This design comes from an exercise in tuning for small area on the open sky130 flow, not from production work. Function was checked by simulation only, so behaviour that the tests miss may differ from the original. Some runs may be left out. An edit can pass the tests and still lose a function that they never use.

$ cat flow/design.v
module RstGen(
    input           clk,
    input           asrst_n,
    output wire     srst_n
);
reg  asrst_n_d1, asrst_n_d2;
always @(posedge clk or negedge asrst_n) begin
    if (!asrst_n) begin
        asrst_n_d1 <= 1'b0;
        asrst_n_d2 <= 1'b0;
    end
    else begin
        asrst_n_d1 <= asrst_n;
        asrst_n_d2 <= asrst_n_d1;
    end
end
assign srst_n = asrst_n_d2;
endmodule
module RoundRobinArbiter(
    input wire clk,
    input wire asrst,            
    input wire en,
    input wire [2:0] req_vld,
    output reg [2:0] o_grant
);
reg [2:0] last_grant;            
always @(*) begin
    if (en)
        case (last_grant)
            'b001: begin
                if      (req_vld[1]) o_grant = 3'b010;
                else if (req_vld[2]) o_grant = 3'b100;
                else if (req_vld[0]) o_grant = 3'b001;
                else                 o_grant = 3'b000;
            end
            'b010: begin
                if      (req_vld[2]) o_grant = 3'b100;
                else if (req_vld[0]) o_grant = 3'b001;
                else if (req_vld[1]) o_grant = 3'b010;
                else                 o_grant = 3'b000;
            end
            'b100: begin
                if      (req_vld[0]) o_grant = 3'b001;
                else if (req_vld[1]) o_grant = 3'b010;
                else if (req_vld[2]) o_grant = 3'b100;
                else                 o_grant = 3'b000;
            end
            default: o_grant <= 3'b000;
        endcase
    else
        o_grant <= 3'b000;
end
always @(posedge clk or posedge asrst) begin
    if (asrst) last_grant <= 'b100;
    else if (en && (| req_vld)) begin
        last_grant <= o_grant;
    end
end
endmodule
module SyncFIFO #(
    parameter DEPTH = 192,
    parameter WIDTH = 8
)(
    input                           clk,
    input                           asrst,   
    input                           wren,    
    input           [WIDTH-1:0]     wrdata,  
    output   wire                   full,    
    input                           rden,    
    output   reg    [WIDTH-1:0]     rddata,  
    output   wire                   empty    
);
localparam ADDR_WIDTH = $clog2(DEPTH);       
reg  [WIDTH-1:0] mem [0:DEPTH-1];            
reg  [ADDR_WIDTH-1:0] wrptr;                 
reg  [ADDR_WIDTH-1:0] rdptr;
reg  [ADDR_WIDTH:0] cnt;                     
always @(posedge clk or posedge asrst) begin
    if (asrst) begin
        rdptr  <= 'd0;
        rddata <= 'd0;
    end 
    else if (rden && !empty) begin
        rddata <= mem[rdptr];
        if (rdptr < DEPTH - 1) 
            rdptr <= rdptr + 'd1;
        else rdptr <= 'd0;
    end
end
always @(posedge clk or posedge asrst) begin
    if (asrst) begin
        wrptr <= 'd0;
    end 
    else if (wren && !full) begin
        mem[wrptr] <= wrdata;
        if (wrptr < DEPTH - 1) 
            wrptr <= wrptr + 'd1;
        else wrptr <= 'd0;
    end
end
always @(posedge clk or posedge asrst) begin
    if (asrst) 
        cnt <= 'd0;
    else if ((wren && !full) && !(rden && !empty))
        cnt <= cnt + 'd1;
    else if (!(wren && !full) && (rden && !empty))
        cnt <= cnt - 'd1;
end
assign full = (cnt == DEPTH);
assign empty = (cnt == 0);
endmodule
module SyncFIFO_Bypass #(
    parameter   DEPTH = 8,
    parameter   WIDTH = 64
)(
    input                       CLK,
    input                       Reset,       
    input                       i_WrEn,      
    input       [WIDTH-1:0]     i_WrData,    
    output wire                 o_Valid,     
    output wire [WIDTH-1:0]     o_Data,
    input                       i_Grant,
    output wire                 o_Grant
);
wire                    fifo_wren, fifo_rden;
wire                    fifo_empty;
wire  [WIDTH-1:0]       fifo_wrdata, fifo_rddata;
reg   [WIDTH-1:0]       i_WrData_reg;        
reg                     i_Grant_reg;         
reg                     fifo_empty_reg;      
always @(posedge CLK) begin
    i_WrData_reg <= i_WrData;
    i_Grant_reg  <= i_Grant;
    fifo_empty_reg <= fifo_empty;
end
assign o_Valid = i_Grant_reg;
assign fifo_wren = (i_WrEn && i_Grant && fifo_empty) ? 0 : i_WrEn;
assign fifo_wrdata = i_WrData;
assign fifo_rden = i_Grant;
assign o_Grant = fifo_empty ? i_WrEn : 1;
assign o_Data  = (i_Grant_reg && fifo_empty_reg) ? i_WrData_reg : fifo_rddata;
SyncFIFO #(
    .DEPTH      ( DEPTH         ),
    .WIDTH      ( WIDTH         )
)u_SyncFIFO(
    .clk        ( CLK           ),
    .asrst      ( Reset         ),
    .wren       ( fifo_wren     ),
    .wrdata     ( fifo_wrdata   ),
    .full       (               ),
    .rden       ( fifo_rden     ),
    .rddata     ( fifo_rddata   ),
    .empty      ( fifo_empty    )
);
endmodule
module PassC #(
    parameter WIDTH = 8
)(
    input                       CLK,
    input                       Reset,       
    input                       i_WrEn,      
    input       [WIDTH-1:0]     i_WrData,    
    output reg                  o_Valid,     
    output reg  [WIDTH-1:0]     o_Data,
    input                       i_Grant,
    output wire                 o_Grant
);
assign o_Grant = i_WrEn;
always @(posedge CLK or posedge Reset) begin
    if (Reset)
        o_Valid <= 'd0;
    else
        o_Valid <= i_Grant;
end
always @(posedge CLK or posedge Reset) begin
    if (Reset)
        o_Data  <= 'd0;
    else if (i_Grant)
        o_Data  <= i_WrData;
end
endmodule
module ArbTop #(
    parameter   FIFO_DEPTH = 8,
    parameter   WIDTH = 64
)(
    input                       CLK,
    input                       ASynReset_N,
    input                       i_DataValid_A, i_DataValid_B, i_DataValid_C,
    input       [WIDTH-1:0]     i_DataIn_A,    i_DataIn_B,    i_DataIn_C,
    input                       i_DataGrant_D,
    output wire                 o_DataValid_D,
    output wire [WIDTH-1:0]     o_DataOut_D,
    output wire                 o_DataGrant_A, o_DataGrant_B, o_DataGrant_C
);
wire                SynReset_N;
wire  [2:0]         arb_req, arb_grant;
wire                PassA_DataVld, PassB_DataVld, PassC_DataVld;
wire  [WIDTH-1:0]   PassA_Data,    PassB_Data,    PassC_Data;
assign {o_DataGrant_C, o_DataGrant_B, o_DataGrant_A} = arb_grant;
assign o_DataValid_D = (PassA_DataVld || PassB_DataVld || PassC_DataVld);
assign o_DataOut_D = PassA_DataVld ? PassA_Data :
                     PassB_DataVld ? PassB_Data :
                     PassC_DataVld ? PassC_Data :
                     0;
RstGen u_RstGen(
    .clk        ( CLK           ),
    .asrst_n    ( ASynReset_N   ),
    .srst_n     ( SynReset_N    )
);
RoundRobinArbiter u_RoundRobinArbiter(
    .clk        ( CLK           ),
    .asrst      ( ~SynReset_N   ),
    .en         ( i_DataGrant_D ),
    .req_vld    ( arb_req       ),
    .o_grant    ( arb_grant     )
);
SyncFIFO_Bypass #(
    .DEPTH      ( FIFO_DEPTH    ),
    .WIDTH      ( WIDTH         )
) u_PassA (
    .CLK        ( CLK           ),
    .Reset      ( ~SynReset_N   ),
    .i_Grant    ( arb_grant[0]  ),
    .i_WrEn     ( i_DataValid_A ),
    .i_WrData   ( i_DataIn_A    ),
    .o_Grant    ( arb_req[0]    ),
    .o_Valid    ( PassA_DataVld ),
    .o_Data     ( PassA_Data    )
);
SyncFIFO_Bypass #(
    .DEPTH      ( FIFO_DEPTH    ),
    .WIDTH      ( WIDTH         )
) u_PassB (
    .CLK        ( CLK           ),
    .Reset      ( ~SynReset_N   ),
    .i_Grant    ( arb_grant[1]  ),
    .i_WrEn     ( i_DataValid_B ),
    .i_WrData   ( i_DataIn_B    ),
    .o_Grant    ( arb_req[1]    ),
    .o_Valid    ( PassB_DataVld ),
    .o_Data     ( PassB_Data    )
);
PassC #(
    .WIDTH      ( WIDTH         )
)u_PassC (
    .CLK        ( CLK           ),
    .Reset      ( ~SynReset_N   ),
    .i_Grant    ( arb_grant[2]  ),
    .i_WrEn     ( i_DataValid_C ),
    .i_WrData   ( i_DataIn_C    ),
    .o_Grant    ( arb_req[2]    ),
    .o_Valid    ( PassC_DataVld ),
    .o_Data     ( PassC_Data    )
);
endmodule
$ cat flow/run.sh
#!/bin/bash
# synth_recipe.tcl (not shown) runs the flow's synth.tcl, then flattens the netlist and writes it again
# the make line also repeats each setting of config.mk as NAME=value (left out here)
make -C /OpenROAD-flow-scripts/flow DESIGN_CONFIG=/design/flow/config.mk WORK_HOME=/design/flow/orfs CLKGATE_MAP_FILE= SYNTH_SCRIPT=/design/flow/synth_recipe.tcl finish
$ cat flow/constraint.sdc
create_clock -name core_clock -period 6.0 [get_ports {CLK}]
set_input_delay 1.2000 -clock core_clock [delete_from_list [all_inputs] [get_ports {CLK}]]
set_output_delay 1.2000 -clock core_clock [all_outputs]
set_load 0.01 [all_outputs]
$ cat flow/config.mk
export PLATFORM = sky130hd
export DESIGN_NAME = ArbTop
export DESIGN_NICKNAME = ArbTop
export VERILOG_FILES = /design/flow/design.v
export SDC_FILE = /design/flow/constraint.sdc
export NUM_CORES = 4
export LEC_CHECK = 0
export CAP_MARGIN = 20
export CORE_MARGIN = 2
export CORE_UTILIZATION = 40
export SLEW_MARGIN = 20
run_1/metal_stack.png
Bar = 100 um. Only two layers are drawn.
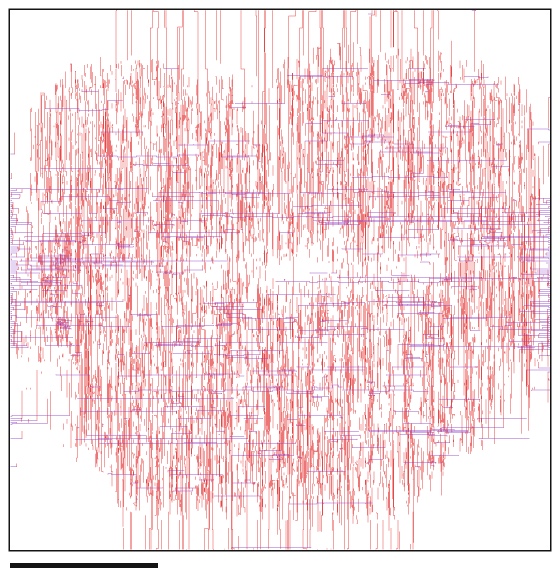
layer	colour	wire length
met2	red	66.0 mm
met3	purple	10100 um
GRT Util Overall: 0.212
WL final: 142000 um
via count: 28.8k

run_1/final_ir_drop.png
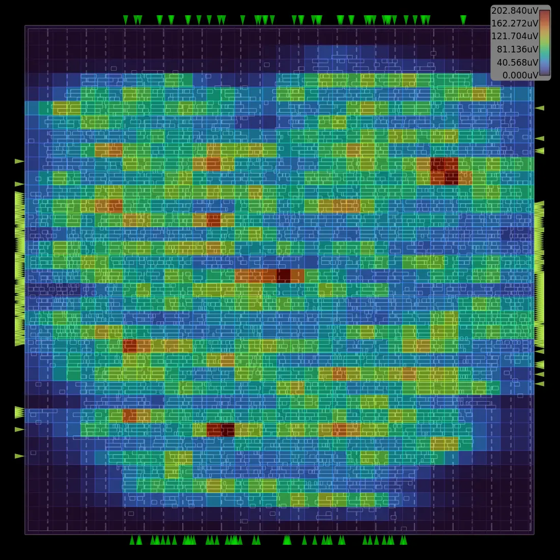

run_1/cell_classes.png
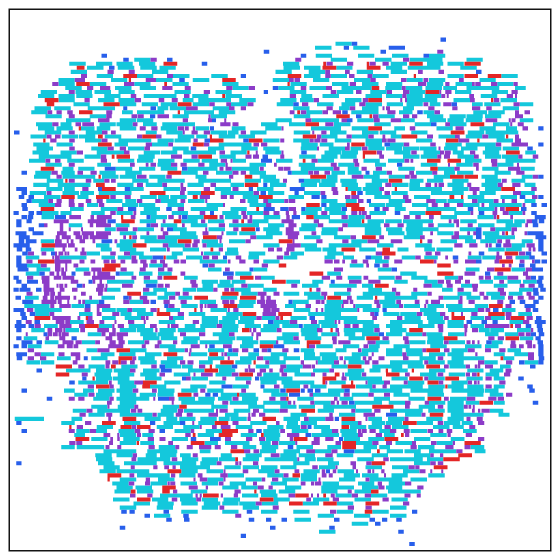
class	colour	cells	share of their area
other buffers and delay cells	blue	335	5.7%
all other logic	purple	1421	21%
clock drivers and dummy loads	red	265	8.0%
flops	cyan	1374	65%
fin util: 0.477
Placeable Area: 129000 um^2
sequential share of cell area: 0.631
Std-Cell Rows: 132

==> results.sh, run 1 <==
export IMPL_status="timing/DRC/antenna clean"
export IMPL_largestClassByArea="registers"
export IMPL_layout_common_cells="edfxtp_1, mux2_2, clkdlybuf4s50_1"
export IMPL_gr_usage_met2=0.330
export IMPL_clk_path_buf_depth=3
export IMPL_drtIter0Drc=3176
export IMPL_seq_cell_count=1374
export IMPL_synth_seq_cells=1374
export IMPL_fin_skew_ps=19.7
export IMPL_post_cts_buffers=0
export IMPL_final_cells=5146
export IMPL_syn_area_per_cell_um2=17.3
export IMPL_yosys_mux_area_fraction=0.0981
export IMPL_synthTopCellsByCount="edfxtp_1, mux2_2, dfrtp_1, clkbuf_1, dfxtp_1"
export IMPL_num_io_pins=266
export IMPL_drc=0
export IMPL_cts_resized=0
export IMPL_clk_share=0.0767
export IMPL_hold_path_class="reg2async"
export IMPL_fmax_ghz=0.204
export IMPL_yosys_top_cells_area="edfxtp_1, dfrtp_1, mux2_2, dfxtp_1, a22o_1"
export IMPL_netlist_instances=2997
export IMPL_grt_max_degree=118
export IMPL_setup_viol=0
export IMPL_area_delta_synth_final_pct=18.7
export IMPL_synthSimpleGateAreaFrac=0.0185
export IMPL_slew_violations=0
export IMPL_crit_arrival_ps=3700
export IMPL_synth_fa_ha_area_frac=0.00753
export IMPL_place_congestion=0.842
export IMPL_synth_fp_nets=3225
export IMPL_clockBufferCount=206
export IMPL_path_class="reg2out"
export IMPL_nNonClkInverters=40
export IMPL_taps=1742
export IMPL_reg_largest_list="u_PassA.u_SyncFIFO.mem x512, u_PassB.u_SyncFIFO.mem x512"
## run 1: through the flow
stage	hold slack, ps	cell area, um^2	setup WS, ps
floorplan	331	52000	690
global placement	272	56800	1210
detailed placement	272	56800	1210
CTS	279	61500	1050
global route	292	61600	963
finish	252	61600	1100
## run 1: final timing paths
| path | cells after the start | slack (ps) | end | startpoint |
|---|---|---|---|---|
| max | 5 | 1100 | o_DataGrant_B | u_PassA.u_SyncFIFO.cnt[3] |
| min | 0 | 250 | u_PassB.u_SyncFIFO.rddata[18] | u_RstGen.asrst_n_d2 |
| max reg2reg | 11 | 2040 | u_PassB.u_SyncFIFO.cnt[3] | u_PassA.u_SyncFIFO.cnt[3] |
| min reg2reg | 0 | 250 | u_PassB.u_SyncFIFO.rddata[18] | u_RstGen.asrst_n_d2 |
| max in group asynchronous | 2 | 4040 | u_PassA.u_SyncFIFO.rddata[50] | u_RstGen.asrst_n_d2 |
| min in group core_clock | 0 | 350 | u_RstGen.asrst_n_d2 | u_RstGen.asrst_n_d1 |
--- run 2 (changed files replaced; the others as in run 1) ---
==> flow/design.v <==
module RstGen(
    input           clk,
    input           asrst_n,
    output wire     srst_n
);
reg  asrst_n_d1, asrst_n_d2;
always @(posedge clk or negedge asrst_n) begin
    if (!asrst_n) begin
        asrst_n_d1 <= 1'b0;
        asrst_n_d2 <= 1'b0;
    end
    else begin
        asrst_n_d1 <= asrst_n;
        asrst_n_d2 <= asrst_n_d1;
    end
end
assign srst_n = asrst_n_d2;
endmodule
module RoundRobinArbiter(
    input  wire       clk,
    input  wire       asrst,         
    input  wire       en,
    input  wire [2:0] req_vld,
    output reg  [2:0] o_grant,
    output reg        o_valid        
);
reg [1:0] last;
always @(*) begin
    o_grant = 3'b000;
    if (en)
        case (last)
            2'd0:    o_grant = req_vld[1] ? 3'b010 : req_vld[2] ? 3'b100 : req_vld[0] ? 3'b001 : 3'b000;
            2'd1:    o_grant = req_vld[2] ? 3'b100 : req_vld[0] ? 3'b001 : req_vld[1] ? 3'b010 : 3'b000;
            default: o_grant = req_vld[0] ? 3'b001 : req_vld[1] ? 3'b010 : req_vld[2] ? 3'b100 : 3'b000;
        endcase
end
always @(posedge clk or posedge asrst) begin
    if (asrst) begin
        last    <= 2'd2;
        o_valid <= 1'b0;
    end else begin
        o_valid <= |o_grant;
        if (o_grant[0])      last <= 2'd0;
        else if (o_grant[1]) last <= 2'd1;
        else if (o_grant[2]) last <= 2'd2;
    end
end
endmodule
module SyncFIFO_Bypass #(
    parameter   DEPTH = 8,
    parameter   WIDTH = 64
)(
    input                       CLK,
    input                       Reset,       
    input                       i_WrEn,
    input       [WIDTH-1:0]     i_WrData,
    input                       i_Grant,
    output wire                 o_Grant,     
    output wire [WIDTH-1:0]     o_Data       
);
localparam AW = $clog2(DEPTH);
reg  [AW-1:0]   head;
reg  [AW:0]     cnt;
wire            empty = (cnt == 0);
wire            full  = (cnt == DEPTH);
wire            wr    = i_WrEn && !full;
wire [AW-1:0]   tail  = head + cnt[AW-1:0];
assign o_Grant = !empty || i_WrEn;
always @(posedge CLK or posedge Reset) begin
    if (Reset) begin
        head <= 'd0;
        cnt  <= 'd0;
    end else begin
        if (i_Grant)
            head <= head + 1'b1;
        if (wr && !i_Grant)
            cnt <= cnt + 1'b1;
        else if (!wr && i_Grant)
            cnt <= cnt - 1'b1;
    end
end
wire [WIDTH-1:0] slot_out [0:DEPTH-1];
genvar k;
generate
    for (k = 0; k < DEPTH; k = k + 1) begin : g_slot
        reg [WIDTH-1:0] data_q;
        reg             sel_q;
        always @(posedge CLK) begin
            if (wr && tail == k)
                data_q <= i_WrData;
            sel_q <= i_Grant && head == k;
        end
        assign slot_out[k] = data_q & {WIDTH{sel_q}};
    end
endgenerate
integer i;
reg [WIDTH-1:0] rd;
always @(*) begin
    rd = 'd0;
    for (i = 0; i < DEPTH; i = i + 1)
        rd = rd | slot_out[i];
end
assign o_Data = rd;
endmodule
module PassC #(
    parameter WIDTH = 8
)(
    input                       CLK,
    input                       i_WrEn,
    input       [WIDTH-1:0]     i_WrData,
    input                       i_Grant,
    output wire                 o_Grant,
    output wire [WIDTH-1:0]     o_Data
);
assign o_Grant = i_WrEn;
reg [WIDTH-1:0] data_q;
reg             sel_q;       
always @(posedge CLK) begin
    data_q <= i_WrData;
    sel_q  <= i_Grant;
end
assign o_Data = data_q & {WIDTH{sel_q}};
endmodule
module ArbTop #(
    parameter   FIFO_DEPTH = 8,
    parameter   WIDTH = 64
)(
    input                       CLK,
    input                       ASynReset_N,
    input                       i_DataValid_A, i_DataValid_B, i_DataValid_C,
    input       [WIDTH-1:0]     i_DataIn_A,    i_DataIn_B,    i_DataIn_C,
    input                       i_DataGrant_D,
    output wire                 o_DataValid_D,
    output wire [WIDTH-1:0]     o_DataOut_D,
    output wire                 o_DataGrant_A, o_DataGrant_B, o_DataGrant_C
);
wire                SynReset_N;
wire  [2:0]         arb_req, arb_grant;
wire  [WIDTH-1:0]   PassA_Data, PassB_Data, PassC_Data;
assign {o_DataGrant_C, o_DataGrant_B, o_DataGrant_A} = arb_grant;
RstGen u_RstGen(
    .clk        ( CLK           ),
    .asrst_n    ( ASynReset_N   ),
    .srst_n     ( SynReset_N    )
);
RoundRobinArbiter u_RoundRobinArbiter(
    .clk        ( CLK           ),
    .asrst      ( ~SynReset_N   ),
    .en         ( i_DataGrant_D ),
    .req_vld    ( arb_req       ),
    .o_grant    ( arb_grant     ),
    .o_valid    ( o_DataValid_D )
);
SyncFIFO_Bypass #(
    .DEPTH      ( FIFO_DEPTH    ),
    .WIDTH      ( WIDTH         )
) u_PassA (
    .CLK        ( CLK           ),
    .Reset      ( ~SynReset_N   ),
    .i_Grant    ( arb_grant[0]  ),
    .i_WrEn     ( i_DataValid_A ),
    .i_WrData   ( i_DataIn_A    ),
    .o_Grant    ( arb_req[0]    ),
    .o_Data     ( PassA_Data    )
);
SyncFIFO_Bypass #(
    .DEPTH      ( FIFO_DEPTH    ),
    .WIDTH      ( WIDTH         )
) u_PassB (
    .CLK        ( CLK           ),
    .Reset      ( ~SynReset_N   ),
    .i_Grant    ( arb_grant[1]  ),
    .i_WrEn     ( i_DataValid_B ),
    .i_WrData   ( i_DataIn_B    ),
    .o_Grant    ( arb_req[1]    ),
    .o_Data     ( PassB_Data    )
);
PassC #(
    .WIDTH      ( WIDTH         )
) u_PassC (
    .CLK        ( CLK           ),
    .i_Grant    ( arb_grant[2]  ),
    .i_WrEn     ( i_DataValid_C ),
    .i_WrData   ( i_DataIn_C    ),
    .o_Grant    ( arb_req[2]    ),
    .o_Data     ( PassC_Data    )
);
assign o_DataOut_D = PassA_Data | PassB_Data | PassC_Data;
endmodule
run_2/final_congestion.png
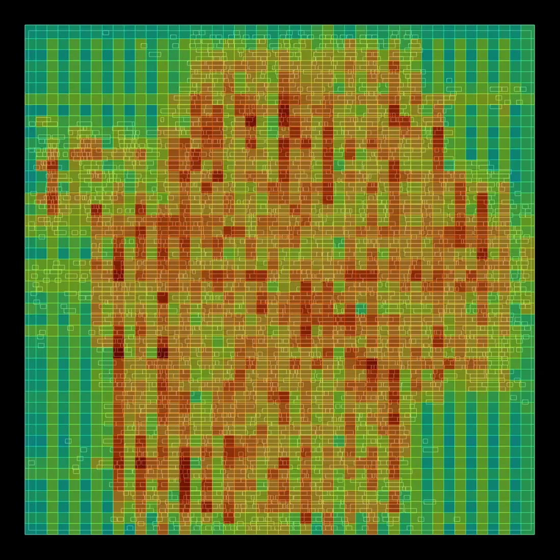
met1 global-route usage: 0.311
GR peak layer: met2
GRT Util Overall: 0.224
grt met2 use: 0.361

run_2/final_ir_drop.png
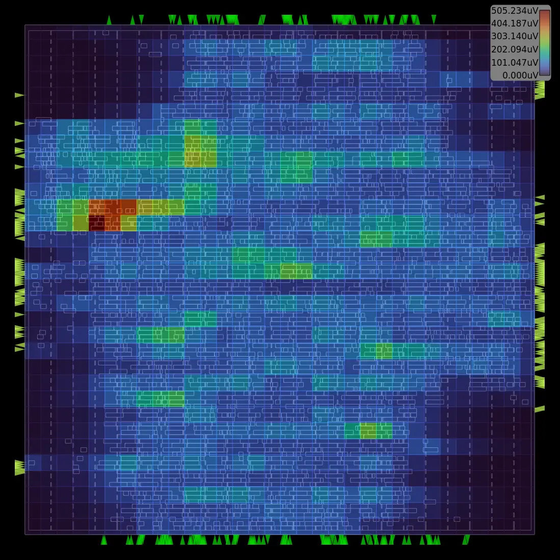

==> results.sh, run 2 <==
export IMPL_status="timing/DRC/antenna clean"
export IMPL_crit_arrival_ps=3490
export IMPL_grt_max_degree=65
export IMPL_finalWorstSetupSlack_ps=1310
export IMPL_taps=1287
export IMPL_holdWs_ps=296
export IMPL_place_congestion=0.787
export IMPL_largestClassByArea="registers"
export IMPL_path_class="reg2out"
export IMPL_netlist_instances=2102
export IMPL_synthTopCellsByCount="edfxtp_1, a22oi_1, a221oi_1, dfxtp_1, nand2_1"
export IMPL_hold_buffers=0
export IMPL_nNonClkInverters=12
export IMPL_r2r_setup_slack_ps=2630
export IMPL_layout_common_cells="edfxtp_1, clkdlybuf4s50_1, a22oi_1"
export IMPL_syn_area_per_cell_um2=18.9
export IMPL_seq_cell_count=1124
export IMPL_placed_cell_area_um2=44100
export IMPL_timing_rr_start="u_PassB.cnt[0]"
export IMPL_reg2regPathDepth=7
export IMPL_num_rows=115
export IMPL_fin_util=0.486
export IMPL_fmax_ghz=0.213
export IMPL_synth_fp_nets=2324
export IMPL_r2r_end="u_PassB.g_slot[2].data_q[39]"
export IMPL_routed_via_count=22900
export IMPL_post_cts_buffers=0
export IMPL_clk_path_buf_depth=3
export IMPL_cts_resized=0
export IMPL_area_delta_synth_final_pct=20.5
export IMPL_design_area_um2=47800
export IMPL_clk_share=0.0778
export IMPL_yosys_top_cells_area="edfxtp_1, a22oi_1, dfxtp_1, a221oi_1, a222oi_1"
export IMPL_synth_seq_cells=1124
run_2/zoom.png
Bar = 20 um. Window x 135 to 185, y 198 to 248 um. Cells in grey, sequential cells in the stronger grey; small squares are vias.
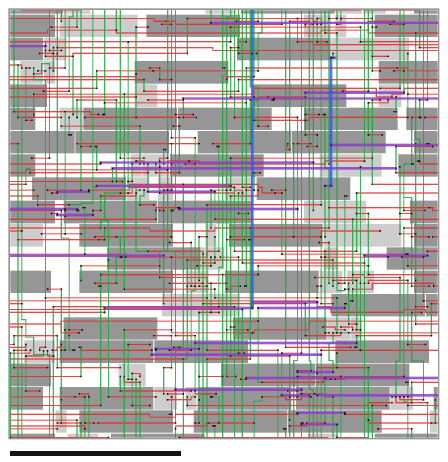
layer	colour
met2	green
met3	purple
met1	red
met4	blue
cells with their middle in the window	72
most frequent	edfxtp_1 (38), a22oi_1 (11), nand2_1 (5)
netlist names of flops here include	u_PassB.g_slot.data_q (23), u_PassA.g_slot.data_q (15)
sequential cells in the window	38

[run 2: worst max path at each step]
stage / startpoint / endpoint / slack [ps] / cells after the start
2_1_floorplan: u_PassA.cnt[0] / u_PassA.g_slot[0].data_q[0] / -2110 / 5
3_3_place_gp: i_DataValid_B / u_PassB.g_slot[7].data_q[7] / 1520 / 5
3_5_place_dp: i_DataValid_B / u_PassB.g_slot[4].data_q[50] / 1500 / 5
4_1_cts: u_PassA.g_slot[2].sel_q / o_DataOut_D[62] / 1320 / 6
5_1_grt: u_PassA.g_slot[2].sel_q / o_DataOut_D[62] / 1240 / 6
6_report: u_PassA.g_slot[2].sel_q / o_DataOut_D[62] / 1310 / 6
[run 2: logic make-up after synthesis]
kind of cell,share of synthesized area
compound gates,0.112
xor+xnor,0.00243
fa+ha+maj,0.00832
buf+inv,0.0142
flops,0.827
mux,0.00214
simple gates,0.0338
==> run 3: changes to the inputs <==
==> flow/flow/run.sh (new file) <==
#!/bin/bash
# Layout: the standard flow (standard.sh, unchanged synthesis), with
#  - the smallest buffer (buf_1) for the port buffers instead of the default choice,
#  - CTS with clkbuf_8 leaf clusters of at most 16 sinks and no dummy loads.
# make's full output goes to make.log in this folder; ORFS's own per-step logs stay under orfs/logs.
set -euo pipefail
bash standard.sh \
  "BUFFER_PORTS_ARGS=-buffer_cell sky130_fd_sc_hd__buf_1" \
  "CTS_ARGS=-sink_clustering_enable -repair_clock_nets -dont_use_dummy_load -buf_list sky130_fd_sc_hd__clkbuf_8 -sink_clustering_size 16 -sink_clustering_max_diameter 80" \
  finish > make.log 2>&1
==> flow/standard.sh (new file) <==
#!/bin/bash
# synth_recipe.tcl (not shown) runs the flow's synth.tcl, then flattens the netlist and writes it again
# the make line also repeats each setting of config.mk as NAME=value (left out here)
make -C /OpenROAD-flow-scripts/flow DESIGN_CONFIG=/design/flow/config.mk WORK_HOME=/design/flow/orfs CLKGATE_MAP_FILE= SYNTH_SCRIPT=/design/flow/synth_recipe.tcl "${@:-finish}"
removed: flow/run.sh
run_3/final_congestion.png
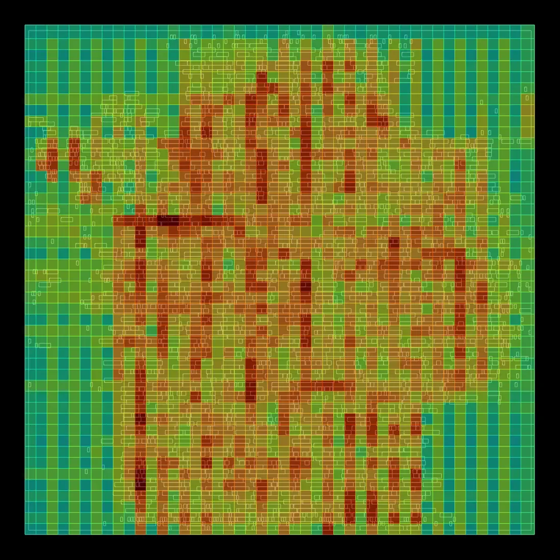
met1 global-route usage: 0.291
grt met2 use: 0.350

run_3/metal_stack.png
Bar = 100 um. Only two layers are drawn.
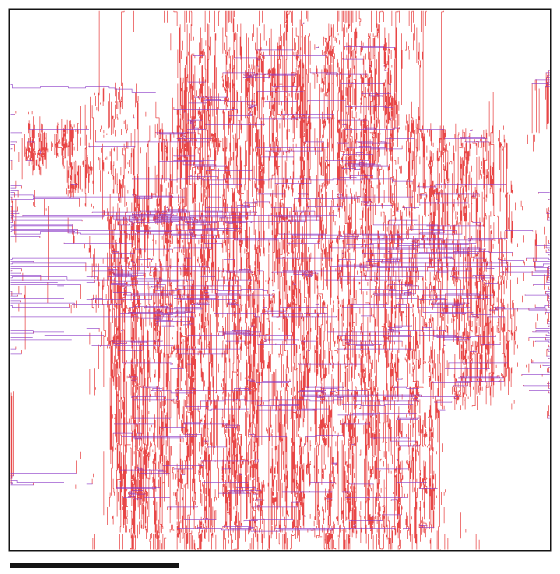
WL final: 112000 um
Avg WL per Cell: 30.8 um
via count: 22.1k
GRT Util Overall: 0.216

==> results.sh, run 3 <==
export IMPL_status="timing/DRC/antenna clean"
export IMPL_synth_seq_cells=1124
export IMPL_synth_compound_area_share=0.112
export IMPL_layout_common_cells="edfxtp_1, buf_1, a22oi_1"
export IMPL_hold_buffers=0
export IMPL_synth_top_family_by_area="compound AO/OA/AOI/OAI gates"
export IMPL_clk_path_buf_depth=3
export IMPL_r2r_end="u_PassA.g_slot[1].data_q[35]"
export IMPL_synthTopCellsByCount="edfxtp_1, a22oi_1, a221oi_1, dfxtp_1, nand2_1"
export IMPL_place_congestion=0.809
export IMPL_drive_above_1_share=0.0688
export IMPL_startpoint="u_PassA.g_slot[2].sel_q"
export IMPL_synth_edf_count=1024
export IMPL_drtIter0Drc=3084
export IMPL_path_depth=6
export IMPL_met3_usage=0.0559
export IMPL_reg2regPathDepth=7
export IMPL_hold_path_class="reg2async"
export IMPL_syn_area_per_cell_um2=18.9
export IMPL_num_io_pins=266
export IMPL_fin_util=0.442
export IMPL_synthSimpleGateAreaFrac=0.0338
export IMPL_fin_skew_ps=89.6
export IMPL_final_common_cell="edfxtp_1"
export IMPL_timing_rr_start="u_PassA.cnt[0]"
export IMPL_reg_largest_list="u_PassA.g_slot.data_q x512, u_PassB.g_slot.data_q x512, u_PassC.data_q x64"
export IMPL_setup_viol=0
export IMPL_r2r_setup_slack_ps=2400
export IMPL_area_delta_synth_final_pct=9.54
export IMPL_yosys_top_cells_area="edfxtp_1, a22oi_1, dfxtp_1, a221oi_1, a222oi_1"
export IMPL_grt_busiest_layer="met2"
export IMPL_design_area_um2=43500
export IMPL_path_class="reg2out"
export IMPL_synth_fp_nets=2324
export IMPL_synth_fa_ha_area_frac=0.00832
export IMPL_cts_resized=0
export IMPL_crit_arrival_ps=3010
export IMPL_netlist_instances=2102
export IMPL_drc=0
export IMPL_core_um2=98400
export IMPL_yosys_mux_area_fraction=0.00214
export IMPL_post_cts_buffers=0
export IMPL_synth_xor_area_share=0.00243
export IMPL_grt_max_degree=65
run_3/final_ir_drop.png
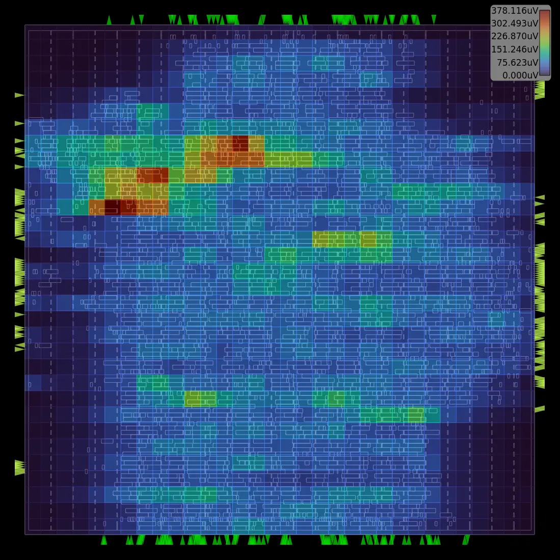

[run 3: cell types whose count changed in the layout (fill, tap and decap cells not counted), sizes merged]
| cell | before | now |
|---|---|---|
| clkdlybuf4s50 | 265 | 0 |
| clkinv | 40 | 0 |
| clkinvlp | 6 | 0 |
| buf | 40 | 294 |
| diode | 4 | 7 |
| clkbuf | 145 | 83 |
| inv | 18 | 12 |
| bufinv | 13 | 0 |
[run 3: cell type report]
class	count	area, um^2	share of cell area
flip-flops and latches	1124	32900	0.757
diodes	7	17.5	0.000403
multi-input cells	841	6400	0.147
repair buffers	294	1350	0.0311
well taps	1287	1610	0.0370
clock buffers	83	1140	0.0263
inverters	12	45.0	0.00104
[run 3: per-stage QoR]
stage | setup TNS [ps] | hold WS, ps | setup slack (ps) | instances
after floorplan | -323070 | 212 | -2110 | 2102
after global placement | 0 | 336 | 1670 | 3558
after detailed placement | 0 | 337 | 1710 | 3558
after CTS | 0 | 286 | 1770 | 3641
after global routing | 0 | 304 | 1700 | 3647
final | 0 | 258 | 1790 | 3648
==> run 4: changes to the inputs <==
--- a/flow/design.v
+++ b/flow/design.v
@@ -58,3 +58,4 @@
     output wire                 o_Grant,     
-    output wire [WIDTH-1:0]     o_Data       
+    output wire [DEPTH*WIDTH-1:0] o_Slots,   
+    output wire [DEPTH-1:0]     o_Sel        
 );
@@ -81,3 +82,2 @@
 end
-wire [WIDTH-1:0] slot_out [0:DEPTH-1];
 genvar k;
@@ -92,13 +92,6 @@
         end
-        assign slot_out[k] = data_q & {WIDTH{sel_q}};
+        assign o_Slots[k*WIDTH +: WIDTH] = data_q;
+        assign o_Sel[k] = sel_q;
     end
 endgenerate
-integer i;
-reg [WIDTH-1:0] rd;
-always @(*) begin
-    rd = 'd0;
-    for (i = 0; i < DEPTH; i = i + 1)
-        rd = rd | slot_out[i];
-end
-assign o_Data = rd;
 endmodule
@@ -112,3 +105,4 @@
     output wire                 o_Grant,
-    output wire [WIDTH-1:0]     o_Data
+    output wire                 o_Sel,       
+    output wire [WIDTH-1:0]     o_Data       
 );
@@ -121,3 +115,4 @@
 end
-assign o_Data = data_q & {WIDTH{sel_q}};
+assign o_Sel  = sel_q;
+assign o_Data = data_q;
 endmodule
@@ -138,3 +133,6 @@
 wire  [2:0]         arb_req, arb_grant;
-wire  [WIDTH-1:0]   PassA_Data, PassB_Data, PassC_Data;
+wire  [FIFO_DEPTH*WIDTH-1:0] PassA_Slots, PassB_Slots;
+wire  [FIFO_DEPTH-1:0]       PassA_Sel,   PassB_Sel;
+wire                         PassC_Sel;
+wire  [WIDTH-1:0]            PassC_Data;
 assign {o_DataGrant_C, o_DataGrant_B, o_DataGrant_A} = arb_grant;
@@ -163,3 +161,4 @@
     .o_Grant    ( arb_req[0]    ),
-    .o_Data     ( PassA_Data    )
+    .o_Slots    ( PassA_Slots   ),
+    .o_Sel      ( PassA_Sel     )
 );
@@ -175,3 +174,4 @@
     .o_Grant    ( arb_req[1]    ),
-    .o_Data     ( PassB_Data    )
+    .o_Slots    ( PassB_Slots   ),
+    .o_Sel      ( PassB_Sel     )
 );
@@ -185,5 +185,34 @@
     .o_Grant    ( arb_req[2]    ),
+    .o_Sel      ( PassC_Sel     ),
     .o_Data     ( PassC_Data    )
 );
-assign o_DataOut_D = PassA_Data | PassB_Data | PassC_Data;
-endmodule
+genvar i;
+generate
+    for (i = 0; i < WIDTH; i = i + 1) begin : g_out
+        wire [FIFO_DEPTH-1:0] a, b;
+        wire [5:0] x;
+        wire       y;
+        genvar k;
+        for (k = 0; k < FIFO_DEPTH; k = k + 1) begin : g_bit
+            assign a[k] = PassA_Slots[k*WIDTH + i];
+            assign b[k] = PassB_Slots[k*WIDTH + i];
+        end
+        AOI222 u_x0 (.a1(PassA_Sel[0]), .a2(a[0]), .b1(PassA_Sel[1]), .b2(a[1]), .c1(PassA_Sel[2]), .c2(a[2]), .y(x[0]));
+        AOI222 u_x1 (.a1(PassA_Sel[3]), .a2(a[3]), .b1(PassA_Sel[4]), .b2(a[4]), .c1(PassA_Sel[5]), .c2(a[5]), .y(x[1]));
+        AOI222 u_x2 (.a1(PassA_Sel[6]), .a2(a[6]), .b1(PassA_Sel[7]), .b2(a[7]), .c1(PassB_Sel[0]), .c2(b[0]), .y(x[2]));
+        AOI222 u_x3 (.a1(PassB_Sel[1]), .a2(b[1]), .b1(PassB_Sel[2]), .b2(b[2]), .c1(PassB_Sel[3]), .c2(b[3]), .y(x[3]));
+        AOI222 u_x4 (.a1(PassB_Sel[4]), .a2(b[4]), .b1(PassB_Sel[5]), .b2(b[5]), .c1(PassB_Sel[6]), .c2(b[6]), .y(x[4]));
+        AND4   u_y  (.a(x[0]), .b(x[1]), .c(x[2]), .d(x[3]), .y(y));
+        FIN    u_o  (.a(y), .b(x[4]), .p1(PassB_Sel[7]), .p2(b[7]), .q1(PassC_Sel), .q2(PassC_Data[i]), .y(o_DataOut_D[i]));
+    end
+endgenerate
+endmodule
+module AOI222(input a1, a2, b1, b2, c1, c2, output y);
+assign y = ~((a1 & a2) | (b1 & b2) | (c1 & c2));
+endmodule
+module FIN(input a, b, p1, p2, q1, q2, output y);
+assign y = ~(a & b) | (p1 & p2) | (q1 & q2);
+endmodule
+module AND4(input a, b, c, d, output y);
+assign y = a & b & c & d;
+endmodule
--- a/flow/config.mk
+++ b/flow/config.mk
@@ -11 +11,3 @@
 export SLEW_MARGIN = 20
+export SYNTH_HIERARCHICAL = 1
+export SYNTH_MINIMUM_KEEP_SIZE = 0
run_4/final_congestion.png
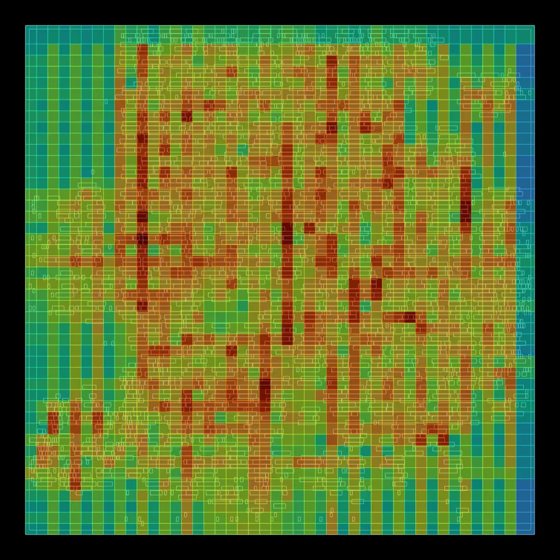
fin util: 0.445
met3 GRT Util: 0.0507
met1 global-route usage: 0.266
grt met2 use: 0.343

run_4/cell_classes.png
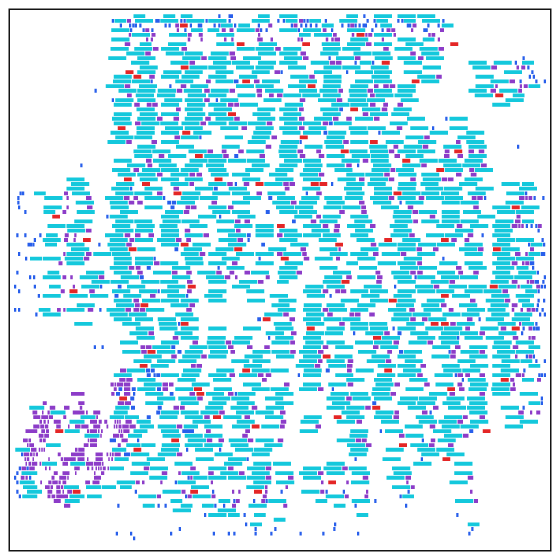
class	colour	cells	share of their area
other buffers and delay cells	blue	308	3.2%
all other logic	purple	673	14%
flops	cyan	1124	80%
cells driving clock nets	red	82	2.7%
Final Cell Area: 42800 um^2
sequential share of cell area: 0.769
Placeable Area: 96300 um^2
Std-Cell Rows: 114

==> results.sh, run 4 <==
export IMPL_dp_cells=3380
export IMPL_place_congestion=0.753
export IMPL_reg2regPathDepth=6
export IMPL_r2r_end="u_PassA.g_slot[1].data_q[33]"
export IMPL_drive_above_1_share=0.0750
export IMPL_reg_largest_list="u_PassA.g_slot.data_q x512, u_PassB.g_slot.data_q x512, u_PassC.data_q x64"
export IMPL_slew_violations=0
export IMPL_timing_rr_start="u_PassA.cnt[0]"
export IMPL_placed_cell_area_um2=41600
export IMPL_area_delta_synth_final_pct=10.6
export IMPL_syn_area_per_cell_um2=21.3
export IMPL_yosys_top_cells_area="edfxtp_1, a222oi_1, dfxtp_1, and4_1, a22oi_1"
export IMPL_synth_seq_cells=1124
export IMPL_finalWorstSetupSlack_ps=1770
export IMPL_setup_viol=0
export IMPL_rsz0062_at_grt="no"
export IMPL_final_cells=3469
export IMPL_routed_via_count=21000
export IMPL_grt_max_degree=65
export IMPL_cts_resized=0
export IMPL_crit_arrival_ps=3030
export IMPL_netlist_instances=1818
export IMPL_tns_ps=0
export IMPL_post_cts_buffers=0
export IMPL_dpl_worst_slack_ps=2070
export IMPL_hold_path_class="reg2async"
export IMPL_endpoint="o_DataOut_D[32]"
export IMPL_drtIter0Drc=3308
export IMPL_grt_pass1_wl_um=146000
export IMPL_startpoint="u_PassB.g_slot[3].sel_q"
export IMPL_cts_buffers=82
export IMPL_fmax_ghz=0.236
export IMPL_r2r_setup_slack_ps=2670
export IMPL_netlist_area_leader_share=0.795
export IMPL_synthTopCellsByCount="edfxtp_1, a222oi_1, dfxtp_1, nand3_1"
export IMPL_slowest_stage="dfxtp_4"
export IMPL_fin_skew_ps=37.1
export IMPL_grt_busiest_layer="met2"
export IMPL_status="timing/DRC/antenna clean"
export IMPL_clk_path_buf_depth=3
export IMPL_layout_common_cells="edfxtp_1, a222oi_1, buf_1"
export IMPL_synth_fp_nets=2040
export IMPL_drc=0
export IMPL_num_io_pins=266
export IMPL_fin_crit_ps=4230
export IMPL_final_common_cell="edfxtp_1"
export IMPL_holdWs_ps=155
export IMPL_path_class="reg2out"
export IMPL_path_depth=5
export IMPL_hold_buffers=0
run_4/metal_stack.png
Bar = 100 um. Only two layers are drawn.
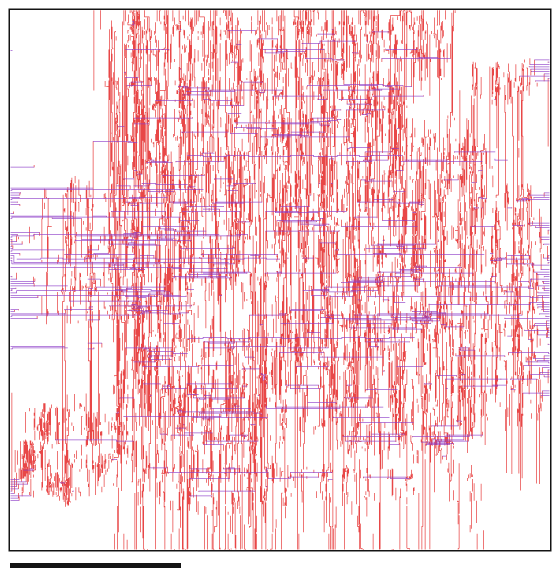
GRT Util Overall: 0.205
WL final: 103000 um
Avg WL per Cell: 29.7 um

-- run 4: layout make-up --
cell class	instances	area (um^2)	area share
flip-flops and latches	1124	32900	0.769
multi-input cells	657	5770	0.135
well taps	1276	1600	0.0373
repair buffers	308	1340	0.0312
clock buffers	82	1130	0.0264
inverters	16	60.1	0.00140
diodes	6	15.0	0.000351
-- run 4: routing by layer --
metal	up-vias	part of all wire
met2	944	0.49
met5	-	0.0026
met4	44	0.023
met3	198	0.086
li1	8905	-
met1	10900	0.40
-- run 4: logic make-up (layout without fill, tap and decap cells) --
kind of cell	count (synthesis)	after routing	share of synthesized area
buf+inv	37	406	0.00530
simple gates	210	210	0.0335
compound gates	408	408	0.0995
mux	7	7	0.00188
fa+ha+maj	24	24	0.00854
xor+xnor	8	8	0.00252
flops	1124	1124	0.849
other cells	0	6	0
-- run 4: worst min-delay path, delay by kind of cell, from the launching register on --
kind | cells | cell delay, ps
buf+inv | 2 | 180
flops | 1 | 330
==> run 5: changes to the inputs <==
--- a/flow/design.v
+++ b/flow/design.v
@@ -23,25 +23,15 @@
     input  wire [2:0] req_vld,
-    output reg  [2:0] o_grant,
-    output reg        o_valid        
-);
-reg [1:0] last;
-always @(*) begin
-    o_grant = 3'b000;
-    if (en)
-        case (last)
-            2'd0:    o_grant = req_vld[1] ? 3'b010 : req_vld[2] ? 3'b100 : req_vld[0] ? 3'b001 : 3'b000;
-            2'd1:    o_grant = req_vld[2] ? 3'b100 : req_vld[0] ? 3'b001 : req_vld[1] ? 3'b010 : 3'b000;
-            default: o_grant = req_vld[0] ? 3'b001 : req_vld[1] ? 3'b010 : req_vld[2] ? 3'b100 : 3'b000;
-        endcase
-end
+    output wire [2:0] o_grant
+);
+reg  [2:0] last_grant;
+wire [2:0] r = req_vld;
+wire [2:0] l = last_grant;
+assign o_grant[0] = en && r[0] && (l[2] || (!r[2] && (l[1] || !r[1])));
+assign o_grant[1] = en && r[1] && (l[0] || (!r[0] && (l[2] || !r[2])));
+assign o_grant[2] = en && r[2] && (l[1] || (!r[1] && (l[0] || !r[0])));
 always @(posedge clk or posedge asrst) begin
-    if (asrst) begin
-        last    <= 2'd2;
-        o_valid <= 1'b0;
-    end else begin
-        o_valid <= |o_grant;
-        if (o_grant[0])      last <= 2'd0;
-        else if (o_grant[1]) last <= 2'd1;
-        else if (o_grant[2]) last <= 2'd2;
-    end
+    if (asrst)
+        last_grant <= 3'b100;
+    else if (|o_grant)
+        last_grant <= o_grant;
 end
@@ -58,2 +48,3 @@
     output wire                 o_Grant,     
+    output reg                  o_Valid,     
     output wire [DEPTH*WIDTH-1:0] o_Slots,   
@@ -62,8 +53,8 @@
 localparam AW = $clog2(DEPTH);
-reg  [AW-1:0]   head;
-reg  [AW:0]     cnt;
-wire            empty = (cnt == 0);
-wire            full  = (cnt == DEPTH);
+reg  [AW-1:0]   head, tail;
+reg             full;
+wire            same  = (head == tail);
+wire            empty = same && !full;
 wire            wr    = i_WrEn && !full;
-wire [AW-1:0]   tail  = head + cnt[AW-1:0];
+wire [AW-1:0]   tail1 = tail + 1'b1;
 assign o_Grant = !empty || i_WrEn;
@@ -72,3 +63,4 @@
         head <= 'd0;
-        cnt  <= 'd0;
+        tail <= 'd0;
+        full <= 1'b0;
     end else begin
@@ -76,8 +68,12 @@
             head <= head + 1'b1;
-        if (wr && !i_Grant)
-            cnt <= cnt + 1'b1;
-        else if (!wr && i_Grant)
-            cnt <= cnt - 1'b1;
-    end
-end
+        if (wr)
+            tail <= tail1;
+        if (i_Grant)
+            full <= 1'b0;
+        else if (wr && tail1 == head)
+            full <= 1'b1;
+    end
+end
+always @(posedge CLK)
+    o_Valid <= i_Grant;
 genvar k;
@@ -86,10 +82,7 @@
         reg [WIDTH-1:0] data_q;
-        reg             sel_q;
-        always @(posedge CLK) begin
+        always @(posedge CLK)
             if (wr && tail == k)
                 data_q <= i_WrData;
-            sel_q <= i_Grant && head == k;
-        end
         assign o_Slots[k*WIDTH +: WIDTH] = data_q;
-        assign o_Sel[k] = sel_q;
+        assign o_Sel[k] = o_Valid && head == ((k + 1) % DEPTH);
     end
@@ -105,14 +98,10 @@
     output wire                 o_Grant,
-    output wire                 o_Sel,       
-    output wire [WIDTH-1:0]     o_Data       
+    output reg                  o_Valid,
+    output reg  [WIDTH-1:0]     o_Data       
 );
 assign o_Grant = i_WrEn;
-reg [WIDTH-1:0] data_q;
-reg             sel_q;       
 always @(posedge CLK) begin
-    data_q <= i_WrData;
-    sel_q  <= i_Grant;
-end
-assign o_Sel  = sel_q;
-assign o_Data = data_q;
+    o_Data  <= i_WrData;
+    o_Valid <= i_Grant;
+end
 endmodule
@@ -135,3 +124,3 @@
 wire  [FIFO_DEPTH-1:0]       PassA_Sel,   PassB_Sel;
-wire                         PassC_Sel;
+wire                         PassA_Vld,   PassB_Vld,   PassC_Sel;
 wire  [WIDTH-1:0]            PassC_Data;
@@ -148,4 +137,3 @@
     .req_vld    ( arb_req       ),
-    .o_grant    ( arb_grant     ),
-    .o_valid    ( o_DataValid_D )
+    .o_grant    ( arb_grant     )
 );
@@ -161,2 +149,3 @@
     .o_Grant    ( arb_req[0]    ),
+    .o_Valid    ( PassA_Vld     ),
     .o_Slots    ( PassA_Slots   ),
@@ -174,2 +163,3 @@
     .o_Grant    ( arb_req[1]    ),
+    .o_Valid    ( PassB_Vld     ),
     .o_Slots    ( PassB_Slots   ),
@@ -185,5 +175,6 @@
     .o_Grant    ( arb_req[2]    ),
-    .o_Sel      ( PassC_Sel     ),
+    .o_Valid    ( PassC_Sel     ),
     .o_Data     ( PassC_Data    )
 );
+assign o_DataValid_D = PassA_Vld | PassB_Vld | PassC_Sel;
 genvar i;
run_5/final_ir_drop.png
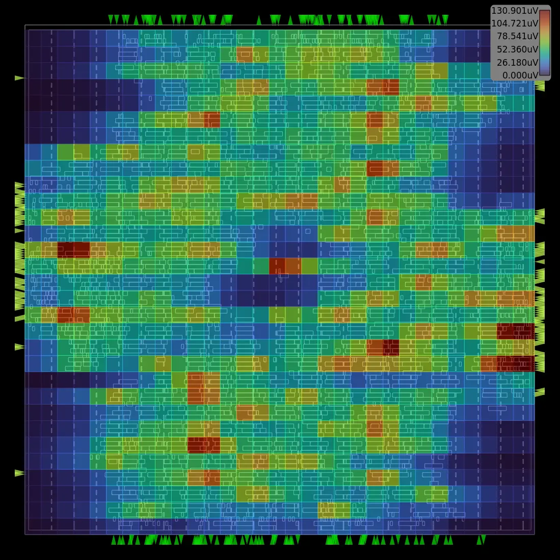

run_5/final_congestion.png
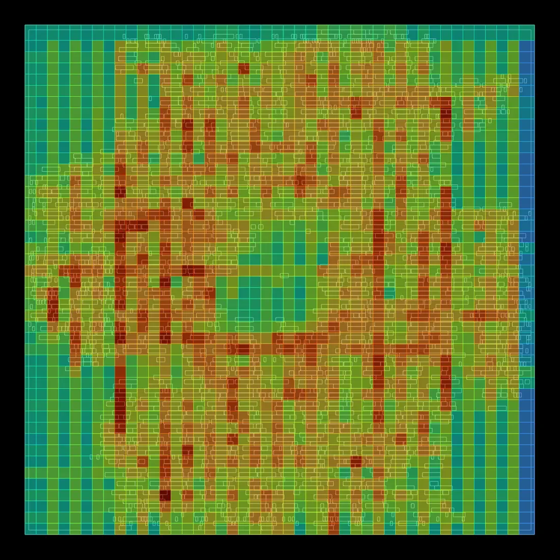
fin util: 0.446
Avg WL per Cell: 29.4 um
met1 global-route usage: 0.283
GRT Util Overall: 0.201

==> results.sh, run 5 <==
export IMPL_status="timing/DRC/antenna clean"
export IMPL_reg_largest_list="u_PassA.g_slot.data_q x512, u_PassB.g_slot.data_q x512, u_PassC.o_Data x64"
export IMPL_r2r_setup_slack_ps=3210
export IMPL_fmax_ghz=0.212
export IMPL_multi_input_area_share=0.135
export IMPL_drt_wl_total_um=100000
export IMPL_clockBufferCount=80
export IMPL_final_common_cell="edfxtp_1"
export IMPL_final_nonclk_buf_share=0.0300
export IMPL_crit_arrival_ps=3510
export IMPL_finalWorstSetupSlack_ps=1290
export IMPL_nNonClkInverters=19
export IMPL_netlist_area_leader_share=0.805
export IMPL_dpl_worst_slack_ps=1900
export IMPL_path_depth=7
export IMPL_clk_path_buf_depth=3
export IMPL_post_cts_buffers=0
export IMPL_rsz0062_at_grt="no"
export IMPL_nonClockBufferCount=300
export IMPL_num_io_pins=266
export IMPL_drc=0
export IMPL_synth_seq_cells=1110
export IMPL_multiInputGateArea_um2=5700
export IMPL_num_rows=113
export IMPL_slew_violations=0
export IMPL_hold_path_class="reg2async"
export IMPL_syn_area_per_cell_um2=21.7
export IMPL_final_cells=3413
export IMPL_drive_above_1_share=0.0738
export IMPL_yosys_top_cells_area="edfxtp_1, a222oi_1, dfxtp_1, and4_1, a22oi_1"
export IMPL_setup_viol=0
export IMPL_area_delta_synth_final_pct=10.7
export IMPL_startpoint="u_PassA.head[2]"
export IMPL_dp_cells=3327
export IMPL_grt_pass1_wl_um=143000
export IMPL_fin_skew_ps=63.8
export IMPL_holdWs_ps=207
export IMPL_synth_edf_count=1024
export IMPL_largestClassByArea="registers"
export IMPL_hold_buffers=0
export IMPL_timing_rr_start="u_PassB.full"
run_5/zoom.png
Bar = 20 um. Window x 132 to 182, y 194 to 244 um. Cells in grey, sequential cells in the stronger grey; small squares are vias.
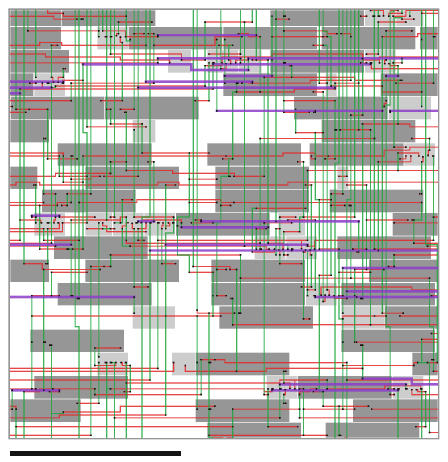
layer	colour
met3	purple
met1	red
met2	green
sequential cells in the window	44
netlist names of flops here include	u_PassA.g_slot.data_q (32), u_PassB.g_slot.data_q (12)
most frequent	edfxtp_1 (44), a222oi_1 (15), buf_4 (4)
cells with their middle in the window	71

-- run 5: layer usage --
layer	vias to the layer above	routed length (um)	GRT usage
met5	-	121	0
met4	20	1660	0.0476
met3	123	10200	0.0459
met2	1076	46700	0.319
met1	10700	41700	0.283
li1	8731	-	-
-- run 5: cell families after synthesis --
group                      Yosys count  synth area share
buffers and inverters               22           0.00232
muxes                                6           0.00164
xor gates and xnor gates            14           0.00321
AOI/OAI and AO/OA                  394            0.0992
and+or+nand+nor                    195            0.0336
adders and majority gates           24           0.00786
DFF                               1110             0.852
-- run 5: per-module statistics from Yosys (local to each module, per instance), excerpt --
module | cells | cell area, um^2 | flip-flops and latches
AND4 | 1 | 8.76 | 0
AOI222 | 1 | 10.0 | 0
ArbTop | 2 | 10.0 | 0
FIN | 2 | 12.5 | 0
RoundRobinArbiter | 25 | 235 | 3
RstGen | 2 | 50.0 | 2
==> run 6: changes to the inputs <==
--- a/flow/design.v
+++ b/flow/design.v
@@ -55,2 +55,4 @@
 reg             full;
+wire [AW-1:0]   head_n, tail_n;
+wire [DEPTH-1:0] wr_slot;
 wire            same  = (head == tail);
@@ -58,4 +60,7 @@
 wire            wr    = i_WrEn && !full;
-wire [AW-1:0]   tail1 = tail + 1'b1;
 assign o_Grant = !empty || i_WrEn;
+PtrInc #(.AW(AW)) u_head_inc (.q(head), .en(i_Grant), .d(head_n));
+PtrInc #(.AW(AW)) u_tail_inc (.q(tail), .en(wr),      .d(tail_n));
+Decode #(.AW(AW), .N(DEPTH), .ROT(0)) u_wr_dec  (.a(tail), .en(wr),      .y(wr_slot));
+Decode #(.AW(AW), .N(DEPTH), .ROT(1)) u_sel_dec (.a(head), .en(o_Valid), .y(o_Sel));
 always @(posedge CLK or posedge Reset) begin
@@ -66,9 +71,7 @@
     end else begin
-        if (i_Grant)
-            head <= head + 1'b1;
-        if (wr)
-            tail <= tail1;
+        head <= head_n;
+        tail <= tail_n;
         if (i_Grant)
             full <= 1'b0;
-        else if (wr && tail1 == head)
+        else if (wr && tail_n == head)
             full <= 1'b1;
@@ -83,6 +86,30 @@
         always @(posedge CLK)
-            if (wr && tail == k)
+            if (wr_slot[k])
                 data_q <= i_WrData;
         assign o_Slots[k*WIDTH +: WIDTH] = data_q;
-        assign o_Sel[k] = o_Valid && head == ((k + 1) % DEPTH);
+    end
+endgenerate
+endmodule
+module PtrInc #(
+    parameter AW = 3
+)(
+    input  [AW-1:0] q,
+    input           en,
+    output [AW-1:0] d
+);
+assign d = q + en;
+endmodule
+module Decode #(
+    parameter AW  = 3,
+    parameter N   = 8,
+    parameter ROT = 0
+)(
+    input  [AW-1:0] a,
+    input           en,
+    output [N-1:0]  y
+);
+genvar k;
+generate
+    for (k = 0; k < N; k = k + 1) begin : g_y
+        assign y[k] = en && a == ((k + ROT) % N);
     end
==> flow/flow/run.sh (replaced) <==
#!/bin/bash
# Layout: the standard flow (standard.sh, unchanged synthesis), with
#  - the smallest buffer (buf_1) for the port buffers instead of the default choice,
#  - CTS with clkbuf_8 leaf clusters of at most 18 sinks and no dummy loads.
# make's full output goes to make.log in this folder; ORFS's own per-step logs stay under orfs/logs.
set -euo pipefail
bash standard.sh \
  "BUFFER_PORTS_ARGS=-buffer_cell sky130_fd_sc_hd__buf_1" \
  "CTS_ARGS=-sink_clustering_enable -repair_clock_nets -dont_use_dummy_load -buf_list sky130_fd_sc_hd__clkbuf_8 -sink_clustering_size 18 -sink_clustering_max_diameter 80" \
  finish > make.log 2>&1
--- a/flow/config.mk
+++ b/flow/config.mk
@@ -7,6 +7,7 @@
 export LEC_CHECK = 0
-export CAP_MARGIN = 20
+export CAP_MARGIN = 0
 export CORE_MARGIN = 2
-export CORE_UTILIZATION = 40
-export SLEW_MARGIN = 20
+export CORE_UTILIZATION = 65
+export PLACE_DENSITY = 0.8
+export SLEW_MARGIN = 0
 export SYNTH_HIERARCHICAL = 1
run_6/cell_classes.png
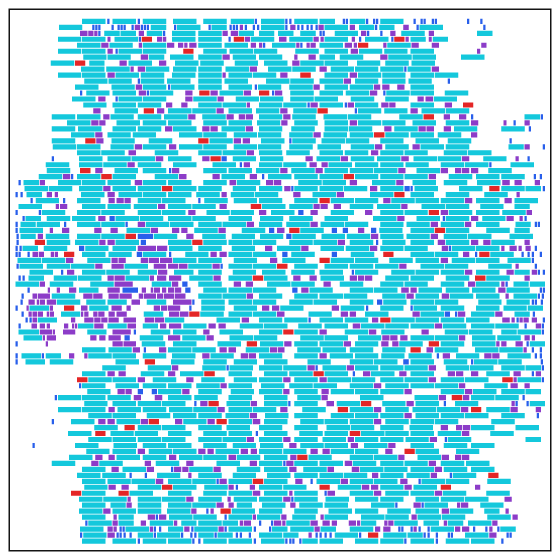
class	colour	cells	share of their area
flops	cyan	1110	81%
all other logic	purple	606	14%
cells driving clock nets	red	71	2.4%
other buffers and delay cells	blue	290	3.0%
Std-Cell Rows: 88
fin util: 0.714
Final Cell Area: 41300 um^2
Placeable Area: 57800 um^2

run_6/port_nets.png
Bar = 50 um.
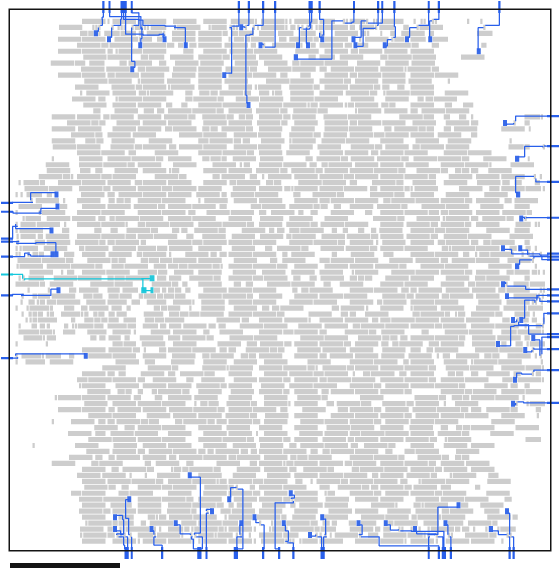
port	colour	bits	direction	edge	end cells	buffers	wire
o_DataOut_D	blue	64	output	21 south, 20 north, 16 east, 7 west	64	64	1490 um
i_DataValid_A	cyan	1	input	west	3	1	74.3 um
I/O pin total: 266
Port-buffer cells: 265

==> results.sh, run 6 <==
export IMPL_drtIter0Drc=4386
export IMPL_holdWs_ps=146
export IMPL_hold_path_class="reg2async"
export IMPL_dpl_worst_slack_ps=2060
export IMPL_wl_met3_um=12000
export IMPL_hold_buffers=0
export IMPL_netlist_area_leader_share=0.809
export IMPL_grt_busiest_layer="met2"
export IMPL_final_cells=2847
export IMPL_grt_use_met1=0.429
export IMPL_clk_path_buf_depth=3
export IMPL_path_class="reg2out"
export IMPL_met3_usage=0.0661
export IMPL_drive_above_1_share=0.0660
export IMPL_layout_area_seq_um2=32600
export IMPL_taps=765
export IMPL_post_cts_buffers=0
export IMPL_slowest_stage="and4bb_4"
export IMPL_area_delta_synth_final_pct=8.59
export IMPL_grt_pass1_wl_um=133000
export IMPL_nonClockBufferCount=290
export IMPL_synth_seq_cells=1110
export IMPL_routed_via_count=21000
export IMPL_seq_cell_count=1110
export IMPL_dr_wl_met2_um=44000
export IMPL_clk_share=0.0237
export IMPL_routedWlPerCell_um=32.0
export IMPL_status="timing/DRC/antenna clean"
export IMPL_rsz0062_at_grt="no"
export IMPL_wl_met1_um=32600
export IMPL_track_usage=0.303
export IMPL_nNonClkInverters=7
export IMPL_place_congestion=0.795
export IMPL_synthTopCellsByCount="edfxtp_1, a222oi_1, dfxtp_1"
export IMPL_drt_wl_total_um=91100
export IMPL_startpoint="u_PassB.head[0]"
export IMPL_top_layer_used="met5"
export IMPL_final_nonclk_buf_share=0.0292
export IMPL_multiInputGateArea_um2=5550
run_6/zoom.png
Bar = 20 um. Window x 98 to 148, y 147 to 197 um. Cells in grey, sequential cells in the stronger grey; small squares are vias.
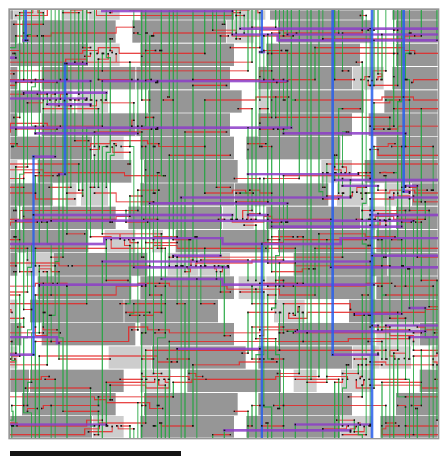

run 6: cell count changes after synthesis, moves of 8 or more:
| cell | before | now |
|---|---|---|
| and2_1 | 14 | 0 |
| and4b_2 | 0 | 12 |
| and4bb_2 | 0 | 12 |
| ha_1 | 24 | 8 |
| inv_1 | 19 | 7 |
| nor2_1 | 10 | 2 |
run 6: logic make-up after synthesis:
| logic type | after synthesis | share of synthesized area |
|---|---|---|
| fa+ha+maj | 8 | 0.00263 |
| xor+xnor | 16 | 0.00368 |
| simple gates | 183 | 0.0371 |
| compound gates | 392 | 0.0994 |
| flops | 1110 | 0.856 |
| buf+inv | 8 | 0.000888 |
run 6: worst paths after layout:
kind,slack [ps],end,cells after the start
min reg2reg,150,u_RoundRobinArbiter.last_grant[0],2
max reg2reg,3110,u_PassB.g_slot[1].data_q[49],3
max in group asynchronous,5510,u_PassA.tail[2],2
min,150,u_RoundRobinArbiter.last_grant[0],2
max,1270,o_DataOut_D[5],6
min in group core_clock,360,u_RstGen.asrst_n_d2,0
run 6: worst min-delay path, cell delays in order (launching register included):
cell and delay [ps]:
dfrtp_1 340, inv_1 60, inv_1 110
==> run 7: changes to the inputs <==
==> flow/flow/run.sh (replaced) <==
#!/bin/bash
# Layout: the standard flow (standard.sh, unchanged synthesis), with
#  - the smallest buffer (buf_1) for the port buffers instead of the default choice,
#  - CTS with clkbuf_8 leaf clusters of at most 20 sinks within 60 um and no dummy loads.
# make's full output goes to make.log in this folder; ORFS's own per-step logs stay under orfs/logs.
set -euo pipefail
bash standard.sh \
  "BUFFER_PORTS_ARGS=-buffer_cell sky130_fd_sc_hd__buf_1" \
  "CTS_ARGS=-sink_clustering_enable -repair_clock_nets -dont_use_dummy_load -buf_list sky130_fd_sc_hd__clkbuf_8 -sink_clustering_size 20 -sink_clustering_max_diameter 60" \
  finish > make.log 2>&1
run_7/port_nets.png
Bar = 50 um.
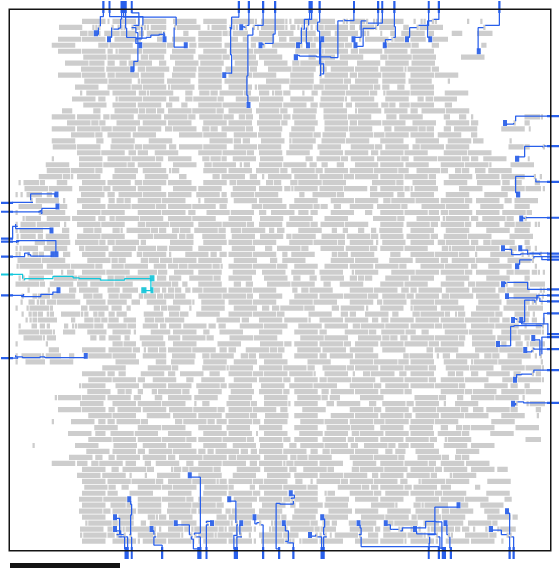

run_7/zoom.png
Bar = 20 um. Window x 98 to 148, y 147 to 197 um. Cells in grey, sequential cells in the stronger grey; small squares are vias.
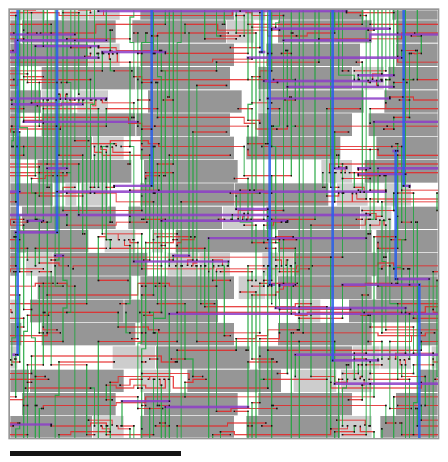
layer	colour
met4	blue
met3	purple
met2	green
met1	red
netlist names of flops here include	u_PassA.g_slot.data_q (44), u_PassB.g_slot.data_q (13)
sequential cells in the window	57
most frequent	edfxtp_1 (57), a222oi_1 (18), and4_1 (6)
cells with their middle in the window	88

==> results.sh, run 7 <==
export IMPL_portBuffers=265
export IMPL_grt_max_degree=66
export IMPL_tns_ps=0
export IMPL_slew_violations=0
export IMPL_placed_cell_area_um2=40300
export IMPL_num_rows=88
export IMPL_status="timing/DRC/antenna clean"
export IMPL_cts_resized=0
export IMPL_fin_skew_ps=68.4
export IMPL_hold_buffers=0
export IMPL_finalWorstSetupSlack_ps=1260
export IMPL_dp_cells=2771
export IMPL_yosys_top_cells_area="edfxtp_1, a222oi_1, dfxtp_1, and4_1, a22oi_1"
export IMPL_netlist_area_leader_share=0.809
export IMPL_area_delta_synth_final_pct=8.52
export IMPL_grt_busiest_layer="met2"
export IMPL_slowest_stage="and4bb_4"
export IMPL_hold_path_class="reg2async"
export IMPL_wl_met3_um=12100
export IMPL_fin_util=0.714
export IMPL_path_class="reg2out"
export IMPL_grt_pass1_wl_um=133000
export IMPL_final_cells=2846
export IMPL_drtIter0Drc=4204
export IMPL_fmax_ghz=0.211
export IMPL_syn_area_per_cell_um2=22.1
export IMPL_dr_wl_met2_um=43900
export IMPL_top_layer_used="met5"
export IMPL_cts_buffers=69
export IMPL_reg_largest_list="u_PassA.g_slot.data_q x512, u_PassB.g_slot.data_q x512, u_PassC.o_Data x64"
export IMPL_rsz0062_at_grt="no"
export IMPL_num_io_pins=266
export IMPL_grt_use_met1=0.431
export IMPL_track_usage=0.303
export IMPL_holdWs_ps=159
export IMPL_drt_wl_total_um=91100
export IMPL_met3_usage=0.0635
export IMPL_drc=0
export IMPL_final_common_cell="edfxtp_1"
export IMPL_setup_viol=0
export IMPL_synth_edf_count=1024
export IMPL_synth_fp_nets=1923
run_7/final_ir_drop.png
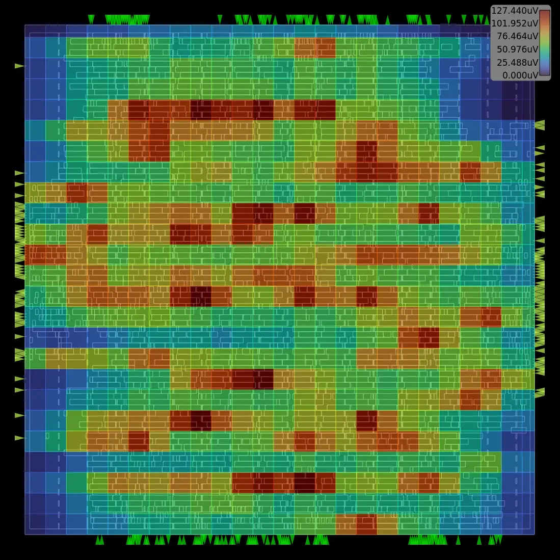

run 7: final timing paths:
check | start | endpoint | slack, ps | depth (start not counted)
setup reg to reg | u_PassB.full | u_PassB.g_slot[1].data_q[15] | 3100 | 3
max in group asynchronous | ASynReset_N | u_RstGen.asrst_n_d2 | 5540 | 1
hold reg to reg | u_RstGen.asrst_n_d2 | u_RoundRobinArbiter.last_grant[0] | 160 | 2
min in group core_clock | u_RstGen.asrst_n_d1 | u_RstGen.asrst_n_d2 | 360 | 0
setup / recovery | u_PassB.head[0] | o_DataOut_D[13] | 1260 | 6
hold / removal | u_RstGen.asrst_n_d2 | u_RoundRobinArbiter.last_grant[0] | 160 | 2
run 7: final cells by class:
class	instances	area (um^2)	area share
sequential	1110	32600	0.789
multi-input combinational	599	5550	0.134
timing repair buffer	290	1210	0.0293
tap	765	957	0.0232
clock buffer	69	950	0.0230
inverter	7	26.3	0.000637
antenna	6	15.0	0.000364
run 7: cell families after synthesis:
group                      count (synthesis)  share of synthesized area
and+or+nand+nor                          183                     0.0371
buffers and inverters                      8                   0.000888
AOI/OAI and AO/OA                        392                     0.0994
xor gates and xnor gates                  16                    0.00368
adders and majority gates                  8                    0.00263
DFF                                     1110                      0.856

port drivers added, routing unchanged:
The flow's constraints put no driver on any port. The routed layouts listed below were extracted and timed again, unchanged, in two steps. Step 1 (the two cells are an assumption about what drives the block):
set clk [get_ports {CLK}]
set_driving_cell -lib_cell sky130_fd_sc_hd__clkbuf_16 $clk
set_driving_cell -lib_cell sky130_fd_sc_hd__buf_2 [delete_from_list [all_inputs] $clk]
Step 2 times the ports against the registers' clock, not the clock port: input delays grow and output delays shrink by t, the midpoint of the rising clock arrivals with the driver on. a / b / c = ideal / step 1 / step 2; a / b = the first two.
run | t, ns | slack for setup (ns) | worst slew at a driven data input, ns
run 1 | 0.812 | 1.102 / 1.024 / 1.099 | 0.17
run 2 | 0.744 | 1.314 / 1.246 / 1.463 | 0.15
run 3 | 0.761 | 1.790 / 1.724 / 1.691 | 0.17
run 4 | 0.750 | 1.772 / 1.709 / 2.064 | 0.16
run 5 | 0.766 | 1.287 / 1.221 / 1.822 | 0.14
run 6 | 0.721 | 1.266 / 1.206 / 1.927 | 0.11
run 7 | 0.702 | 1.256 / 1.198 / 1.900 | 0.11
After both steps setup and hold are still met in every run listed. The setup slack of run 3, which loses most, moves by -0.066 ns with the drivers and by -0.099 ns with both steps.
